This is an optimization exercise on Yosys and OpenROAD, whose aim is small area and a short achievable clock period, not a production implementation.
At most, simulation tests tie the RTL to the original design; equivalence was not proved.
Not every run is shown, and edits may drop behaviour that the tests do not exercise.
Only the layout flow was run in runs 2 to 5; the RTL was not checked for function there.

<file path="config.mk">
export PLATFORM = sky130hd
export DESIGN_NAME = AXIS_linear_regression_v1_0
export DESIGN_NICKNAME = AXIS_linear_regression_v1_0
export VERILOG_FILES = /design/flow/design.v
export SDC_FILE = /design/flow/constraint.sdc
export NUM_CORES = 8
export LEC_CHECK = 0
export CAP_MARGIN = 20
export CORE_MARGIN = 2
export CORE_UTILIZATION = 40
export SLEW_MARGIN = 20
</file>
<file path="constraint.sdc">
create_clock -name core_clock -period 22.0 [get_ports {aclk}]
set_input_delay 4.4000 -clock core_clock [delete_from_list [all_inputs] [get_ports {aclk}]]
set_output_delay 4.4000 -clock core_clock [all_outputs]
set_load 0.01 [all_outputs]
</file>
<file path="design.v">
module X_multiply_theta#(parameter m=20, n=3)
(
    input[16*m*n-1:0]X,
    input[16*n-1:0] theta,
    output reg [32*m-1:0] X_theta
    );
 reg signed [15:0] X_tmp;
 reg signed [15:0] theta_tmp;
 reg signed [31:0] tmp;
 integer i,j;
 always@(*)begin
 for (i=0;i<m;i=i+1)begin
    tmp=0;
    for(j=0;j<n;j=j+1)begin
    X_tmp=X[16*(m-i)*n-1-16*j -:16];
    theta_tmp=theta[16*n-1-16*j -:16];
    tmp= tmp+X_tmp*theta_tmp;
    end
    X_theta[32*m-1-32*i -:32] = tmp;
end
end
endmodule
`timescale 1ns / 1ps
module X_to_XT#(parameter m=20, n=3)
(
    input [16*m*n-1:0] X,
    output reg [16*n*m-1:0] XT
    );
integer i,j;   
always@(*)begin
for (i=0;i<m;i=i+1)begin
    for(j=0; j<n; j=j+1)begin
        XT[16*(n-j)*m-1-16*i -:16] =X[16*(m-i)*n-1-16*j -:16];
    end
end
end
endmodule
`timescale 1ns / 1ps
module Xtheta_minus_Y#(parameter m=20)
(
    input[32*m-1:0] X_theta,
    input[32*m-1:0] Y,
    output reg [32*m-1:0] Xtheta_Y
    );
reg signed [31:0]theta_tmp;
reg signed [31:0]Y_tmp;
reg signed [31:0]tmp;
integer i;
always@(*)begin
for(i=0;i<m;i=i+1)begin
    tmp=0;
    theta_tmp=X_theta[32*m-1-32*i -:32];
    Y_tmp=Y[32*m-1-32*i -:32];
    tmp=theta_tmp- Y_tmp;
    Xtheta_Y[32*m-1-32*i -:32] = tmp;
end
end
endmodule
`timescale 1ns / 1ps
module XT_multiply_Xtheta_Y#(parameter m=20, n=3)
(
    input [16*n*m-1:0] XT,
    input [32*m-1:0] Xtheta_Y,
    output reg [32*n-1:0] gradient_vector
    );
reg signed [15:0]XT_tmp;
reg signed [31:0]Xtheta_Y_tmp;
reg signed [31:0]tmp;
integer i,j;
always@(*)begin
for(j=0;j<n;j=j+1)begin
    tmp=0;
    for(i=0;i<m;i=i+1)begin
        XT_tmp=XT[16*(n-j)*m-1-16*i -:16];
        Xtheta_Y_tmp=Xtheta_Y[32*m-1-32*i -:32];
        tmp=tmp + XT_tmp * Xtheta_Y_tmp;
    end
    gradient_vector[32*n-1-32*j -:32]=tmp;
end
end     
endmodule
`timescale 1ns / 1ps
module gradient_calc #(parameter m=20, n=3)
    (
        input [16*m*n-1:0] X,
        input [32*m-1:0] Y,
        input [16*n-1:0] theta,
        output [32*n-1:0] gradient_vector
    );
    wire [32*m-1:0] X_theta;
    wire [16*n*m-1:0] XT;
    wire [32*m-1:0] Xtheta_Y;
    X_multiply_theta #(m,n) m1(X,theta,X_theta);
    X_to_XT #(m,n) m2(X,XT);
    Xtheta_minus_Y #(m) m3(X_theta,Y,Xtheta_Y);
    XT_multiply_Xtheta_Y #(m,n) m4(XT,Xtheta_Y,gradient_vector);
endmodule
`timescale 1 ns / 1 ps
	module AXIS_linear_regression_v1_0 #
		(
        parameter M = 8,     
        parameter N = 3,     
		parameter integer C_S00_AXIS_TDATA_WIDTH	= 32,
		parameter integer C_M00_AXIS_TDATA_WIDTH	= 32,
		parameter integer C_M00_AXIS_START_COUNT	= 32
	)
	(
		input wire  aclk,
		input wire  aresetn,
		output wire  s00_axis_tready,
		input wire [C_S00_AXIS_TDATA_WIDTH-1 : 0] s00_axis_tdata,
		input wire  s00_axis_tlast,
		input wire  s00_axis_tvalid,
		output wire  m00_axis_tvalid,
		output wire [C_M00_AXIS_TDATA_WIDTH-1 : 0] m00_axis_tdata,
		output wire  m00_axis_tlast,
		input wire  m00_axis_tready
	);
	integer i;  
    integer j;  
    integer t;  
    integer w;  
    integer count;  
    reg s00_axis_tready_reg;
	reg m00_axis_tvalid_reg;
	reg m00_axis_tlast_reg;
	reg [C_M00_AXIS_TDATA_WIDTH-1 : 0] m00_axis_tdata_reg;
	wire [C_M00_AXIS_TDATA_WIDTH-1 : 0] data_out;
    wire [32*N-1:0] gradient_vector;
    reg [16*M*N-1:0] X;
    reg [32*M-1:0] Y;
    reg [16*N-1:0] theta;
    reg temp1_tlast;
	reg temp2_tlast;
	reg temp3_tlast;
	reg temp1_valid;
	reg temp2_valid;
	reg temp3_valid;
	reg prepare_data_done;
    assign m00_axis_tvalid = m00_axis_tvalid_reg;
    assign m00_axis_tlast = m00_axis_tlast_reg;
    assign m00_axis_tdata = m00_axis_tdata_reg;
    assign s00_axis_tready = s00_axis_tready_reg;
    gradient_calc #(M,N) gradient (X,Y,theta,gradient_vector);
   always @(posedge aclk)begin
        if(aresetn==0)begin
            i<=0;
            j<=0;
            t<=0;
            count<=0;
            s00_axis_tready_reg <= 0;
            prepare_data_done <= 0;
        end
        else begin
            s00_axis_tready_reg <= m00_axis_tready;
            if (w == 2 && m00_axis_tready)begin
               prepare_data_done <= 0;
               i <= 0;
               j <= 0;
               t <= 0;
               count <= 0;
            end
            else if(s00_axis_tvalid & s00_axis_tready_reg) begin
                if(count==(M+1)*(N+1)-1)begin
                       prepare_data_done <= 1;
                end
                t <= t+1;
                if (j == M && t < N)begin
                       theta[16*N-1-(16*t) -:16] <= s00_axis_tdata[15:0];
                end
                if(j < M) begin  
                       if(t < N)begin    
                            X[16*M*N-1-16*t-16*N*j -:16] <= s00_axis_tdata[15:0];
                       end
                       if(t == N) begin
                       Y[32*M-1-(32*j) -:32] <= s00_axis_tdata;
                       t <= 0;
                       j <= j+1;
                       end
                end
                count <= count+1;
            end
     end
end
	always @(posedge aclk)begin
	    if (aresetn==0)begin
	        m00_axis_tvalid_reg <= 0;
            m00_axis_tlast_reg <= 0;
            m00_axis_tdata_reg <= 0;
            w <= 0;
            temp1_valid <= 0;
            temp2_valid <= 0;
            temp3_valid <= 0;
            temp1_tlast <= 0;
            temp2_tlast <= 0;
            temp3_tlast <= 0;
        end
        else begin
            temp1_valid <= s00_axis_tvalid;
            temp2_valid <= temp1_valid;
            temp3_valid <= temp2_valid;
            m00_axis_tvalid_reg <= temp3_valid;
            temp1_tlast <= s00_axis_tlast;
            temp2_tlast <= temp1_tlast;
            temp3_tlast <= temp2_tlast;
            m00_axis_tlast_reg <= temp3_tlast;
            if (m00_axis_tready & prepare_data_done== 1) begin
                m00_axis_tdata_reg <= gradient_vector[32*N-1-32*w -:32];
                w <= w+1;
                if(w == 2) begin
                   w <= 0;
                end
            end
      end
end
endmodule
</file>
<file path="run.sh">
#!/bin/bash
# synth_recipe.tcl (not shown) runs the flow's synth.tcl, then flattens the netlist and writes it again
# the make line also repeats each setting of config.mk as NAME=value (left out here)
make -C /OpenROAD-flow-scripts/flow DESIGN_CONFIG=/design/flow/config.mk WORK_HOME=/design/flow/orfs CLKGATE_MAP_FILE= SYNTH_SCRIPT=/design/flow/synth_recipe.tcl finish
</file>
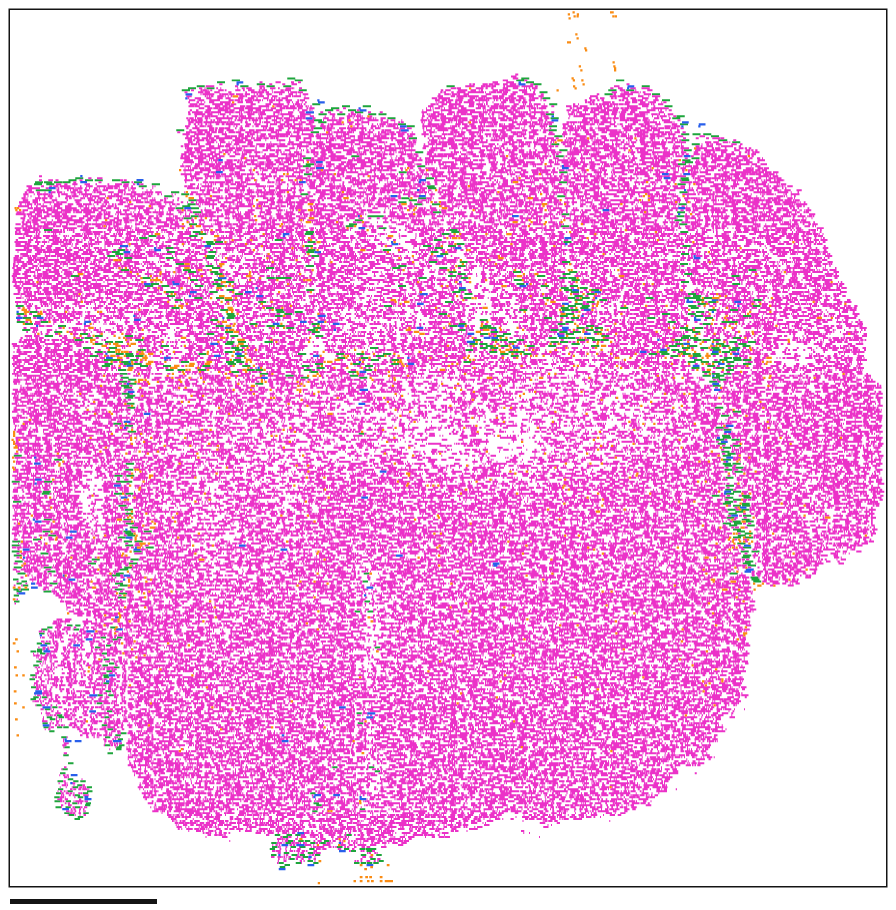
Fig. 1. Placement by cell class (run 1).
The bar under the picture is 200 um long.
legend:
  magenta:
    class: remaining logic cells
    cells: 54,935
  blue:
    class: clock drivers and dummy loads
    cells: 258
  orange:
    class: remaining buffers and delay cells
    cells: 1,438
  green:
    class: registers
    cells: 858

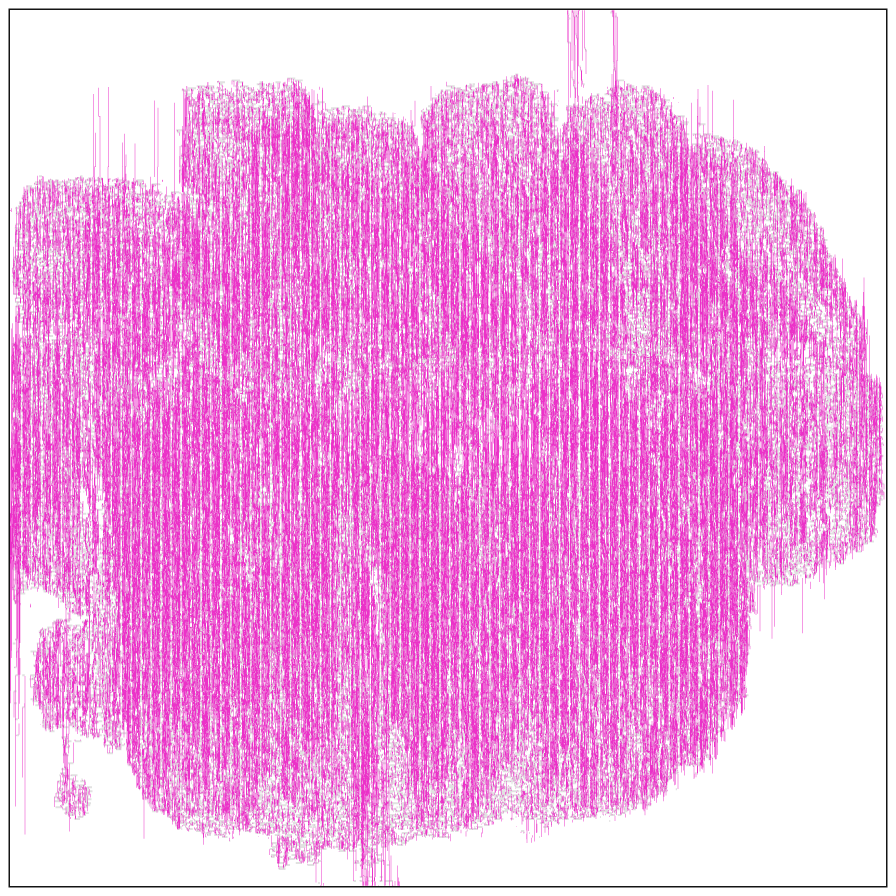
Fig. 2. The metal 2 layer (run 1).
Cells faint in the background.
longest straight run: 242 um
main direction: vertical
share of all routed wire: 45%
nets with wire on the layer: 65,902
wire length on this layer: 983 mm

==> metrics list, run 1 <==
- Outcome: timing/DRC/antenna clean
- Arrival time worst endpoint: 22.38 ns
- Yosys reg bits: 858
- After synthesis, the netlist uses 102 different library cells.
- Adder-cell share of the synthesized area: 62.8%
* Combined global-route utilization of all metal layers: 30.7%
* Setup violators final: 0
- Yosys printed 5 warnings.
* Peak fanout along the critical path: 28
- Number of instances on the worst hold path: 1
- Fraction of met3 tracks used by global routing: 8.09%
* Metal-1 WL: 808,000 um
- Counting stages on the worst path, the most repeated cell is fa_1.
* Largest Register: X
- Timing would allow up to 0.0466 GHz.
- After synthesis, the most frequently instantiated cells are 15,800 x fa_1, 15,800 x inv_1, 7,828 x nand2_1.
* Worst Hold Margin: 0.433 ns
- For the worst setup path, the data required time is 22.93 ns.
- After the flow finishes, the layout carries non-filler instances totaling 76,500.
- Hold-fix buffer count after cts: 0
* Later-pin clock latency in the skew report: 1.12 ns
- The HPWL after detailed placement is 1,840,000 um.
* Non-Clock Buffer Count: 1,438
* Chip width: 1190 um
- Layout Skew: 0.164 ns
- The largest total area in the synthesized netlist belongs to fa_1.
* Area share of the largest cell type after synthesis: 56.0%
* Relative slew slack: 6.53%
- The largest registers in the layout are X (384), Y (256), theta (48).
- Hold path start: temp3_tlast$_SDFF_PN0_
- In this run the count of I/O pins placed on the die edge is 72.
- Post-CTS sizing: 0
- Flip-flop count of the largest register after layout: 384
* Root buffer cell: clkbuf_16
- In this run the number of cells on the critical path is 61.
- Each instance of the synthesized netlist takes up on average 9.55 um^2.
* Classification of the worst setup path: flop to flop
- The worst setup path is launched from a flop.
- Initial antenna violation count: 221
- Endpoint of the worst setup timing path: m00_axis_tdata_reg[31]$_SDFFE_PN0P_
- In this run the critical register-to-register path is launched from X[6]$_DFFE_PP_.
- Global routing consumed, on the met1 layer, 38.5% of the routing resources.
- For this run, the detailed router's first-pass iteration total came to 8.
* Non-clk invs: 15,800
- Clock slew at the register clock pins of the worst setup and hold paths: 0.06 ns
- In the final layout, multi-input gates take up 79.1% of the cell area.
* Netlist Area Pre-Place: 566,000 um^2
- Counting cells, the worst reg-to-reg path comes to 61.
- The min-delay analysis places its worst path in the category flop to flop.
* MaxCap Viol Count: 0
* Remaining global-route overflow: 0
* Worst-path cell with the longest stage delay: fa_1
- The via count of the first global-routing pass is 440,000.
* Share of final-layout standard cells stronger than drive strength 1: 4.59%
- Compound-cell area share of the yosys netlist: 1.22%
- Prior to clock tree synthesis, the placed netlist has a worst setup slack of 0.661 ns.
* Multi-input gates: 39,100
* Clk buf depth: 5
- Number of buffers created by CTS: 151
* Non-clock buffer area fraction after layout: 2.04%
* Critical path origin: X[6]$_DFFE_PP_
- After detailed routing, the met2 layer carries 983,000 um of wire.
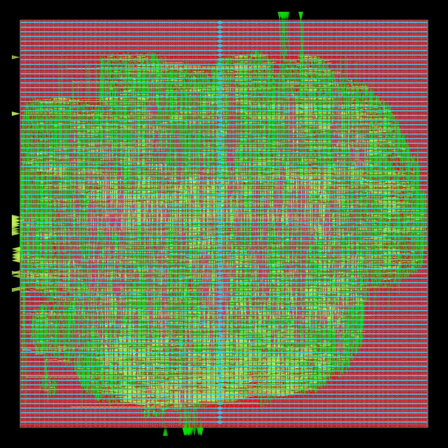
Fig. 3. The whole layout, all layers (run 1).
Non-Filler Cell Area, Final: 596,000 um^2
# rows: 437

Fig. 4: run 1, met1 routing
Supply wires on this layer in grey. Cells faint in the background.
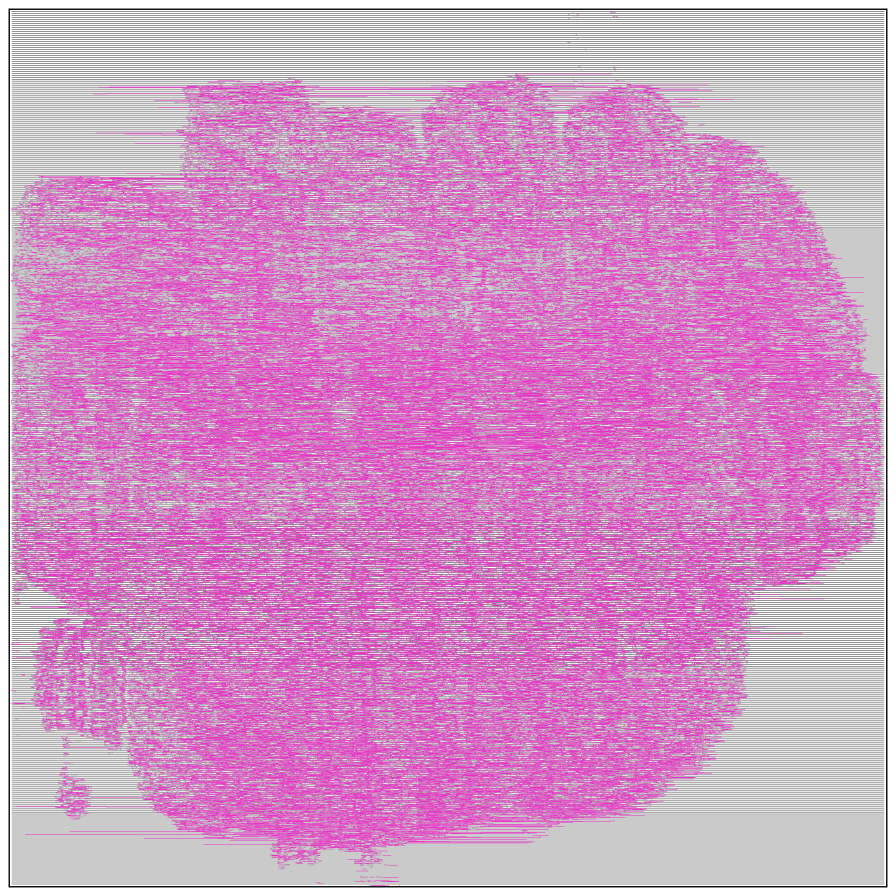

--- run 2 (changed files replaced; the others as in run 1) ---
==> design.v <==
`timescale 1 ns / 1 ps
module AXIS_linear_regression_v1_0 #
	(
		parameter M = 8,
		parameter N = 3,
		parameter integer C_S00_AXIS_TDATA_WIDTH	= 32,
		parameter integer C_M00_AXIS_TDATA_WIDTH	= 32,
		parameter integer C_M00_AXIS_START_COUNT	= 32
	)
	(
		input wire  aclk,
		input wire  aresetn,
		output wire  s00_axis_tready,
		input wire [C_S00_AXIS_TDATA_WIDTH-1 : 0] s00_axis_tdata,
		input wire  s00_axis_tlast,
		input wire  s00_axis_tvalid,
		output wire  m00_axis_tvalid,
		output wire [C_M00_AXIS_TDATA_WIDTH-1 : 0] m00_axis_tdata,
		output wire  m00_axis_tlast,
		input wire  m00_axis_tready
	);
    reg        tready_r;
    reg  [2:0] vdly, ldly;
    reg        tvalid_r, tlast_r;
    reg  [31:0] tdata_r;
    reg  [1:0] col;         
    reg  [3:0] row;         
    reg        pending;     
    reg  [1:0] w;           
    assign s00_axis_tready = tready_r;
    assign m00_axis_tvalid = tvalid_r;
    assign m00_axis_tlast  = tlast_r;
    assign m00_axis_tdata  = tdata_r;
    wire take = s00_axis_tvalid & tready_r & ~pending;
    wire xrow = ~row[3];
    reg [31:0] d;                       
    reg sx0, sx1, sx2, sx3;             
    reg st0, st1, st2;                  
    reg first;                          
    reg [15:0] X0, X1, X2;              
    reg [31:0] A00, A01, A02, A11, A12, A22;
    reg [31:0] B0, B1, B2;              
    always @(posedge aclk) begin
        d <= s00_axis_tdata;
        if (!aresetn) begin
            tready_r <= 1'b0;
            vdly <= 3'b0; ldly <= 3'b0;
            tvalid_r <= 1'b0; tlast_r <= 1'b0;
            col <= 2'd0; row <= 4'd0;
            pending <= 1'b0; w <= 2'd0;
            tdata_r <= 32'd0;
            {sx0, sx1, sx2, sx3, st0, st1, st2} <= 7'b0;
        end else begin
            tready_r <= m00_axis_tready;
            vdly <= {vdly[1:0], s00_axis_tvalid};
            ldly <= {ldly[1:0], s00_axis_tlast};
            tvalid_r <= vdly[2];
            tlast_r <= ldly[2];
            sx0 <= take & xrow & (col == 2'd0);
            sx1 <= take & xrow & (col == 2'd1);
            sx2 <= take & xrow & (col == 2'd2);
            sx3 <= take & xrow & (col == 2'd3);
            st0 <= take & ~xrow & (col == 2'd0);
            st1 <= take & ~xrow & (col == 2'd1);
            st2 <= take & ~xrow & (col == 2'd2);
            if (take) begin
                col <= col + 2'd1;
                if (col == 2'd3) row <= row + 4'd1;
                if (~xrow && col == 2'd3) pending <= 1'b1;
            end
            if (pending & m00_axis_tready) begin
                tdata_r <= (w == 2'd0) ? B0 : (w == 2'd1) ? B1 : B2;
                w <= (w == 2'd2) ? 2'd0 : w + 2'd1;
                if (w == 2'd2) begin
                    pending <= 1'b0;
                    row <= 4'd0;
                    col <= 2'd0;
                end
            end
        end
        if (take) first <= (row == 4'd0);
    end
    wire st = st0 | st1 | st2;
    wire sx = sx0 | sx1 | sx2 | sx3;
    wire [15:0] d16 = d[15:0];
    wire [31:0] dx = sx3 ? d : {{16{d[15]}}, d16};
    wire clr = first & sx;
    wire [15:0] a0 = (sx0 | st) ? d16 : X0;
    wire [31:0] b0 = st0 ? A00 : st1 ? A01 : st2 ? A02 : dx;
    wire [31:0] c0 = clr ? 32'd0 : sx0 ? A00 : sx1 ? A01 : sx2 ? A02 : st0 ? ~B0 : B0;
    wire [31:0] r0;
    mac u0 (a0, b0, c0, st0, r0);
    wire [15:0] a1 = (sx1 | st) ? d16 : X1;
    wire [31:0] b1 = st0 ? A01 : st1 ? A11 : st2 ? A12 : dx;
    wire [31:0] c1 = clr ? 32'd0 : sx1 ? A11 : sx2 ? A12 : st0 ? ~B1 : B1;
    wire [31:0] r1;
    mac u1 (a1, b1, c1, st0, r1);
    wire [15:0] a2 = (sx2 | st) ? d16 : X2;
    wire [31:0] b2 = st0 ? A02 : st1 ? A12 : st2 ? A22 : dx;
    wire [31:0] c2 = clr ? 32'd0 : sx2 ? A22 : st0 ? ~B2 : B2;
    wire [31:0] r2;
    mac u2 (a2, b2, c2, st0, r2);
    always @(posedge aclk) begin
        if (sx0) begin X0 <= d16; A00 <= r0; end
        if (sx1) begin X1 <= d16; A01 <= r0; A11 <= r1; end
        if (sx2) begin X2 <= d16; A02 <= r0; A12 <= r1; A22 <= r2; end
        if (sx3 | st) begin B0 <= r0; B1 <= r1; B2 <= r2; end
    end
endmodule
module mac(input [15:0] a, input [31:0] b, input [31:0] c, input ci, output [31:0] r);
wire one0 = a[0] ^ 1'b0;
wire two0 = (a[1] & ~a[0] & ~1'b0) | (~a[1] & a[0] & 1'b0);
wire neg0 = a[1];
wire p0_0 = (one0 & b[0]) ^ neg0;
wire p0_1; bpp u_p0_1(one0, two0, neg0, b[1], b[0], p0_1);
wire p0_2; bpp u_p0_2(one0, two0, neg0, b[2], b[1], p0_2);
wire p0_3; bpp u_p0_3(one0, two0, neg0, b[3], b[2], p0_3);
wire p0_4; bpp u_p0_4(one0, two0, neg0, b[4], b[3], p0_4);
wire p0_5; bpp u_p0_5(one0, two0, neg0, b[5], b[4], p0_5);
wire p0_6; bpp u_p0_6(one0, two0, neg0, b[6], b[5], p0_6);
wire p0_7; bpp u_p0_7(one0, two0, neg0, b[7], b[6], p0_7);
wire p0_8; bpp u_p0_8(one0, two0, neg0, b[8], b[7], p0_8);
wire p0_9; bpp u_p0_9(one0, two0, neg0, b[9], b[8], p0_9);
wire p0_10; bpp u_p0_10(one0, two0, neg0, b[10], b[9], p0_10);
wire p0_11; bpp u_p0_11(one0, two0, neg0, b[11], b[10], p0_11);
wire p0_12; bpp u_p0_12(one0, two0, neg0, b[12], b[11], p0_12);
wire p0_13; bpp u_p0_13(one0, two0, neg0, b[13], b[12], p0_13);
wire p0_14; bpp u_p0_14(one0, two0, neg0, b[14], b[13], p0_14);
wire p0_15; bpp u_p0_15(one0, two0, neg0, b[15], b[14], p0_15);
wire p0_16; bpp u_p0_16(one0, two0, neg0, b[16], b[15], p0_16);
wire p0_17; bpp u_p0_17(one0, two0, neg0, b[17], b[16], p0_17);
wire p0_18; bpp u_p0_18(one0, two0, neg0, b[18], b[17], p0_18);
wire p0_19; bpp u_p0_19(one0, two0, neg0, b[19], b[18], p0_19);
wire p0_20; bpp u_p0_20(one0, two0, neg0, b[20], b[19], p0_20);
wire p0_21; bpp u_p0_21(one0, two0, neg0, b[21], b[20], p0_21);
wire p0_22; bpp u_p0_22(one0, two0, neg0, b[22], b[21], p0_22);
wire p0_23; bpp u_p0_23(one0, two0, neg0, b[23], b[22], p0_23);
wire p0_24; bpp u_p0_24(one0, two0, neg0, b[24], b[23], p0_24);
wire p0_25; bpp u_p0_25(one0, two0, neg0, b[25], b[24], p0_25);
wire p0_26; bpp u_p0_26(one0, two0, neg0, b[26], b[25], p0_26);
wire p0_27; bpp u_p0_27(one0, two0, neg0, b[27], b[26], p0_27);
wire p0_28; bpp u_p0_28(one0, two0, neg0, b[28], b[27], p0_28);
wire p0_29; bpp u_p0_29(one0, two0, neg0, b[29], b[28], p0_29);
wire p0_30; bpp u_p0_30(one0, two0, neg0, b[30], b[29], p0_30);
wire p0_31; bpp u_p0_31(one0, two0, neg0, b[31], b[30], p0_31);
wire one1 = a[2] ^ a[1];
wire two1 = (a[3] & ~a[2] & ~a[1]) | (~a[3] & a[2] & a[1]);
wire neg1 = a[3];
wire p1_0 = (one1 & b[0]) ^ neg1;
wire p1_1; bpp u_p1_1(one1, two1, neg1, b[1], b[0], p1_1);
wire p1_2; bpp u_p1_2(one1, two1, neg1, b[2], b[1], p1_2);
wire p1_3; bpp u_p1_3(one1, two1, neg1, b[3], b[2], p1_3);
wire p1_4; bpp u_p1_4(one1, two1, neg1, b[4], b[3], p1_4);
wire p1_5; bpp u_p1_5(one1, two1, neg1, b[5], b[4], p1_5);
wire p1_6; bpp u_p1_6(one1, two1, neg1, b[6], b[5], p1_6);
wire p1_7; bpp u_p1_7(one1, two1, neg1, b[7], b[6], p1_7);
wire p1_8; bpp u_p1_8(one1, two1, neg1, b[8], b[7], p1_8);
wire p1_9; bpp u_p1_9(one1, two1, neg1, b[9], b[8], p1_9);
wire p1_10; bpp u_p1_10(one1, two1, neg1, b[10], b[9], p1_10);
wire p1_11; bpp u_p1_11(one1, two1, neg1, b[11], b[10], p1_11);
wire p1_12; bpp u_p1_12(one1, two1, neg1, b[12], b[11], p1_12);
wire p1_13; bpp u_p1_13(one1, two1, neg1, b[13], b[12], p1_13);
wire p1_14; bpp u_p1_14(one1, two1, neg1, b[14], b[13], p1_14);
wire p1_15; bpp u_p1_15(one1, two1, neg1, b[15], b[14], p1_15);
wire p1_16; bpp u_p1_16(one1, two1, neg1, b[16], b[15], p1_16);
wire p1_17; bpp u_p1_17(one1, two1, neg1, b[17], b[16], p1_17);
wire p1_18; bpp u_p1_18(one1, two1, neg1, b[18], b[17], p1_18);
wire p1_19; bpp u_p1_19(one1, two1, neg1, b[19], b[18], p1_19);
wire p1_20; bpp u_p1_20(one1, two1, neg1, b[20], b[19], p1_20);
wire p1_21; bpp u_p1_21(one1, two1, neg1, b[21], b[20], p1_21);
wire p1_22; bpp u_p1_22(one1, two1, neg1, b[22], b[21], p1_22);
wire p1_23; bpp u_p1_23(one1, two1, neg1, b[23], b[22], p1_23);
wire p1_24; bpp u_p1_24(one1, two1, neg1, b[24], b[23], p1_24);
wire p1_25; bpp u_p1_25(one1, two1, neg1, b[25], b[24], p1_25);
wire p1_26; bpp u_p1_26(one1, two1, neg1, b[26], b[25], p1_26);
wire p1_27; bpp u_p1_27(one1, two1, neg1, b[27], b[26], p1_27);
wire p1_28; bpp u_p1_28(one1, two1, neg1, b[28], b[27], p1_28);
wire p1_29; bpp u_p1_29(one1, two1, neg1, b[29], b[28], p1_29);
wire one2 = a[4] ^ a[3];
wire two2 = (a[5] & ~a[4] & ~a[3]) | (~a[5] & a[4] & a[3]);
wire neg2 = a[5];
wire p2_0 = (one2 & b[0]) ^ neg2;
wire p2_1; bpp u_p2_1(one2, two2, neg2, b[1], b[0], p2_1);
wire p2_2; bpp u_p2_2(one2, two2, neg2, b[2], b[1], p2_2);
wire p2_3; bpp u_p2_3(one2, two2, neg2, b[3], b[2], p2_3);
wire p2_4; bpp u_p2_4(one2, two2, neg2, b[4], b[3], p2_4);
wire p2_5; bpp u_p2_5(one2, two2, neg2, b[5], b[4], p2_5);
wire p2_6; bpp u_p2_6(one2, two2, neg2, b[6], b[5], p2_6);
wire p2_7; bpp u_p2_7(one2, two2, neg2, b[7], b[6], p2_7);
wire p2_8; bpp u_p2_8(one2, two2, neg2, b[8], b[7], p2_8);
wire p2_9; bpp u_p2_9(one2, two2, neg2, b[9], b[8], p2_9);
wire p2_10; bpp u_p2_10(one2, two2, neg2, b[10], b[9], p2_10);
wire p2_11; bpp u_p2_11(one2, two2, neg2, b[11], b[10], p2_11);
wire p2_12; bpp u_p2_12(one2, two2, neg2, b[12], b[11], p2_12);
wire p2_13; bpp u_p2_13(one2, two2, neg2, b[13], b[12], p2_13);
wire p2_14; bpp u_p2_14(one2, two2, neg2, b[14], b[13], p2_14);
wire p2_15; bpp u_p2_15(one2, two2, neg2, b[15], b[14], p2_15);
wire p2_16; bpp u_p2_16(one2, two2, neg2, b[16], b[15], p2_16);
wire p2_17; bpp u_p2_17(one2, two2, neg2, b[17], b[16], p2_17);
wire p2_18; bpp u_p2_18(one2, two2, neg2, b[18], b[17], p2_18);
wire p2_19; bpp u_p2_19(one2, two2, neg2, b[19], b[18], p2_19);
wire p2_20; bpp u_p2_20(one2, two2, neg2, b[20], b[19], p2_20);
wire p2_21; bpp u_p2_21(one2, two2, neg2, b[21], b[20], p2_21);
wire p2_22; bpp u_p2_22(one2, two2, neg2, b[22], b[21], p2_22);
wire p2_23; bpp u_p2_23(one2, two2, neg2, b[23], b[22], p2_23);
wire p2_24; bpp u_p2_24(one2, two2, neg2, b[24], b[23], p2_24);
wire p2_25; bpp u_p2_25(one2, two2, neg2, b[25], b[24], p2_25);
wire p2_26; bpp u_p2_26(one2, two2, neg2, b[26], b[25], p2_26);
wire p2_27; bpp u_p2_27(one2, two2, neg2, b[27], b[26], p2_27);
wire one3 = a[6] ^ a[5];
wire two3 = (a[7] & ~a[6] & ~a[5]) | (~a[7] & a[6] & a[5]);
wire neg3 = a[7];
wire p3_0 = (one3 & b[0]) ^ neg3;
wire p3_1; bpp u_p3_1(one3, two3, neg3, b[1], b[0], p3_1);
wire p3_2; bpp u_p3_2(one3, two3, neg3, b[2], b[1], p3_2);
wire p3_3; bpp u_p3_3(one3, two3, neg3, b[3], b[2], p3_3);
wire p3_4; bpp u_p3_4(one3, two3, neg3, b[4], b[3], p3_4);
wire p3_5; bpp u_p3_5(one3, two3, neg3, b[5], b[4], p3_5);
wire p3_6; bpp u_p3_6(one3, two3, neg3, b[6], b[5], p3_6);
wire p3_7; bpp u_p3_7(one3, two3, neg3, b[7], b[6], p3_7);
wire p3_8; bpp u_p3_8(one3, two3, neg3, b[8], b[7], p3_8);
wire p3_9; bpp u_p3_9(one3, two3, neg3, b[9], b[8], p3_9);
wire p3_10; bpp u_p3_10(one3, two3, neg3, b[10], b[9], p3_10);
wire p3_11; bpp u_p3_11(one3, two3, neg3, b[11], b[10], p3_11);
wire p3_12; bpp u_p3_12(one3, two3, neg3, b[12], b[11], p3_12);
wire p3_13; bpp u_p3_13(one3, two3, neg3, b[13], b[12], p3_13);
wire p3_14; bpp u_p3_14(one3, two3, neg3, b[14], b[13], p3_14);
wire p3_15; bpp u_p3_15(one3, two3, neg3, b[15], b[14], p3_15);
wire p3_16; bpp u_p3_16(one3, two3, neg3, b[16], b[15], p3_16);
wire p3_17; bpp u_p3_17(one3, two3, neg3, b[17], b[16], p3_17);
wire p3_18; bpp u_p3_18(one3, two3, neg3, b[18], b[17], p3_18);
wire p3_19; bpp u_p3_19(one3, two3, neg3, b[19], b[18], p3_19);
wire p3_20; bpp u_p3_20(one3, two3, neg3, b[20], b[19], p3_20);
wire p3_21; bpp u_p3_21(one3, two3, neg3, b[21], b[20], p3_21);
wire p3_22; bpp u_p3_22(one3, two3, neg3, b[22], b[21], p3_22);
wire p3_23; bpp u_p3_23(one3, two3, neg3, b[23], b[22], p3_23);
wire p3_24; bpp u_p3_24(one3, two3, neg3, b[24], b[23], p3_24);
wire p3_25; bpp u_p3_25(one3, two3, neg3, b[25], b[24], p3_25);
wire one4 = a[8] ^ a[7];
wire two4 = (a[9] & ~a[8] & ~a[7]) | (~a[9] & a[8] & a[7]);
wire neg4 = a[9];
wire p4_0 = (one4 & b[0]) ^ neg4;
wire p4_1; bpp u_p4_1(one4, two4, neg4, b[1], b[0], p4_1);
wire p4_2; bpp u_p4_2(one4, two4, neg4, b[2], b[1], p4_2);
wire p4_3; bpp u_p4_3(one4, two4, neg4, b[3], b[2], p4_3);
wire p4_4; bpp u_p4_4(one4, two4, neg4, b[4], b[3], p4_4);
wire p4_5; bpp u_p4_5(one4, two4, neg4, b[5], b[4], p4_5);
wire p4_6; bpp u_p4_6(one4, two4, neg4, b[6], b[5], p4_6);
wire p4_7; bpp u_p4_7(one4, two4, neg4, b[7], b[6], p4_7);
wire p4_8; bpp u_p4_8(one4, two4, neg4, b[8], b[7], p4_8);
wire p4_9; bpp u_p4_9(one4, two4, neg4, b[9], b[8], p4_9);
wire p4_10; bpp u_p4_10(one4, two4, neg4, b[10], b[9], p4_10);
wire p4_11; bpp u_p4_11(one4, two4, neg4, b[11], b[10], p4_11);
wire p4_12; bpp u_p4_12(one4, two4, neg4, b[12], b[11], p4_12);
wire p4_13; bpp u_p4_13(one4, two4, neg4, b[13], b[12], p4_13);
wire p4_14; bpp u_p4_14(one4, two4, neg4, b[14], b[13], p4_14);
wire p4_15; bpp u_p4_15(one4, two4, neg4, b[15], b[14], p4_15);
wire p4_16; bpp u_p4_16(one4, two4, neg4, b[16], b[15], p4_16);
wire p4_17; bpp u_p4_17(one4, two4, neg4, b[17], b[16], p4_17);
wire p4_18; bpp u_p4_18(one4, two4, neg4, b[18], b[17], p4_18);
wire p4_19; bpp u_p4_19(one4, two4, neg4, b[19], b[18], p4_19);
wire p4_20; bpp u_p4_20(one4, two4, neg4, b[20], b[19], p4_20);
wire p4_21; bpp u_p4_21(one4, two4, neg4, b[21], b[20], p4_21);
wire p4_22; bpp u_p4_22(one4, two4, neg4, b[22], b[21], p4_22);
wire p4_23; bpp u_p4_23(one4, two4, neg4, b[23], b[22], p4_23);
wire one5 = a[10] ^ a[9];
wire two5 = (a[11] & ~a[10] & ~a[9]) | (~a[11] & a[10] & a[9]);
wire neg5 = a[11];
wire p5_0 = (one5 & b[0]) ^ neg5;
wire p5_1; bpp u_p5_1(one5, two5, neg5, b[1], b[0], p5_1);
wire p5_2; bpp u_p5_2(one5, two5, neg5, b[2], b[1], p5_2);
wire p5_3; bpp u_p5_3(one5, two5, neg5, b[3], b[2], p5_3);
wire p5_4; bpp u_p5_4(one5, two5, neg5, b[4], b[3], p5_4);
wire p5_5; bpp u_p5_5(one5, two5, neg5, b[5], b[4], p5_5);
wire p5_6; bpp u_p5_6(one5, two5, neg5, b[6], b[5], p5_6);
wire p5_7; bpp u_p5_7(one5, two5, neg5, b[7], b[6], p5_7);
wire p5_8; bpp u_p5_8(one5, two5, neg5, b[8], b[7], p5_8);
wire p5_9; bpp u_p5_9(one5, two5, neg5, b[9], b[8], p5_9);
wire p5_10; bpp u_p5_10(one5, two5, neg5, b[10], b[9], p5_10);
wire p5_11; bpp u_p5_11(one5, two5, neg5, b[11], b[10], p5_11);
wire p5_12; bpp u_p5_12(one5, two5, neg5, b[12], b[11], p5_12);
wire p5_13; bpp u_p5_13(one5, two5, neg5, b[13], b[12], p5_13);
wire p5_14; bpp u_p5_14(one5, two5, neg5, b[14], b[13], p5_14);
wire p5_15; bpp u_p5_15(one5, two5, neg5, b[15], b[14], p5_15);
wire p5_16; bpp u_p5_16(one5, two5, neg5, b[16], b[15], p5_16);
wire p5_17; bpp u_p5_17(one5, two5, neg5, b[17], b[16], p5_17);
wire p5_18; bpp u_p5_18(one5, two5, neg5, b[18], b[17], p5_18);
wire p5_19; bpp u_p5_19(one5, two5, neg5, b[19], b[18], p5_19);
wire p5_20; bpp u_p5_20(one5, two5, neg5, b[20], b[19], p5_20);
wire p5_21; bpp u_p5_21(one5, two5, neg5, b[21], b[20], p5_21);
wire one6 = a[12] ^ a[11];
wire two6 = (a[13] & ~a[12] & ~a[11]) | (~a[13] & a[12] & a[11]);
wire neg6 = a[13];
wire p6_0 = (one6 & b[0]) ^ neg6;
wire p6_1; bpp u_p6_1(one6, two6, neg6, b[1], b[0], p6_1);
wire p6_2; bpp u_p6_2(one6, two6, neg6, b[2], b[1], p6_2);
wire p6_3; bpp u_p6_3(one6, two6, neg6, b[3], b[2], p6_3);
wire p6_4; bpp u_p6_4(one6, two6, neg6, b[4], b[3], p6_4);
wire p6_5; bpp u_p6_5(one6, two6, neg6, b[5], b[4], p6_5);
wire p6_6; bpp u_p6_6(one6, two6, neg6, b[6], b[5], p6_6);
wire p6_7; bpp u_p6_7(one6, two6, neg6, b[7], b[6], p6_7);
wire p6_8; bpp u_p6_8(one6, two6, neg6, b[8], b[7], p6_8);
wire p6_9; bpp u_p6_9(one6, two6, neg6, b[9], b[8], p6_9);
wire p6_10; bpp u_p6_10(one6, two6, neg6, b[10], b[9], p6_10);
wire p6_11; bpp u_p6_11(one6, two6, neg6, b[11], b[10], p6_11);
wire p6_12; bpp u_p6_12(one6, two6, neg6, b[12], b[11], p6_12);
wire p6_13; bpp u_p6_13(one6, two6, neg6, b[13], b[12], p6_13);
wire p6_14; bpp u_p6_14(one6, two6, neg6, b[14], b[13], p6_14);
wire p6_15; bpp u_p6_15(one6, two6, neg6, b[15], b[14], p6_15);
wire p6_16; bpp u_p6_16(one6, two6, neg6, b[16], b[15], p6_16);
wire p6_17; bpp u_p6_17(one6, two6, neg6, b[17], b[16], p6_17);
wire p6_18; bpp u_p6_18(one6, two6, neg6, b[18], b[17], p6_18);
wire p6_19; bpp u_p6_19(one6, two6, neg6, b[19], b[18], p6_19);
wire one7 = a[14] ^ a[13];
wire two7 = (a[15] & ~a[14] & ~a[13]) | (~a[15] & a[14] & a[13]);
wire neg7 = a[15];
wire p7_0 = (one7 & b[0]) ^ neg7;
wire p7_1; bpp u_p7_1(one7, two7, neg7, b[1], b[0], p7_1);
wire p7_2; bpp u_p7_2(one7, two7, neg7, b[2], b[1], p7_2);
wire p7_3; bpp u_p7_3(one7, two7, neg7, b[3], b[2], p7_3);
wire p7_4; bpp u_p7_4(one7, two7, neg7, b[4], b[3], p7_4);
wire p7_5; bpp u_p7_5(one7, two7, neg7, b[5], b[4], p7_5);
wire p7_6; bpp u_p7_6(one7, two7, neg7, b[6], b[5], p7_6);
wire p7_7; bpp u_p7_7(one7, two7, neg7, b[7], b[6], p7_7);
wire p7_8; bpp u_p7_8(one7, two7, neg7, b[8], b[7], p7_8);
wire p7_9; bpp u_p7_9(one7, two7, neg7, b[9], b[8], p7_9);
wire p7_10; bpp u_p7_10(one7, two7, neg7, b[10], b[9], p7_10);
wire p7_11; bpp u_p7_11(one7, two7, neg7, b[11], b[10], p7_11);
wire p7_12; bpp u_p7_12(one7, two7, neg7, b[12], b[11], p7_12);
wire p7_13; bpp u_p7_13(one7, two7, neg7, b[13], b[12], p7_13);
wire p7_14; bpp u_p7_14(one7, two7, neg7, b[14], b[13], p7_14);
wire p7_15; bpp u_p7_15(one7, two7, neg7, b[15], b[14], p7_15);
wire p7_16; bpp u_p7_16(one7, two7, neg7, b[16], b[15], p7_16);
wire p7_17; bpp u_p7_17(one7, two7, neg7, b[17], b[16], p7_17);
wire n1;
wire n2;
ha un2 (p0_14, p1_12, n1, n2);
wire n3;
wire n4;
ha un4 (p0_15, p1_13, n3, n4);
wire n5;
wire n6;
ha un6 (p0_16, p1_14, n5, n6);
wire n7;
wire n8;
ha un8 (p0_17, p1_15, n7, n8);
wire n9;
wire n10;
ha un10 (p0_18, p1_16, n9, n10);
wire n11;
wire n12;
ha un12 (p0_19, p1_17, n11, n12);
wire n13;
wire n14;
ha un14 (p0_20, p1_18, n13, n14);
wire n15;
wire n16;
ha un16 (p0_21, p1_19, n15, n16);
wire n17;
wire n18;
ha un18 (p0_22, p1_20, n17, n18);
wire n19;
wire n20;
ha un20 (p0_23, p1_21, n19, n20);
wire n21;
wire n22;
ha un22 (p0_24, p1_22, n21, n22);
wire n23;
wire n24;
ha un24 (p0_25, p1_23, n23, n24);
wire n25;
wire n26;
ha un26 (p0_26, p1_24, n25, n26);
wire n27;
wire n28;
ha un28 (p0_27, p1_25, n27, n28);
wire n29;
wire n30;
ha un30 (p0_28, p1_26, n29, n30);
wire n31;
wire n32;
ha un32 (p0_29, p1_27, n31, n32);
wire n33;
wire n34;
ha un34 (p0_30, p1_28, n33, n34);
wire n35;
wire n36;
ha un36 (p0_31, p1_29, n35, n36);
wire n37;
wire n38;
ha un38 (p0_8, p1_6, n37, n38);
wire n39;
wire n40;
ha un40 (p0_9, p1_7, n39, n40);
wire n41;
wire n42;
fa un42 (p0_10, p1_8, p2_6, n41, n42);
wire n43;
wire n44;
ha un44 (p3_4, p4_2, n43, n44);
wire n45;
wire n46;
fa un46 (p0_11, p1_9, p2_7, n45, n46);
wire n47;
wire n48;
ha un48 (p3_5, p4_3, n47, n48);
wire n49;
wire n50;
fa un50 (p0_12, p1_10, p2_8, n49, n50);
wire n51;
wire n52;
fa un52 (p3_6, p4_4, p5_2, n51, n52);
wire n53;
wire n54;
ha un54 (p6_0, neg6, n53, n54);
wire n55;
wire n56;
fa un56 (p0_13, p1_11, p2_9, n55, n56);
wire n57;
wire n58;
fa un58 (p3_7, p4_5, p5_3, n57, n58);
wire n59;
wire n60;
ha un60 (p6_1, c[13], n59, n60);
wire n61;
wire n62;
fa un62 (n1, p2_10, p3_8, n61, n62);
wire n63;
wire n64;
fa un64 (p4_6, p5_4, p6_2, n63, n64);
wire n65;
wire n66;
fa un66 (p7_0, neg7, c[14], n65, n66);
wire n67;
wire n68;
fa un68 (n2, n3, p2_11, n67, n68);
wire n69;
wire n70;
fa un70 (p3_9, p4_7, p5_5, n69, n70);
wire n71;
wire n72;
fa un72 (p6_3, p7_1, c[15], n71, n72);
wire n73;
wire n74;
fa un74 (n4, n5, p2_12, n73, n74);
wire n75;
wire n76;
fa un76 (p3_10, p4_8, p5_6, n75, n76);
wire n77;
wire n78;
fa un78 (p6_4, p7_2, c[16], n77, n78);
wire n79;
wire n80;
fa un80 (n6, n7, p2_13, n79, n80);
wire n81;
wire n82;
fa un82 (p3_11, p4_9, p5_7, n81, n82);
wire n83;
wire n84;
fa un84 (p6_5, p7_3, c[17], n83, n84);
wire n85;
wire n86;
fa un86 (n8, n9, p2_14, n85, n86);
wire n87;
wire n88;
fa un88 (p3_12, p4_10, p5_8, n87, n88);
wire n89;
wire n90;
fa un90 (p6_6, p7_4, c[18], n89, n90);
wire n91;
wire n92;
fa un92 (n10, n11, p2_15, n91, n92);
wire n93;
wire n94;
fa un94 (p3_13, p4_11, p5_9, n93, n94);
wire n95;
wire n96;
fa un96 (p6_7, p7_5, c[19], n95, n96);
wire n97;
wire n98;
fa un98 (n12, n13, p2_16, n97, n98);
wire n99;
wire n100;
fa un100 (p3_14, p4_12, p5_10, n99, n100);
wire n101;
wire n102;
fa un102 (p6_8, p7_6, c[20], n101, n102);
wire n103;
wire n104;
fa un104 (n14, n15, p2_17, n103, n104);
wire n105;
wire n106;
fa un106 (p3_15, p4_13, p5_11, n105, n106);
wire n107;
wire n108;
fa un108 (p6_9, p7_7, c[21], n107, n108);
wire n109;
wire n110;
fa un110 (n16, n17, p2_18, n109, n110);
wire n111;
wire n112;
fa un112 (p3_16, p4_14, p5_12, n111, n112);
wire n113;
wire n114;
fa un114 (p6_10, p7_8, c[22], n113, n114);
wire n115;
wire n116;
fa un116 (n18, n19, p2_19, n115, n116);
wire n117;
wire n118;
fa un118 (p3_17, p4_15, p5_13, n117, n118);
wire n119;
wire n120;
fa un120 (p6_11, p7_9, c[23], n119, n120);
wire n121;
wire n122;
fa un122 (n20, n21, p2_20, n121, n122);
wire n123;
wire n124;
fa un124 (p3_18, p4_16, p5_14, n123, n124);
wire n125;
wire n126;
fa un126 (p6_12, p7_10, c[24], n125, n126);
wire n127;
wire n128;
fa un128 (n22, n23, p2_21, n127, n128);
wire n129;
wire n130;
fa un130 (p3_19, p4_17, p5_15, n129, n130);
wire n131;
wire n132;
fa un132 (p6_13, p7_11, c[25], n131, n132);
wire n133;
wire n134;
fa un134 (n24, n25, p2_22, n133, n134);
wire n135;
wire n136;
fa un136 (p3_20, p4_18, p5_16, n135, n136);
wire n137;
wire n138;
fa un138 (p6_14, p7_12, c[26], n137, n138);
wire n139;
wire n140;
fa un140 (n26, n27, p2_23, n139, n140);
wire n141;
wire n142;
fa un142 (p3_21, p4_19, p5_17, n141, n142);
wire n143;
wire n144;
fa un144 (p6_15, p7_13, c[27], n143, n144);
wire n145;
wire n146;
fa un146 (n28, n29, p2_24, n145, n146);
wire n147;
wire n148;
fa un148 (p3_22, p4_20, p5_18, n147, n148);
wire n149;
wire n150;
fa un150 (p6_16, p7_14, c[28], n149, n150);
wire n151;
wire n152;
fa un152 (n30, n31, p2_25, n151, n152);
wire n153;
wire n154;
fa un154 (p3_23, p4_21, p5_19, n153, n154);
wire n155;
wire n156;
fa un156 (p6_17, p7_15, c[29], n155, n156);
wire n157;
wire n158;
fa un158 (n32, n33, p2_26, n157, n158);
wire n159;
wire n160;
fa un160 (p3_24, p4_22, p5_20, n159, n160);
wire n161;
wire n162;
fa un162 (p6_18, p7_16, c[30], n161, n162);
wire n163;
wire n164;
fa un164 (n34, n35, p2_27, n163, n164);
wire n165;
wire n166;
fa un166 (p3_25, p4_23, p5_21, n165, n166);
wire n167;
wire n168;
fa un168 (p6_19, p7_17, c[31], n167, n168);
wire n169;
wire n170;
ha un170 (p0_4, p1_2, n169, n170);
wire n171;
wire n172;
ha un172 (p0_5, p1_3, n171, n172);
wire n173;
wire n174;
fa un174 (p0_6, p1_4, p2_2, n173, n174);
wire n175;
wire n176;
ha un176 (p3_0, neg3, n175, n176);
wire n177;
wire n178;
fa un178 (p0_7, p1_5, p2_3, n177, n178);
wire n179;
wire n180;
ha un180 (p3_1, c[7], n179, n180);
wire n181;
wire n182;
fa un182 (n37, p2_4, p3_2, n181, n182);
wire n183;
wire n184;
fa un184 (p4_0, neg4, c[8], n183, n184);
wire n185;
wire n186;
fa un186 (n38, n39, p2_5, n185, n186);
wire n187;
wire n188;
fa un188 (p3_3, p4_1, c[9], n187, n188);
wire n189;
wire n190;
fa un190 (n40, n41, n43, n189, n190);
wire n191;
wire n192;
fa un192 (p5_0, neg5, c[10], n191, n192);
wire n193;
wire n194;
fa un194 (n42, n44, n45, n193, n194);
wire n195;
wire n196;
fa un196 (n47, p5_1, c[11], n195, n196);
wire n197;
wire n198;
fa un198 (n46, n48, n49, n197, n198);
wire n199;
wire n200;
fa un200 (n51, n53, c[12], n199, n200);
wire n201;
wire n202;
fa un202 (n50, n52, n54, n201, n202);
wire n203;
wire n204;
fa un204 (n55, n57, n59, n203, n204);
wire n205;
wire n206;
fa un206 (n56, n58, n60, n205, n206);
wire n207;
wire n208;
fa un208 (n61, n63, n65, n207, n208);
wire n209;
wire n210;
fa un210 (n62, n64, n66, n209, n210);
wire n211;
wire n212;
fa un212 (n67, n69, n71, n211, n212);
wire n213;
wire n214;
fa un214 (n68, n70, n72, n213, n214);
wire n215;
wire n216;
fa un216 (n73, n75, n77, n215, n216);
wire n217;
wire n218;
fa un218 (n74, n76, n78, n217, n218);
wire n219;
wire n220;
fa un220 (n79, n81, n83, n219, n220);
wire n221;
wire n222;
fa un222 (n80, n82, n84, n221, n222);
wire n223;
wire n224;
fa un224 (n85, n87, n89, n223, n224);
wire n225;
wire n226;
fa un226 (n86, n88, n90, n225, n226);
wire n227;
wire n228;
fa un228 (n91, n93, n95, n227, n228);
wire n229;
wire n230;
fa un230 (n92, n94, n96, n229, n230);
wire n231;
wire n232;
fa un232 (n97, n99, n101, n231, n232);
wire n233;
wire n234;
fa un234 (n98, n100, n102, n233, n234);
wire n235;
wire n236;
fa un236 (n103, n105, n107, n235, n236);
wire n237;
wire n238;
fa un238 (n104, n106, n108, n237, n238);
wire n239;
wire n240;
fa un240 (n109, n111, n113, n239, n240);
wire n241;
wire n242;
fa un242 (n110, n112, n114, n241, n242);
wire n243;
wire n244;
fa un244 (n115, n117, n119, n243, n244);
wire n245;
wire n246;
fa un246 (n116, n118, n120, n245, n246);
wire n247;
wire n248;
fa un248 (n121, n123, n125, n247, n248);
wire n249;
wire n250;
fa un250 (n122, n124, n126, n249, n250);
wire n251;
wire n252;
fa un252 (n127, n129, n131, n251, n252);
wire n253;
wire n254;
fa un254 (n128, n130, n132, n253, n254);
wire n255;
wire n256;
fa un256 (n133, n135, n137, n255, n256);
wire n257;
wire n258;
fa un258 (n134, n136, n138, n257, n258);
wire n259;
wire n260;
fa un260 (n139, n141, n143, n259, n260);
wire n261;
wire n262;
fa un262 (n140, n142, n144, n261, n262);
wire n263;
wire n264;
fa un264 (n145, n147, n149, n263, n264);
wire n265;
wire n266;
fa un266 (n146, n148, n150, n265, n266);
wire n267;
wire n268;
fa un268 (n151, n153, n155, n267, n268);
wire n269;
wire n270;
fa un270 (n152, n154, n156, n269, n270);
wire n271;
wire n272;
fa un272 (n157, n159, n161, n271, n272);
wire n273;
wire n274;
fa un274 (n158, n160, n162, n273, n274);
wire n275;
wire n276;
fa un276 (n163, n165, n167, n275, n276);
wire n277;
wire n278;
ha un278 (p0_0, neg0, n277, n278);
wire n279;
wire n280;
ha un280 (p0_2, p1_0, n279, n280);
wire n281;
wire n282;
ha un282 (p0_3, p1_1, n281, n282);
wire n283;
wire n284;
fa un284 (n169, p2_0, neg2, n283, n284);
wire n285;
wire n286;
fa un286 (n170, n171, p2_1, n285, n286);
wire n287;
wire n288;
fa un288 (n172, n173, n175, n287, n288);
wire n289;
wire n290;
fa un290 (n174, n176, n177, n289, n290);
wire n291;
wire n292;
fa un292 (n178, n180, n181, n291, n292);
wire n293;
wire n294;
fa un294 (n182, n184, n185, n293, n294);
wire n295;
wire n296;
fa un296 (n186, n188, n189, n295, n296);
wire n297;
wire n298;
fa un298 (n190, n192, n193, n297, n298);
wire n299;
wire n300;
fa un300 (n194, n196, n197, n299, n300);
wire n301;
wire n302;
fa un302 (n198, n200, n201, n301, n302);
wire n303;
wire n304;
fa un304 (n202, n204, n205, n303, n304);
wire n305;
wire n306;
fa un306 (n206, n208, n209, n305, n306);
wire n307;
wire n308;
fa un308 (n210, n212, n213, n307, n308);
wire n309;
wire n310;
fa un310 (n214, n216, n217, n309, n310);
wire n311;
wire n312;
fa un312 (n218, n220, n221, n311, n312);
wire n313;
wire n314;
fa un314 (n222, n224, n225, n313, n314);
wire n315;
wire n316;
fa un316 (n226, n228, n229, n315, n316);
wire n317;
wire n318;
fa un318 (n230, n232, n233, n317, n318);
wire n319;
wire n320;
fa un320 (n234, n236, n237, n319, n320);
wire n321;
wire n322;
fa un322 (n238, n240, n241, n321, n322);
wire n323;
wire n324;
fa un324 (n242, n244, n245, n323, n324);
wire n325;
wire n326;
fa un326 (n246, n248, n249, n325, n326);
wire n327;
wire n328;
fa un328 (n250, n252, n253, n327, n328);
wire n329;
wire n330;
fa un330 (n254, n256, n257, n329, n330);
wire n331;
wire n332;
fa un332 (n258, n260, n261, n331, n332);
wire n333;
wire n334;
fa un334 (n262, n264, n265, n333, n334);
wire n335;
wire n336;
fa un336 (n266, n268, n269, n335, n336);
wire n337;
wire n338;
fa un338 (n270, n272, n273, n337, n338);
wire n339;
wire n340;
ha un340 (n277, c[0], n339, n340);
wire n341;
wire n342;
fa un342 (n278, p0_1, c[1], n341, n342);
wire n343;
wire n344;
fa un344 (n279, neg1, c[2], n343, n344);
wire n345;
wire n346;
fa un346 (n280, n281, c[3], n345, n346);
wire n347;
wire n348;
fa un348 (n282, n283, c[4], n347, n348);
wire n349;
wire n350;
fa un350 (n284, n285, c[5], n349, n350);
wire n351;
wire n352;
fa un352 (n286, n287, c[6], n351, n352);
wire n353;
wire n354;
fa un354 (n288, n289, n179, n353, n354);
wire n355;
wire n356;
fa un356 (n290, n291, n183, n355, n356);
wire n357;
wire n358;
fa un358 (n292, n293, n187, n357, n358);
wire n359;
wire n360;
fa un360 (n294, n295, n191, n359, n360);
wire n361;
wire n362;
fa un362 (n296, n297, n195, n361, n362);
wire n363;
wire n364;
fa un364 (n298, n299, n199, n363, n364);
wire n365;
wire n366;
fa un366 (n300, n301, n203, n365, n366);
wire n367;
wire n368;
fa un368 (n302, n303, n207, n367, n368);
wire n369;
wire n370;
fa un370 (n304, n305, n211, n369, n370);
wire n371;
wire n372;
fa un372 (n306, n307, n215, n371, n372);
wire n373;
wire n374;
fa un374 (n308, n309, n219, n373, n374);
wire n375;
wire n376;
fa un376 (n310, n311, n223, n375, n376);
wire n377;
wire n378;
fa un378 (n312, n313, n227, n377, n378);
wire n379;
wire n380;
fa un380 (n314, n315, n231, n379, n380);
wire n381;
wire n382;
fa un382 (n316, n317, n235, n381, n382);
wire n383;
wire n384;
fa un384 (n318, n319, n239, n383, n384);
wire n385;
wire n386;
fa un386 (n320, n321, n243, n385, n386);
wire n387;
wire n388;
fa un388 (n322, n323, n247, n387, n388);
wire n389;
wire n390;
fa un390 (n324, n325, n251, n389, n390);
wire n391;
wire n392;
fa un392 (n326, n327, n255, n391, n392);
wire n393;
wire n394;
fa un394 (n328, n329, n259, n393, n394);
wire n395;
wire n396;
fa un396 (n330, n331, n263, n395, n396);
wire n397;
wire n398;
fa un398 (n332, n333, n267, n397, n398);
wire n399;
wire n400;
fa un400 (n334, n335, n271, n399, n400);
wire n401;
wire n402;
fa un402 (n336, n337, n275, n401, n402);
wire [31:0] s0 = {n400, n398, n396, n394, n392, n390, n388, n386, n384, n382, n380, n378, n376, n374, n372, n370, n368, n366, n364, n362, n360, n358, n356, n354, n352, n350, n348, n346, n344, n342, n340, n339};
wire [31:0] s1 = {n401, n399, n397, n395, n393, n391, n389, n387, n385, n383, n381, n379, n377, n375, n373, n371, n369, n367, n365, n363, n361, n359, n357, n355, n353, n351, n349, n347, n345, n343, n341, ci};
assign r = s0 + s1;
endmodule
module fa(input a, input b, input c, output s, output co);
assign s = a ^ b ^ c;
assign co = (a & b) | (a & c) | (b & c);
endmodule
module ha(input a, input b, output s, output co);
assign s = a ^ b;
assign co = a & b;
endmodule
module bpp(input one, input two, input neg, input bj, input bj1, output p);
assign p = ((one & bj) | (two & bj1)) ^ neg;
endmodule
==> config.mk <==
export PLATFORM = sky130hd
export DESIGN_NAME = AXIS_linear_regression_v1_0
export DESIGN_NICKNAME = AXIS_linear_regression_v1_0
export VERILOG_FILES = /design/flow/design.v
export SDC_FILE = /design/flow/constraint.sdc
export NUM_CORES = 8
export LEC_CHECK = 0
export CAP_MARGIN = 20
export CORE_MARGIN = 2
export CORE_UTILIZATION = 40
export SLEW_MARGIN = 20
export SYNTH_HIERARCHICAL = 1
export SYNTH_MINIMUM_KEEP_SIZE = 0
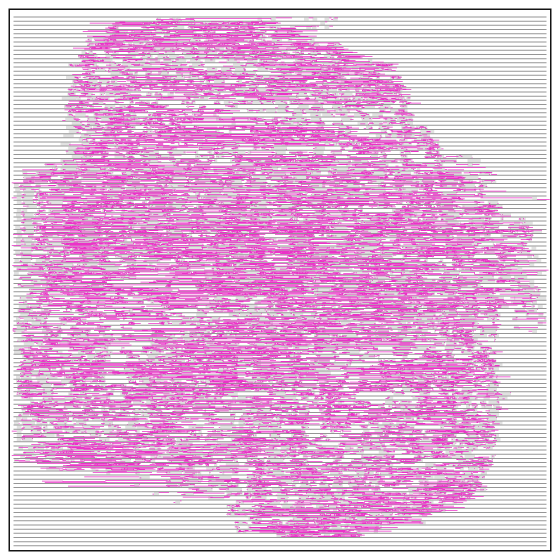
Fig. 5. Met1 routing (run 2).
Supply wires on this layer in grey. Cells faint in the background.
share of all routed wire: 41%
wire length on this layer: 71.5 mm
main direction: horizontal

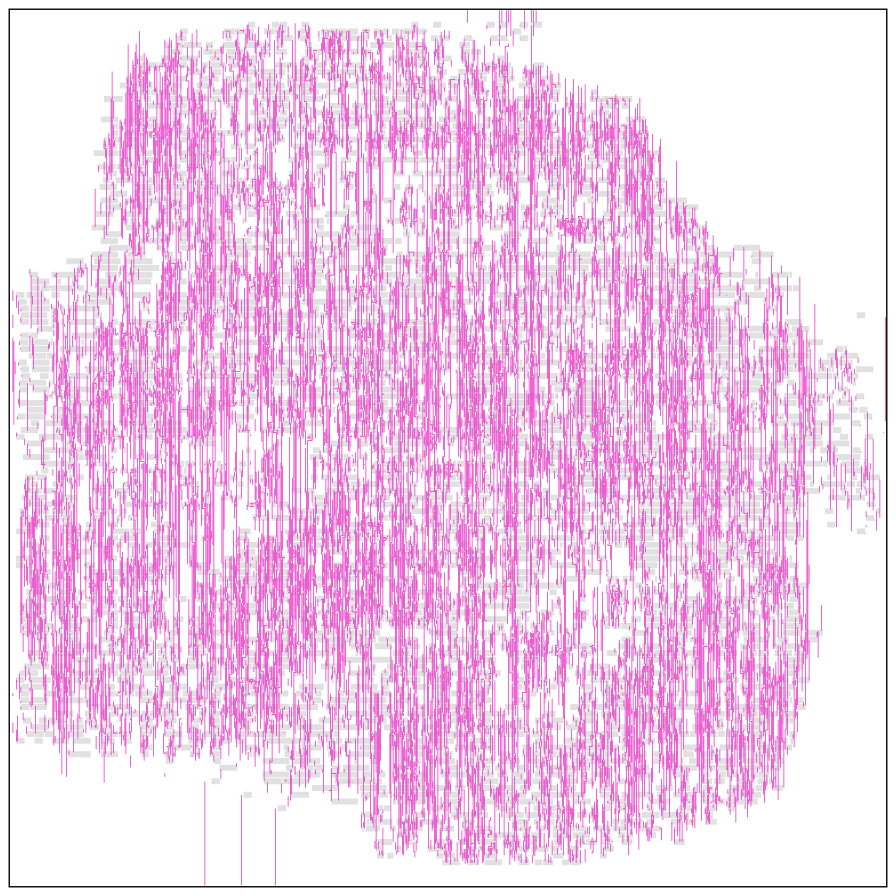
Fig. 6. The metal 2 layer (run 2).
Cells faint in the background.
main direction: vertical
nets with wire on the layer: 4,312
share of all routed wire: 46%
longest straight run: 94.2 um

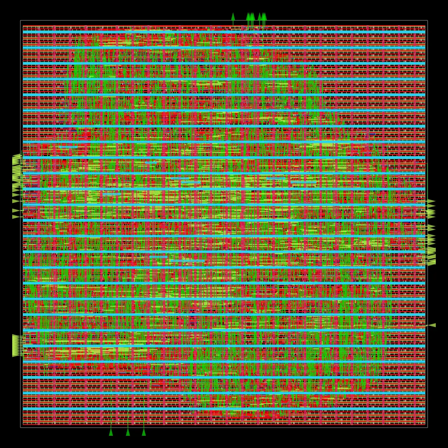
Fig. 7. The whole layout, all layers (run 2).
number of I/O pins: 72
core utilization of the finished layout: 45.4%
chip height: 353 um

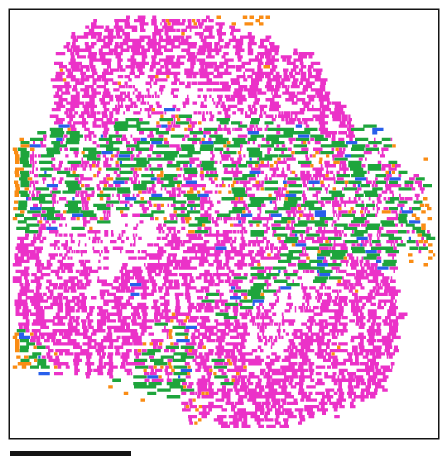
Fig. 8. Placement by cell class (run 2).
The bar under the picture is 100 um long.
legend:
  magenta:
    class: remaining logic cells
    cells: 3,542
  green:
    class: registers
    cells: 426
  orange:
    class: remaining buffers and delay cells
    cells: 254
  blue:
    class: clock drivers and dummy loads
    cells: 85
# rows: 127
Non-Filler Cell Area, Final: 54,700 um^2
area of the core: 120,000 um^2
sequential share of cell area: 21.8%

==> metrics list, run 2 <==
* Yosys reg bits: 426 (-50%)
- Sequential element share of the synthesized area: 24.5%
- The maximum frequency from static timing analysis was 0.116 GHz (+150%).
* Clk buf depth: 3 (-2)
* Simple logic cell fraction of the synthesized area: 5.71%
- Worst min path class: flop to flop
- TritonCTS built the clock tree.
- Multi-input gate share of the layout cell area: 67.7% (-11 points)
* Classification of the worst setup path: flop to flop
- Most common cell on crit path: fa_1
- After detailed routing, the number of vias per cell comes to 6.24.
- The fraction of post-synthesis cell area in the top cell type by area is 21.0% (-35 points).
* Cell accounting for the most synthesized area: fa_1
- Hold-fix buffer count after cts: 0 (unchanged)
* Multi-input gates: 3,512 (-91%)
* Combined global-route utilization of all metal layers: 27.5% (-3.2 points)
* Setup violators final: 0 (unchanged)
- Relative slew slack: 18.8% (+12 points)
* Arrival time worst endpoint: 8.94 ns (-13.44 ns)
- The startpoint identified for the worst hold timing path is ldly[1]$_SDFF_PN0_.
- Count of cell instances traversed by the critical path: 23 (-62%)
- Chip width: 353 um (-70%)
- The required time at the worst-slack endpoint came to 22.33 ns (-0.60 ns).
* Post-CTS sizing: 0 (unchanged)
- Adder-cell share of the synthesized area: 26.0% (-37 points)
* Fraction of met3 tracks used by global routing: 5.24% (-2.8 points)
- Initial DRC Count: 3,826
- For this run, the slowest stage of the critical path takes 0.68 ns.
- The kind of cell with the highest combined delay along the critical path is adder cells.
- At the end of the flow, the number of nets in the layout was 5,012.
* Total half-perimeter wirelength after legalization and detailed placement: 129,000 um (-93%)
- The number of CTS-inserted buffers is 46 (-70%).
* Kind of launch point of the worst setup path: flop
- The total routed wire length on the met1 layer is 71,500 um (-91%).
* DIE AREA: 124,000 um^2
- The initial antenna violation count was 11 (-95%).
- The count of synthesis-stage warnings from yosys came to 7 (+2).
* Routed length on met3: 13,800 um
- Commonest register cell after synthesis: edfxtp_1
- The post-synthesis cell area was 48,700 um^2 (-91%).
- The commonest cells after synthesis are 720 x xnor2_1, 576 x a22oi_2, 510 x fa_1.
- Average wire per cell in the routed design: 29.3 um
* Non-clk invs: 30 (-99.8%)
- Clock tree synthesis selected as its root buffer the cell clkbuf_16.
* Endpoint of the worst setup timing path: A22[26]$_DFFE_PP_
- M2 GR Usage: 43.1%
- Worst flop-to-flop path endpoint: A22[26]$_DFFE_PP_
- The clock edge transition at the registers on the reported setup and hold paths is 0.07 ns (about the same).
- The area fraction in compound gates after synthesis came to 25.6% (+24 points).
- Mean instance size in the synthesized netlist: 11.8 um^2 (+23%)
* Non-Clock Buffer Count: 254 (-82%)
* Layout Skew: 0.0582 ns (-0.106 ns)
* Remaining global-route overflow: 0 (unchanged)
- The clock latency of the later-clocked register in the worst-skew pair was 0.63 ns (-0.49 ns).
- MaxCap Viol Count: 0 (unchanged)
- The routing usage on met1 came to 37.2% (-1.3 points).
* R2R Path Start: st1$_SDFF_PN0_
* Peak fanout along the critical path: 53 (+89%)
* Vias in the first global route: 37,500 (-91%)
- Non-clock buffer area fraction after layout: 3.84% (+1.8 points)
- Worst Hold Margin: 0.437 ns (+0.00390 ns)
* TritonRoute pass-1 iters: 5 (-3)
- The number of cells on the worst hold path is 1 (unchanged).
* Critical path origin: st1$_SDFF_PN0_
- Dividing the final minimum period by the clock period gives 39.2%.
* Biggest area contributors in the synthesized netlist: fa_1 21%, edfxtp_1 21%, a22oi_2 15%, xnor2_1 13%, ha_1 5.0%
* Count of sequential standard cells: 426
- EDFF count, synth: 337
- At the end of routability-driven placement, the weighted congestion stood at 0.944.
- Outcome: timing/DRC/antenna clean
- Worst-path cell with the longest stage delay: or3_1
- Synth unique cells: 73 (-28%)
- Pre-CTS worst setup slack: 13.54 ns (+12.88 ns)
* Worst reg-to-reg path cell count: 23 (-62%)
- The share of layout cells above drive strength 1 is 23.5% (+19 points).
- Most instantiated library cell after synthesis: xnor2_1
* Share of flip-flops with an asynchronous set or reset after synthesis: 0%
* Non-filler cells, final: 5,926 (-92%)
- Met2 layer wire length in the routed design: 80,100 um (-92%)
Fig. 9: run 2, nets reached from selected ports
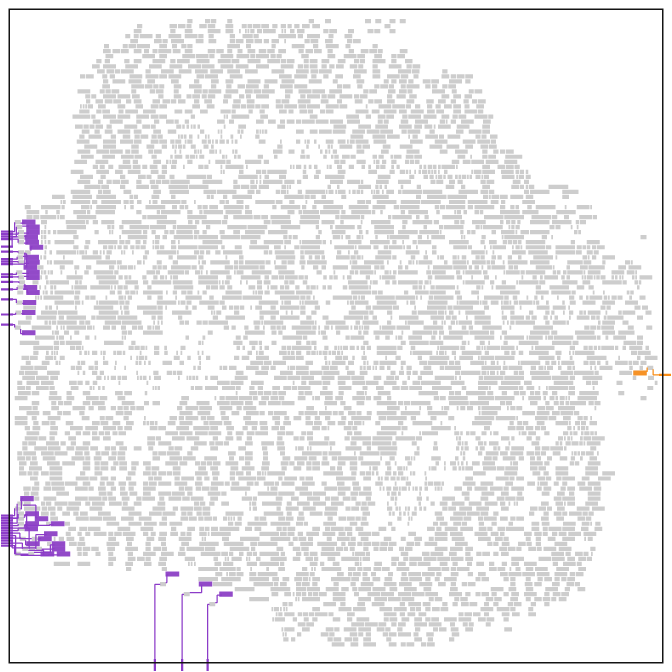

--- run 3 (diff from run 2) ---
--- a/design.v
+++ b/design.v
@@ -33,15 +33,31 @@
     assign m00_axis_tdata  = tdata_r;
     wire take = s00_axis_tvalid & tready_r & ~pending;
     wire xrow = ~row[3];
-    reg [31:0] d;                       
+    wire [15:0] bus16 = s00_axis_tdata[15:0];
+    wire [23:0] enc;
+    genvar g;
+    generate for (g = 0; g < 8; g = g + 1) begin : be
+        wire am1 = (g == 0) ? 1'b0 : bus16[2*g-1];
+        wire a0 = bus16[2*g], a1 = bus16[2*g+1];
+        assign enc[3*g]   = a0 ^ am1;
+        assign enc[3*g+1] = (a1 & ~a0 & ~am1) | (~a1 & a0 & am1);
+        assign enc[3*g+2] = a1;
+    end endgenerate
+    reg [23:0] E0, E1, E2;
+    wire [31:0] busx = (col == 2'd3) ? s00_axis_tdata : {{16{s00_axis_tdata[15]}}, bus16};
+    reg [31:0] Q0, Q1, Q2;
     reg sx0, sx1, sx2, sx3;             
     reg st0, st1, st2;                  
     reg first;                          
-    reg [15:0] X0, X1, X2;              
     reg [31:0] A00, A01, A02, A11, A12, A22;
     reg [31:0] B0, B1, B2;              
     always @(posedge aclk) begin
-        d <= s00_axis_tdata;
+        if (~xrow | col == 2'd0) E0 <= enc;
+        if (~xrow | col == 2'd1) E1 <= enc;
+        if (~xrow | col == 2'd2) E2 <= enc;
+        Q0 <= xrow ? busx : (col == 2'd0) ? A00 : (col == 2'd1) ? A01 : A02;
+        Q1 <= xrow ? busx : (col == 2'd0) ? A01 : (col == 2'd1) ? A11 : A12;
+        Q2 <= xrow ? busx : (col == 2'd0) ? A02 : (col == 2'd1) ? A12 : A22;
         if (!aresetn) begin
             tready_r <= 1'b0;
             vdly <= 3'b0; ldly <= 3'b0;
@@ -80,37 +96,29 @@
         end
         if (take) first <= (row == 4'd0);
     end
-    wire st = st0 | st1 | st2;
     wire sx = sx0 | sx1 | sx2 | sx3;
-    wire [15:0] d16 = d[15:0];
-    wire [31:0] dx = sx3 ? d : {{16{d[15]}}, d16};
+    wire st = st0 | st1 | st2;
     wire clr = first & sx;
-    wire [15:0] a0 = (sx0 | st) ? d16 : X0;
-    wire [31:0] b0 = st0 ? A00 : st1 ? A01 : st2 ? A02 : dx;
     wire [31:0] c0 = clr ? 32'd0 : sx0 ? A00 : sx1 ? A01 : sx2 ? A02 : st0 ? ~B0 : B0;
     wire [31:0] r0;
-    mac u0 (a0, b0, c0, st0, r0);
-    wire [15:0] a1 = (sx1 | st) ? d16 : X1;
-    wire [31:0] b1 = st0 ? A01 : st1 ? A11 : st2 ? A12 : dx;
+    mac u0 (E0, Q0, c0, st0, r0);
     wire [31:0] c1 = clr ? 32'd0 : sx1 ? A11 : sx2 ? A12 : st0 ? ~B1 : B1;
     wire [31:0] r1;
-    mac u1 (a1, b1, c1, st0, r1);
-    wire [15:0] a2 = (sx2 | st) ? d16 : X2;
-    wire [31:0] b2 = st0 ? A02 : st1 ? A12 : st2 ? A22 : dx;
+    mac u1 (E1, Q1, c1, st0, r1);
     wire [31:0] c2 = clr ? 32'd0 : sx2 ? A22 : st0 ? ~B2 : B2;
     wire [31:0] r2;
-    mac u2 (a2, b2, c2, st0, r2);
+    mac u2 (E2, Q2, c2, st0, r2);
     always @(posedge aclk) begin
-        if (sx0) begin X0 <= d16; A00 <= r0; end
-        if (sx1) begin X1 <= d16; A01 <= r0; A11 <= r1; end
-        if (sx2) begin X2 <= d16; A02 <= r0; A12 <= r1; A22 <= r2; end
+        if (sx0) A00 <= r0;
+        if (sx1) begin A01 <= r0; A11 <= r1; end
+        if (sx2) begin A02 <= r0; A12 <= r1; A22 <= r2; end
         if (sx3 | st) begin B0 <= r0; B1 <= r1; B2 <= r2; end
     end
 endmodule
-module mac(input [15:0] a, input [31:0] b, input [31:0] c, input ci, output [31:0] r);
-wire one0 = a[0] ^ 1'b0;
-wire two0 = (a[1] & ~a[0] & ~1'b0) | (~a[1] & a[0] & 1'b0);
-wire neg0 = a[1];
+module mac(input [23:0] e, input [31:0] b, input [31:0] c, input ci, output [31:0] r);
+wire one0 = e[0];
+wire two0 = e[1];
+wire neg0 = e[2];
 wire p0_0 = (one0 & b[0]) ^ neg0;
 wire p0_1; bpp u_p0_1(one0, two0, neg0, b[1], b[0], p0_1);
 wire p0_2; bpp u_p0_2(one0, two0, neg0, b[2], b[1], p0_2);
@@ -143,9 +151,9 @@
 wire p0_29; bpp u_p0_29(one0, two0, neg0, b[29], b[28], p0_29);
 wire p0_30; bpp u_p0_30(one0, two0, neg0, b[30], b[29], p0_30);
 wire p0_31; bpp u_p0_31(one0, two0, neg0, b[31], b[30], p0_31);
-wire one1 = a[2] ^ a[1];
-wire two1 = (a[3] & ~a[2] & ~a[1]) | (~a[3] & a[2] & a[1]);
-wire neg1 = a[3];
+wire one1 = e[3];
+wire two1 = e[4];
+wire neg1 = e[5];
 wire p1_0 = (one1 & b[0]) ^ neg1;
 wire p1_1; bpp u_p1_1(one1, two1, neg1, b[1], b[0], p1_1);
 wire p1_2; bpp u_p1_2(one1, two1, neg1, b[2], b[1], p1_2);
@@ -176,9 +184,9 @@
 wire p1_27; bpp u_p1_27(one1, two1, neg1, b[27], b[26], p1_27);
 wire p1_28; bpp u_p1_28(one1, two1, neg1, b[28], b[27], p1_28);
 wire p1_29; bpp u_p1_29(one1, two1, neg1, b[29], b[28], p1_29);
-wire one2 = a[4] ^ a[3];
-wire two2 = (a[5] & ~a[4] & ~a[3]) | (~a[5] & a[4] & a[3]);
-wire neg2 = a[5];
+wire one2 = e[6];
+wire two2 = e[7];
+wire neg2 = e[8];
 wire p2_0 = (one2 & b[0]) ^ neg2;
 wire p2_1; bpp u_p2_1(one2, two2, neg2, b[1], b[0], p2_1);
 wire p2_2; bpp u_p2_2(one2, two2, neg2, b[2], b[1], p2_2);
@@ -207,9 +215,9 @@
 wire p2_25; bpp u_p2_25(one2, two2, neg2, b[25], b[24], p2_25);
 wire p2_26; bpp u_p2_26(one2, two2, neg2, b[26], b[25], p2_26);
 wire p2_27; bpp u_p2_27(one2, two2, neg2, b[27], b[26], p2_27);
-wire one3 = a[6] ^ a[5];
-wire two3 = (a[7] & ~a[6] & ~a[5]) | (~a[7] & a[6] & a[5]);
-wire neg3 = a[7];
+wire one3 = e[9];
+wire two3 = e[10];
+wire neg3 = e[11];
 wire p3_0 = (one3 & b[0]) ^ neg3;
 wire p3_1; bpp u_p3_1(one3, two3, neg3, b[1], b[0], p3_1);
 wire p3_2; bpp u_p3_2(one3, two3, neg3, b[2], b[1], p3_2);
@@ -236,9 +244,9 @@
 wire p3_23; bpp u_p3_23(one3, two3, neg3, b[23], b[22], p3_23);
 wire p3_24; bpp u_p3_24(one3, two3, neg3, b[24], b[23], p3_24);
 wire p3_25; bpp u_p3_25(one3, two3, neg3, b[25], b[24], p3_25);
-wire one4 = a[8] ^ a[7];
-wire two4 = (a[9] & ~a[8] & ~a[7]) | (~a[9] & a[8] & a[7]);
-wire neg4 = a[9];
+wire one4 = e[12];
+wire two4 = e[13];
+wire neg4 = e[14];
 wire p4_0 = (one4 & b[0]) ^ neg4;
 wire p4_1; bpp u_p4_1(one4, two4, neg4, b[1], b[0], p4_1);
 wire p4_2; bpp u_p4_2(one4, two4, neg4, b[2], b[1], p4_2);
@@ -263,9 +271,9 @@
 wire p4_21; bpp u_p4_21(one4, two4, neg4, b[21], b[20], p4_21);
 wire p4_22; bpp u_p4_22(one4, two4, neg4, b[22], b[21], p4_22);
 wire p4_23; bpp u_p4_23(one4, two4, neg4, b[23], b[22], p4_23);
-wire one5 = a[10] ^ a[9];
-wire two5 = (a[11] & ~a[10] & ~a[9]) | (~a[11] & a[10] & a[9]);
-wire neg5 = a[11];
+wire one5 = e[15];
+wire two5 = e[16];
+wire neg5 = e[17];
 wire p5_0 = (one5 & b[0]) ^ neg5;
 wire p5_1; bpp u_p5_1(one5, two5, neg5, b[1], b[0], p5_1);
 wire p5_2; bpp u_p5_2(one5, two5, neg5, b[2], b[1], p5_2);
@@ -288,9 +296,9 @@
 wire p5_19; bpp u_p5_19(one5, two5, neg5, b[19], b[18], p5_19);
 wire p5_20; bpp u_p5_20(one5, two5, neg5, b[20], b[19], p5_20);
 wire p5_21; bpp u_p5_21(one5, two5, neg5, b[21], b[20], p5_21);
-wire one6 = a[12] ^ a[11];
-wire two6 = (a[13] & ~a[12] & ~a[11]) | (~a[13] & a[12] & a[11]);
-wire neg6 = a[13];
+wire one6 = e[18];
+wire two6 = e[19];
+wire neg6 = e[20];
 wire p6_0 = (one6 & b[0]) ^ neg6;
 wire p6_1; bpp u_p6_1(one6, two6, neg6, b[1], b[0], p6_1);
 wire p6_2; bpp u_p6_2(one6, two6, neg6, b[2], b[1], p6_2);
@@ -311,9 +319,9 @@
 wire p6_17; bpp u_p6_17(one6, two6, neg6, b[17], b[16], p6_17);
 wire p6_18; bpp u_p6_18(one6, two6, neg6, b[18], b[17], p6_18);
 wire p6_19; bpp u_p6_19(one6, two6, neg6, b[19], b[18], p6_19);
-wire one7 = a[14] ^ a[13];
-wire two7 = (a[15] & ~a[14] & ~a[13]) | (~a[15] & a[14] & a[13]);
-wire neg7 = a[15];
+wire one7 = e[21];
+wire two7 = e[22];
+wire neg7 = e[23];
 wire p7_0 = (one7 & b[0]) ^ neg7;
 wire p7_1; bpp u_p7_1(one7, two7, neg7, b[1], b[0], p7_1);
 wire p7_2; bpp u_p7_2(one7, two7, neg7, b[2], b[1], p7_2);
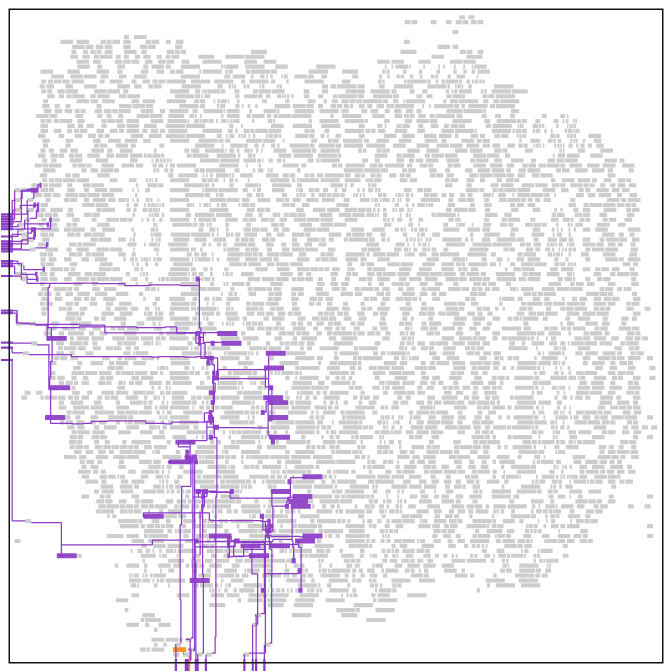
Fig. 10. Nets reached from selected ports (run 3).
legend:
  orange:
    port: `m00_axis_tlast`
    bits: 1
    direction: output
    edge: south
    end_cells: 1
    buffers: 1
    wire: 6.30 um
  purple:
    port: `s00_axis_tdata`
    bits: 32
    direction: input
    edge: 22 west, 10 south
    end_cells: 96
    buffers: 32
    wire: 3,260 um
IO Port Bufs: 71

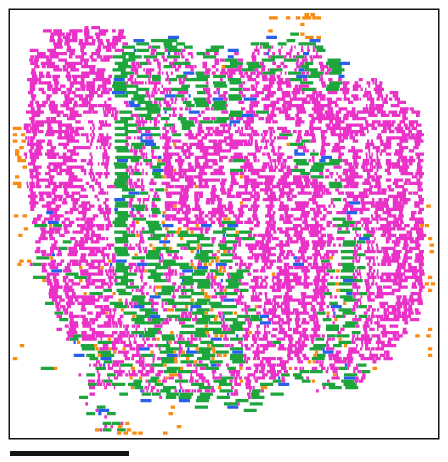
Fig. 11. Placement by cell class (run 3).
The bar under the picture is 100 um long.
legend:
  orange:
    class: remaining buffers and delay cells
    cells: 211
  blue:
    class: clock drivers and dummy loads
    cells: 111
  green:
    class: registers
    cells: 514
  magenta:
    class: remaining logic cells
    cells: 3,537

==> metrics list, run 3 <==
- The run finished with no timing, DRC or antenna violations.
- Average wire per cell in the routed design: 29.0 um (-1.0%)
- The post-synthesis sequential area ratio was 27.6% (+3.1 points).
- The detailed-routed wire length on met2 was 77,000 um (-3.8%).
- The non-clock buffer count in the final layout came to 211 (-17%).
- Endpoint of the worst setup timing path: A22[27]$_DFFE_PP_
- The width of the chip came to 359 um (+1.8%).
- Tracing the worst setup path back leads to its startpoint at st0$_SDFF_PN0_.
* Total area of multi-input combinational cells: 35,700 um^2
- The number of standard-cell rows in the floorplan is 130 (+2.4%).
* Worst reg-to-reg path cell count: 16 (-30%)
- TritonCTS built the clock tree.
- Compound-cell area share of the yosys netlist: 24.2% (-1.4 points)
- The number of register bits inferred by synthesis is 514 (+21%).
* Most instantiated library cell after synthesis: xnor2_1
- The final weighted congestion of routability-driven global placement came to 0.986 (+4.5%).
* Multi-input gates: 3,512 (unchanged)
- The headroom to the max-slew limit was 21.8% (+3.0 points).
* Initial antenna violation count: 7 (-4)
- In the synthesized netlist the dominant register cell turns out to be edfxtp_1.
- Count of yosys warnings during synthesis: 7 (unchanged)
- Combined global-route utilization of all metal layers: 26.7% (-0.77 points)
* EDFF count, synth: 361 (+7.1%)
- The worst-path maximum fanout came to 43 (-19%).
* Later-pin clock latency in the skew report: 0.69 ns (+0.06 ns)
- In this run the most used layer during global routing was met2.
- The arrival time reported for the critical path endpoint came to 7.65 ns (-1.29 ns).
- Clock slew at the register clock pins of the worst setup and hold paths: 0.06 ns (about the same)
- The sequential cell area share came to 25.1% (+3.3 points).
- Most common cell on crit path: fa_1
* Biggest area contributors in the synthesized netlist: edfxtp_1 22%, fa_1 20%, a22oi_2 14%, xnor2_1 12%, dfxtp_1 6.1%
- Area share of the largest cell type after synthesis: 21.5% (+0.53 points)
- Setup repair after global routing left no endpoint under its margin.
* Core utilization of the finished layout: 44.3% (-1.1 points)
- Multi-input gate share of the layout cell area: 64.4% (-3.4 points)
- Number of nets in the layout: 5,065 (+1.1%)
- Worst min path class: flop to flop
* Adder-cell share of the synthesized area: 25.1% (-0.90 points)
- Share of flip-flops with an asynchronous set or reset after synthesis: 0% (unchanged)
- The global-route congestion overflow total was 0 (unchanged).
* Hold path start: ldly[2]$_SDFF_PN0_
* Total half-perimeter wirelength after legalization and detailed placement: 127,000 um (-1.4%)
* Number of instances on the worst hold path: 1 (unchanged)
- The worst hold slack after final layout was 0.428 ns (-0.00881 ns).
- STA classifies the critical path endpoint as a flop.
- Root buffer cell: clkbuf_16
- Worst flop-to-flop path endpoint: A22[27]$_DFFE_PP_
- Share of final-layout standard cells stronger than drive strength 1: 19.9% (-3.7 points)
- The number of hold-repair buffers added at the cts stage was 0 (unchanged).
- Of the post-synthesis cell area, the part taken by muxes is 2.28%.
* Crit path largest cell delay: 0.80 ns (+0.12 ns)
- The library cell used most frequently in the layout, excluding fill and tap cells, is xnor2_1.
- The count of flip-flops and latches is 514 (+21%).
* Layout Skew: 0.0498 ns (-0.00839 ns)
- The met2 usage came to 40.9% (-2.2 points).
* Classification of the worst setup path: flop to flop
- Simple logic cell fraction of the synthesized area: 5.56% (-0.15 points)
- The number of setup violations in the final report came to 0 (unchanged).
* Post-route fraction of the period consumed by the critical path: 32.7% (-6.4 points)
- Chip height: 359 um (+1.8%)
* Cell family contributing the most delay on the critical path: adder cells
- Metal-1 WL: 77,500 um (+8.4%)
* Worst-path cell with the longest stage delay: buf_4
- Post-detailed-route via-to-cell ratio: 6.18 (-0.99%)
* Number of I/O pins: 72 (unchanged)
* Post-CTS sizing: 0 (unchanged)
* Initial DRC Count: 3,980 (+4.0%)
- MaxCap Viol Count: 0 (unchanged)
- Clk buf depth: 3 (unchanged)
- Area of the core: 125,000 um^2 (+4.1%)
- The number of non-clock inverters is 25 (-17%).
- The length of routed met3 wiring is 15,400 um (+11%).
* Fraction of met3 tracks used by global routing: 5.25% (+0.0092 points)
- Ranked by instance count, the synthesized netlist is headed by 711 x xnor2_1, 576 x a22oi_2, 510 x fa_1.
- DIE AREA: 129,000 um^2 (+3.5%)
- The share of final layout cell area taken by non-clock buffers is 3.20% (-0.64 points).
- GR Util met1: 38.4% (+1.2 points)
- STA classifies the critical path startpoint as a flop.
* Vias in the first global route: 38,000 (+1.3%)
* Cell accounting for the most synthesized area: edfxtp_1
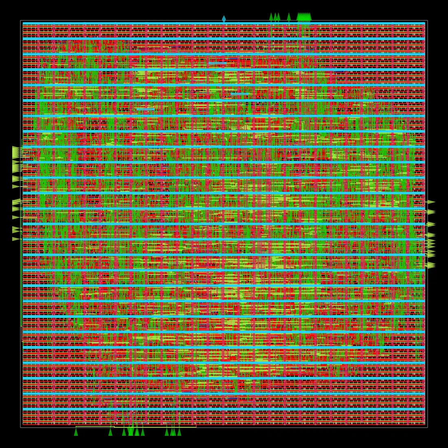
Fig. 12. The whole layout, all layers (run 3).
Non-Filler Cell Area, Final: 55,500 um^2
Routed Wire Length: 175,000 um
non-filler cells, final: 6,024

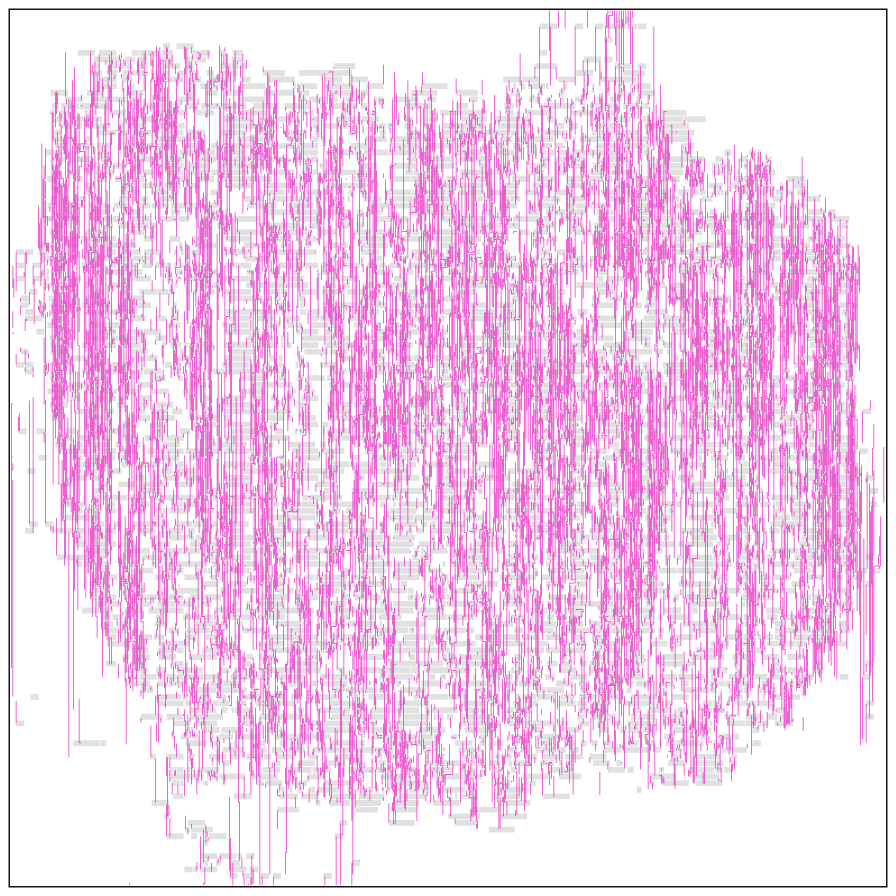
Fig. 13. The metal 2 layer (run 3).
Cells faint in the background.
longest straight run: 123 um
main direction: vertical
nets with wire on the layer: 4,304

Fig. 14: run 3, met1 routing
Supply wires on this layer in grey. Cells faint in the background.
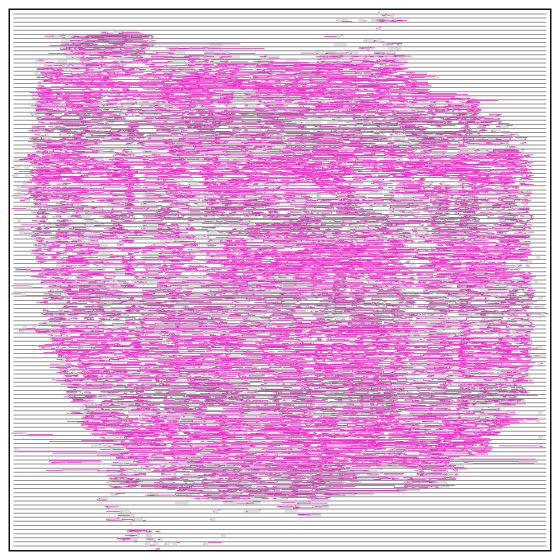

--- run 4: outline of the changes from run 3 ---
design.v: 960 -> 861 lines; modules unchanged: 3
  mac: edited, 832 -> 732 lines
  bpp2: new, 4 lines
  removed: bpp
==> module bpp2 as of run 4 <==
module bpp2(input one, input two, input neg, input bm1, input b0, input b1, output p0, output p1);
assign p0 = ((one & b0) | (two & bm1)) ^ neg;
assign p1 = ((one & b1) | (two & b0)) ^ neg;
endmodule
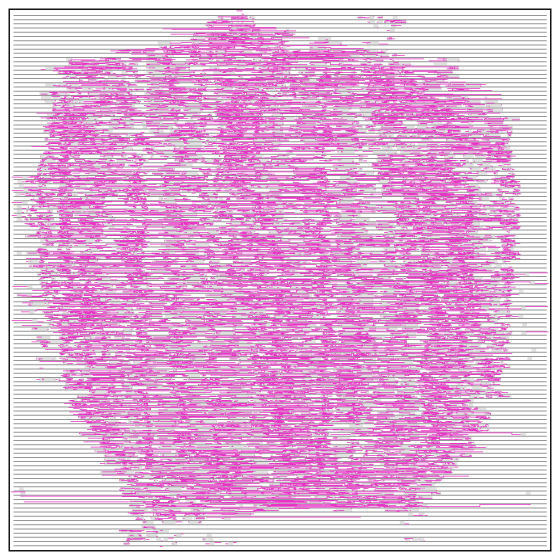
Fig. 15. Met1 routing (run 4).
Supply wires on this layer in grey. Cells faint in the background.
share of all routed wire: 44%
nets with wire on the layer: 4,656
main direction: horizontal
wire length on this layer: 70.7 mm
Routed Wire Length: 160,000 um
GR Util met1: 37.1%
detailed-route via count: 36,300

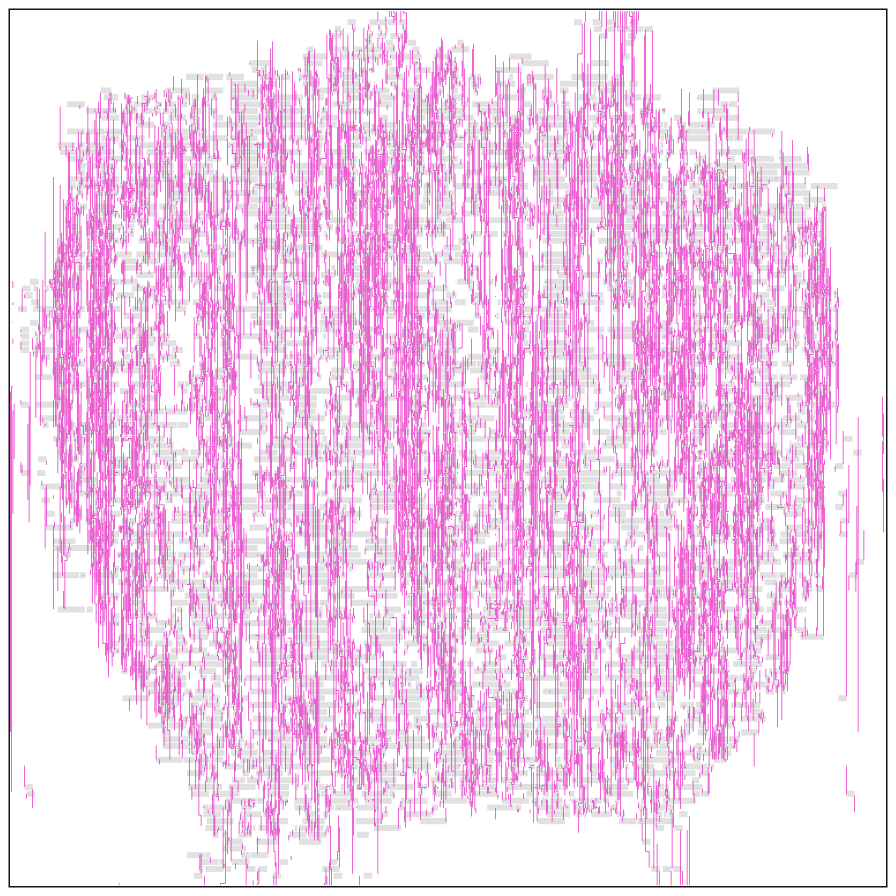
Fig. 16. The metal 2 layer (run 4).
Cells faint in the background.
share of all routed wire: 45%
nets with wire on the layer: 4,180
main direction: vertical

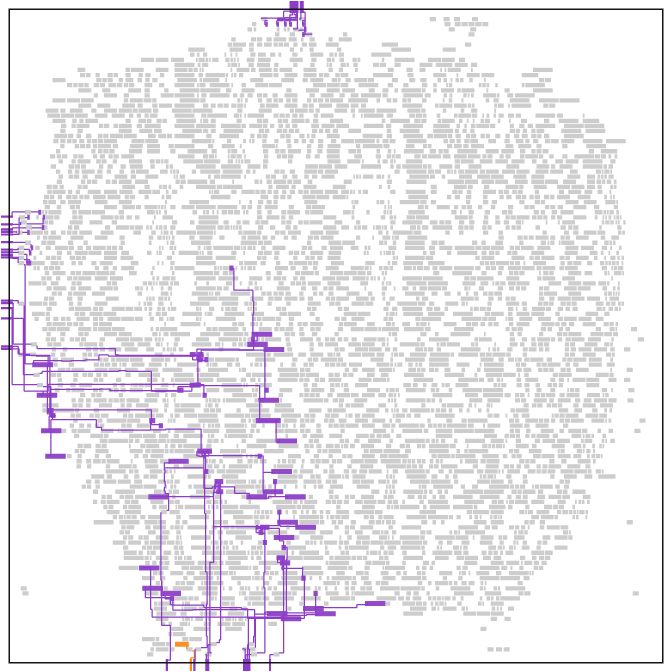
Fig. 17. Nets reached from selected ports (run 4).
legend:
  purple:
    port: `s00_axis_tdata`
    bits: 32
    direction: input
    edge: 16 west, 9 south, 7 north
    end_cells: 96
    buffers: 32
    wire: 3,010 um
  orange:
    port: `m00_axis_tlast`
    bits: 1
    direction: output
    edge: south
    end_cells: 1
    buffers: 1
    wire: 11.0 um

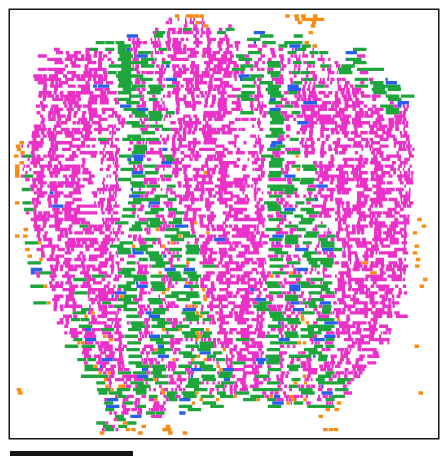
Fig. 18. Placement by cell class (run 4).
The bar under the picture is 100 um long.
legend:
  green:
    class: registers
    cells: 514
  blue:
    class: clock drivers and dummy loads
    cells: 109
  magenta:
    class: remaining logic cells
    cells: 3,561
  orange:
    class: remaining buffers and delay cells
    cells: 153

==> metrics list, run 4 <==
* Setup violators final: 0 (unchanged)
- The flow ran to the end and the layout has no timing, DRC or antenna violations.
- The fraction of post-synthesis cell area in the top cell type by area is 22.8% (+1.3 points).
- The number of non-clock inverters came to 25 (unchanged).
* # rows: 126 (-3.1%)
- The period utilization came to 36.4% (+3.6 points).
- The area fraction in compound gates after synthesis came to 19.9% (-4.3 points).
- In this run the critical register-to-register path is captured at A22[27]$_DFFE_PP_.
- The maximum cell stage delay along the critical path was 0.74 ns (-0.06 ns).
- The total routed wire length on the met1 layer is 70,700 um (-8.8%).
- Kind of launch point of the worst setup path: flop
- IO Port Bufs: 71 (unchanged)
* Biggest area contributors in the synthesized netlist: edfxtp_1 23%, fa_1 21%, xnor2_1 13%, a22oi_1 9.5%, dfxtp_1 6.4%
* DIE AREA: 122,000 um^2 (-5.5%)
- The most critical setup path has its endpoint at A22[27]$_DFFE_PP_.
- Initial antenna violation count: 11 (+4)
- Non-filler cells, final: 5,875 (-2.5%)
- The clock latency of the later-clocked register in the worst-skew pair is 0.69 ns (about the same).
- Number of instances on the worst hold path: 1 (unchanged)
* Instance area at placement: 50,300 um^2
* Relative slew slack: 27.2% (+5.4 points)
- DRT antenna net count: 0
- The post-synthesis sequential area ratio is 29.2% (+1.6 points).
* Non-Clock Buffer Count: 153 (-27%)
* Simple logic cell fraction of the synthesized area: 5.70% (+0.14 points)
* Layout Skew: 0.0430 ns (-0.00681 ns)
- The share of layout cells above drive strength 1 is 5.58% (-14 points).
* Mux contribution to synthesized area: 2.42% (+0.13 points)
- The detailed-routed wire length on met2 was 72,600 um (-5.7%).
- First-pass GRT wire length: 241,000 um
- Initial DRC Count: 4,339 (+9.0%)
* Hold-fix buffer count after cts: 0 (unchanged)
- Remaining global-route overflow: 0 (unchanged)
* Root buffer cell: clkbuf_16
- Vias in the first global route: 36,300 (-4.5%)
- CP endpoint kind: flop
- Post-CTS sizing: 0 (unchanged)
- Post-detailed-route via-to-cell ratio: 6.17 (about the same)
* Number of nets in the layout: 5,031 (-0.67%)
- Sequential share of cell area: 26.6% (+1.5 points)
- TritonCTS built the clock tree.
* GPL Wtd Cong: 0.983 (-0.31%)
- The number of register bits inferred by synthesis is 514 (unchanged).
- Worst Hold Margin: 0.430 ns (+0.00177 ns)
- The detailed placer's ending HPWL came to 122,000 um (-4.3%).
- By count the netlist is led by 711 x xnor2_1, 600 x a22oi_1, 510 x fa_1.
- The count of flip-flops and latches came to 514 (unchanged).
* XOR/XNOR Fraction of Synth Area: 14.5%
- The placeable core region was 118,000 um^2 (-5.7%).
- Multi-input gates: 3,536 (+0.68%)
- The worst hold path begins at vdly[1]$_SDFF_PN0_.
- Fraction of met3 tracks used by global routing: 4.86% (-0.38 points)
- The cell family contributing the most delay on the critical path is adder cells.
- Clock slew at the register clock pins of the worst setup and hold paths: 0.06 ns (about the same)
- The detailed-route wire length per cell came to 27.3 um (-5.9%).
* Cell class ranked first by area: multi-input gates
- Number of I/O pins: 72 (unchanged)
- Total area of multi-input combinational cells: 33,000 um^2 (-7.6%)
- M2 GR Usage: 41.2% (+0.30 points)
- In this run the worst hold path is classified as flop to flop.
* Chip width: 349 um (-2.8%)
* Non-Filler Cell Area, Final: 52,300 um^2 (-5.7%)
- The sequential cells in the finished layout cover a total of 13,900 um^2.
* Classification of the worst setup path: flop to flop
* Arrival time worst endpoint: 8.47 ns (+0.82 ns)
- Routed length on met3: 13,800 um (-10%)
* Adder-cell share of the synthesized area: 26.6% (+1.5 points)
- EDFF count, synth: 361 (unchanged)
* Layer carrying the most global-route usage: met2
- The slowest stage of the critical path belongs to the cell nor4_2.
* Core utilization of the finished layout: 44.3% (about the same)
- The die boundary height is 349 um (-2.8%).
* Worst reg-to-reg path cell count: 16 (unchanged)
Fig. 19: run 4, the whole layout, all layers
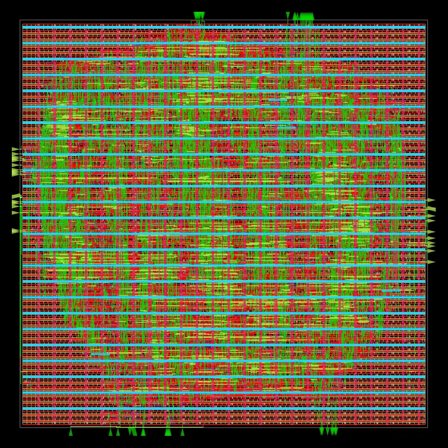

==> run 5: too many edits to list; what changed since run 4 <==
design.v: 861 -> 1149 lines; modules unchanged: 3
  AXIS_linear_regression_v1_0: edited, 116 -> 123 lines
  mac: edited, 732 -> 729 lines
  add32: new, 270 lines
  pgc: new, 4 lines
  dot: new, 4 lines
  gray: new, 3 lines
  xr: new, 3 lines
==> module dot as of run 5 <==
module dot(input g1, input p1, input g0, input p0, output g, output p);
assign g = g1 | (p1 & g0);
assign p = p1 & p0;
endmodule
==> module AXIS_linear_regression_v1_0 as of run 5 <==
module AXIS_linear_regression_v1_0 #
	(
		parameter M = 8,
		parameter N = 3,
		parameter integer C_S00_AXIS_TDATA_WIDTH	= 32,
		parameter integer C_M00_AXIS_TDATA_WIDTH	= 32,
		parameter integer C_M00_AXIS_START_COUNT	= 32
	)
	(
		input wire  aclk,
		input wire  aresetn,
		output wire  s00_axis_tready,
		input wire [C_S00_AXIS_TDATA_WIDTH-1 : 0] s00_axis_tdata,
		input wire  s00_axis_tlast,
		input wire  s00_axis_tvalid,
		output wire  m00_axis_tvalid,
		output wire [C_M00_AXIS_TDATA_WIDTH-1 : 0] m00_axis_tdata,
		output wire  m00_axis_tlast,
		input wire  m00_axis_tready
	);
    reg        tready_r;
    reg  [2:0] vdly, ldly;
    reg        tvalid_r, tlast_r;
    reg  [31:0] tdata_r;
    reg  [1:0] col;         
    reg  [3:0] row;         
    reg        pending;     
    reg  [1:0] w;           
    assign s00_axis_tready = tready_r;
    assign m00_axis_tvalid = tvalid_r;
    assign m00_axis_tlast  = tlast_r;
    assign m00_axis_tdata  = tdata_r;
    wire take = s00_axis_tvalid & tready_r & ~pending;
    wire xrow = ~row[3];
    wire [15:0] bus16 = s00_axis_tdata[15:0];
    wire [23:0] enc;
    genvar g;
    generate for (g = 0; g < 8; g = g + 1) begin : be
        wire am1 = (g == 0) ? 1'b0 : bus16[2*g-1];
        wire a0 = bus16[2*g], a1 = bus16[2*g+1];
        assign enc[3*g]   = a0 ^ am1;
        assign enc[3*g+1] = (a1 & ~a0 & ~am1) | (~a1 & a0 & am1);
        assign enc[3*g+2] = a1;
    end endgenerate
    reg [23:0] E0, E1, E2;
    wire [31:0] busx = (col == 2'd3) ? s00_axis_tdata : {{16{s00_axis_tdata[15]}}, bus16};
    reg [31:0] Q0, Q1, Q2;
    reg sx0, sx1, sx2, sx3;             
    reg st0, st1, st2;                  
    reg cA00, cA01, cA02, cB0, cA11, cA12, cB1, cA22, cB2;
    reg [31:0] A00, A01, A02, A11, A12, A22;
    reg [31:0] B0, B1, B2;              
    always @(posedge aclk) begin
        if (~xrow | col == 2'd0) E0 <= enc;
        if (~xrow | col == 2'd1) E1 <= enc;
        if (~xrow | col == 2'd2) E2 <= enc;
        Q0 <= xrow ? busx : (col == 2'd0) ? A00 : (col == 2'd1) ? A01 : A02;
        Q1 <= xrow ? busx : (col == 2'd0) ? A01 : (col == 2'd1) ? A11 : A12;
        Q2 <= xrow ? busx : (col == 2'd0) ? A02 : (col == 2'd1) ? A12 : A22;
        if (!aresetn) begin
            tready_r <= 1'b0;
            vdly <= 3'b0; ldly <= 3'b0;
            tvalid_r <= 1'b0; tlast_r <= 1'b0;
            col <= 2'd0; row <= 4'd0;
            pending <= 1'b0; w <= 2'd0;
            tdata_r <= 32'd0;
            {sx0, sx1, sx2, sx3, st0, st1, st2} <= 7'b0;
            {cA00, cA01, cA02, cB0, cA11, cA12, cB1, cA22, cB2} <= 9'b0;
        end else begin
            tready_r <= m00_axis_tready;
            vdly <= {vdly[1:0], s00_axis_tvalid};
            ldly <= {ldly[1:0], s00_axis_tlast};
            tvalid_r <= vdly[2];
            tlast_r <= ldly[2];
            sx0 <= take & xrow & (col == 2'd0);
            sx1 <= take & xrow & (col == 2'd1);
            sx2 <= take & xrow & (col == 2'd2);
            sx3 <= take & xrow & (col == 2'd3);
            st0 <= take & ~xrow & (col == 2'd0);
            st1 <= take & ~xrow & (col == 2'd1);
            st2 <= take & ~xrow & (col == 2'd2);
            cA00 <= take & xrow & (row != 4'd0) & (col == 2'd0);
            cA01 <= take & xrow & (row != 4'd0) & (col == 2'd1);
            cA02 <= take & xrow & (row != 4'd0) & (col == 2'd2);
            cA11 <= take & xrow & (row != 4'd0) & (col == 2'd1);
            cA12 <= take & xrow & (row != 4'd0) & (col == 2'd2);
            cA22 <= take & xrow & (row != 4'd0) & (col == 2'd2);
            cB0  <= take & (xrow ? (row != 4'd0) & (col == 2'd3) : (col != 2'd3));
            cB1  <= take & (xrow ? (row != 4'd0) & (col == 2'd3) : (col != 2'd3));
            cB2  <= take & (xrow ? (row != 4'd0) & (col == 2'd3) : (col != 2'd3));
            if (take) begin
                col <= col + 2'd1;
                if (col == 2'd3) row <= row + 4'd1;
                if (~xrow && col == 2'd3) pending <= 1'b1;
            end
            if (pending & m00_axis_tready) begin
                tdata_r <= (w == 2'd0) ? B0 : (w == 2'd1) ? B1 : B2;
                w <= (w == 2'd2) ? 2'd0 : w + 2'd1;
                if (w == 2'd2) begin
                    pending <= 1'b0;
                    row <= 4'd0;
                    col <= 2'd0;
                end
            end
        end
    end
    wire st = st0 | st1 | st2;
    wire [31:0] c0 = ({32{cA00}} & A00) | ({32{cA01}} & A01) | ({32{cA02}} & A02) | ({32{cB0}} & B0);
    wire [31:0] r0;
    mac u0 (E0, Q0, c0, sx3, r0);
    wire [31:0] c1 = ({32{cA11}} & A11) | ({32{cA12}} & A12) | ({32{cB1}} & B1);
    wire [31:0] r1;
    mac u1 (E1, Q1, c1, sx3, r1);
    wire [31:0] c2 = ({32{cA22}} & A22) | ({32{cB2}} & B2);
    wire [31:0] r2;
    mac u2 (E2, Q2, c2, sx3, r2);
    always @(posedge aclk) begin
        if (sx0) A00 <= r0;
        if (sx1) begin A01 <= r0; A11 <= r1; end
        if (sx2) begin A02 <= r0; A12 <= r1; A22 <= r2; end
        if (sx3 | st) begin B0 <= r0; B1 <= r1; B2 <= r2; end
    end
endmodule
==> module gray as of run 5 <==
module gray(input g1, input p1, input g0, output g);
assign g = g1 | (p1 & g0);
endmodule
==> module xr as of run 5 <==
module xr(input a, input b, output y);
assign y = a ^ b;
endmodule
==> module pgc as of run 5 <==
module pgc(input a, input b, output g, output p);
assign g = a & b;
assign p = a ^ b;
endmodule
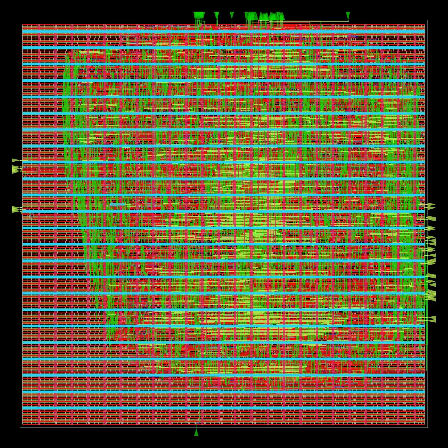
Fig. 20. The whole layout, all layers (run 5).
chip width: 339 um
Non-Filler Cell Area, Final: 49,700 um^2
core utilization of the finished layout: 44.8%
chip height: 339 um

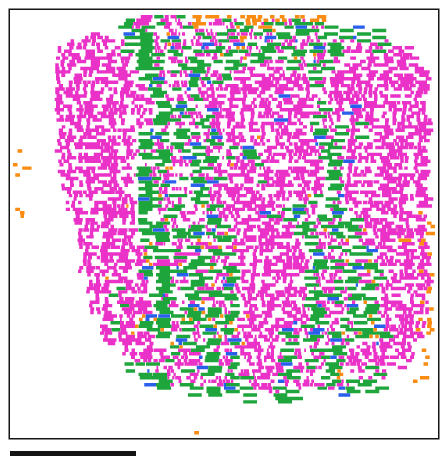
Fig. 21. Placement by cell class (run 5).
The bar under the picture is 100 um long.
legend:
  blue:
    class: clock drivers and dummy loads
    cells: 98
  magenta:
    class: remaining logic cells
    cells: 3,121
  green:
    class: registers
    cells: 517
  orange:
    class: remaining buffers and delay cells
    cells: 148

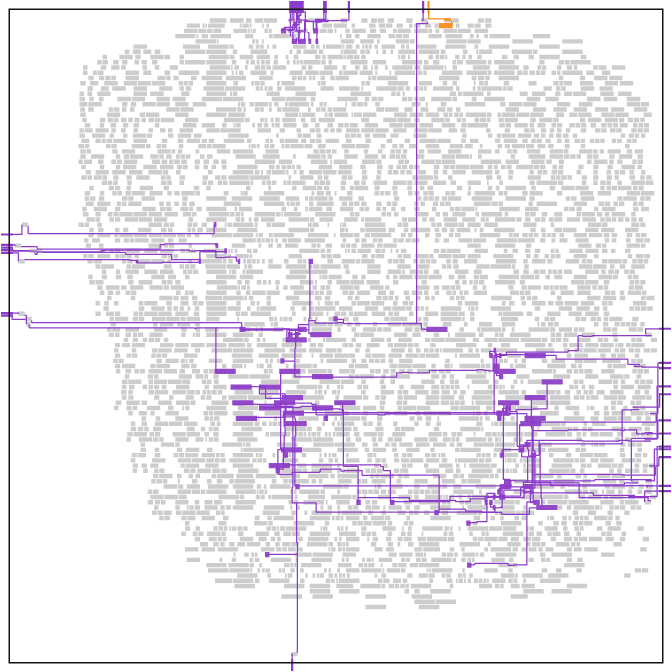
Fig. 22. Nets reached from selected ports (run 5).
legend:
  purple:
    port: `s00_axis_tdata`
    bits: 32
    direction: input
    edge: 12 east, 12 north, 7 west, 1 south
    end_cells: 96
    buffers: 33
    wire: 4,770 um
  orange:
    port: `m00_axis_tlast`
    bits: 1
    direction: output
    edge: north
    end_cells: 1
    buffers: 1
    wire: 22.3 um

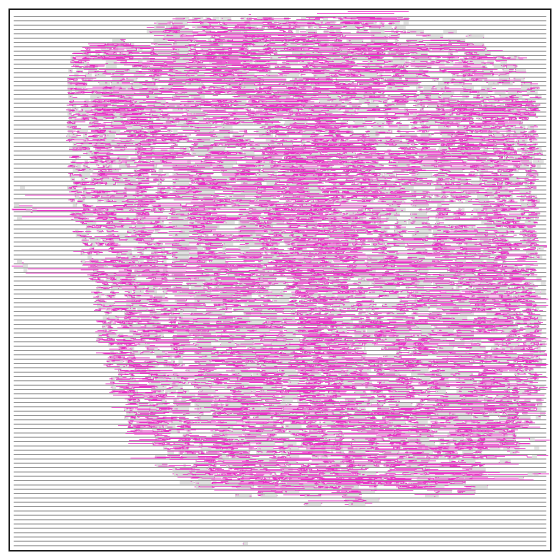
Fig. 23. Met1 routing (run 5).
Supply wires on this layer in grey. Cells faint in the background.
longest straight run: 122 um
share of all routed wire: 44%
wire length on this layer: 64.4 mm
nets with wire on the layer: 4,220
main direction: horizontal

==> metrics list, run 5 <==
* Endpoint of the worst setup timing path: B1[31]$_DFFE_PP_
- The met2 usage was 37.9% (-3.2 points).
* Metal-1 WL: 64,400 um (-8.9%)
* Clock slew at the register clock pins of the worst setup and hold paths: 0.07 ns (about the same)
- Worst reg-to-reg path cell count: 19 (+3)
* Number of nets in the layout: 4,579 (-9.0%)
- The multiplexer share of the synthesized area is 0.0894% (-2.3 points).
- The top-level I/O count is 72 (unchanged).
- Total half-perimeter wirelength after legalization and detailed placement: 107,000 um (-12%)
- Count of sequential standard cells: 517 (+0.58%)
- Sequential element share of the synthesized area: 31.2% (+1.9 points)
- GR Util met1: 36.7% (-0.39 points)
- Routed length on met3: 15,700 um (+14%)
* TritonCTS clock tree: built
* Total area of multi-input combinational cells: 30,600 um^2 (-7.4%)
* Area of the core: 111,000 um^2 (-6.1%)
* Kind of launch point of the worst setup path: flop
- Remaining global-route overflow: 0 (unchanged)
- Layer carrying the most global-route usage: met2
* Arrival time worst endpoint: 7.32 ns (-1.15 ns)
- GPL Wtd Cong: 0.933 (-5.2%)
- Compound-cell area share of the yosys netlist: 20.8% (+0.90 points)
- The detailed-routed wire length on met2 is 64,300 um (-11%).
- Vias in the first global route: 32,500 (-10%)
* Count of filler cells inserted in the layout: 10,300
- Routed Wire Length: 147,000 um (-8.1%)
- Ranked by instance count, the synthesized netlist is headed by 696 x a22oi_1, 602 x xnor2_1, 504 x fa_1.
- The number of input and output port buffers inserted was 71 (unchanged).
- In this run the critical register-to-register path is captured at B1[31]$_DFFE_PP_.
* CP endpoint kind: flop
- In this run the cell area of the synthesized design comes to 44,800 um^2.
- Cell class ranked first by area: multi-input gates
* Starting Density: 40.4%
- In the final layout, multi-input gates take up 61.5% of the cell area.
- Instance area at placement: 47,800 um^2 (-4.9%)
- The number of register bits inferred by synthesis was 517 (+0.58%).
* Number of instances on the worst hold path: 1 (unchanged)
- The share of layout cells above drive strength 1 is 5.46% (-0.12 points).
- Most instantiated library cell after synthesis: a22oi_1
- The run finished with no timing, DRC or antenna violations.
* Post-CTS sizing: 0 (unchanged)
- The number of non-clock inverters is 39 (+56%).
- The number of synthesized flops with an enable pin is 360 (-0.28%).
- Endpoint with the worst hold slack: vdly[1]$_SDFF_PN0_
* Biggest area contributors in the synthesized netlist: edfxtp_1 24%, fa_1 23%, xnor2_1 12%, a22oi_1 12%, dfxtp_1 7.0%
- Multi-input gates: 3,082 (-13%)
- The number of standard cells in the final layout excluding fillers is 5,373 (-8.5%).
* Initial antenna violation count: 2 (-9)
- On the critical path, the stage with the largest delay is an instance of buf_4.
* First-pass GRT wire length: 221,000 um (-8.1%)
* Hold-fix buffer count after cts: 0 (unchanged)
- The fraction of post-synthesis cell area in the top cell type by area is 24.1% (+1.4 points).
- DRT antenna net count: 0 (unchanged)
- Area occupied by registers: 14,000 um^2 (+0.40%)
- Detailed-route via count: 32,700 (-9.7%)
- Simple logic cell fraction of the synthesized area: 4.00% (-1.7 points)
- Cell family contributing the most delay on the critical path: adder cells
* Root buffer cell: clkbuf_16
- The number of standard-cell rows in the floorplan was 122 (-3.2%).
* Non-Clock Buffer Count: 148 (-3.3%)
- The global routing met3 resource utilization is 6.56% (+1.7 points).
* XOR/XNOR Fraction of Synth Area: 14.2% (-0.32 points)
* Peak fanout along the critical path: 33
- The number of setup violations in the final report came to 0 (unchanged).
- The maximum cell stage delay along the critical path came to 0.72 ns (-0.02 ns).
- Post-detailed-route via-to-cell ratio: 6.09 (-1.3%)
- After synthesis, the largest family of logic cells by area is adder cells.
- The period utilization is 31.6% (-4.8 points).
* Worst min path class: flop to flop
* Layout Skew: 0.0160 ns (-0.0271 ns)
- Initial DRC Count: 3,927 (-9.5%)
* Clock sinks: 517
- The setup path with the least slack is of type flop to flop.
- The headroom to the max-slew limit is 19.6% (-7.6 points).
- Setup repair after global routing left no endpoint under its margin.
- The clock latency of the later-clocked register in the worst-skew pair came to 0.64 ns (-0.05 ns).
- Critical path origin: sx3$_SDFF_PN0_
- The sequential cell area share is 28.1% (+1.5 points).
- The area of the die is 115,000 um^2 (-5.8%).

-- what the ideal ports hide --
The flow's constraints put no driver on any port. The routed layouts listed below were extracted and timed again, unchanged, in two steps.
Step 1: set_driving_cell puts a clkbuf_16 on aclk and a buf_2 on each other input, an assumption about the parent block.
Step 2, shift: input delay + t, output delay - t, t = (earliest + latest rising clock arrival at the registers) / 2. This alone moves slack from input paths to output paths.
Slacks: ideal ports / drivers / drivers and shift; pairs: ideal ports / drivers.
run | t (ns) | setup slack, ns | worst setup path at the end
run 1 | 1.205 | 0.549 / 0.549 / 0.549 | register to register
run 2 | 0.667 | 13.386 / 13.386 / 13.386 | register to register
run 3 | 0.730 | 14.796 / 14.796 / 14.796 | register to register
run 4 | 0.733 | 14.000 / 14.000 / 14.000 | register to register
run 5 | 0.696 | 15.050 / 15.050 / 15.050 | register to register
After both steps every run listed still meets setup and hold.
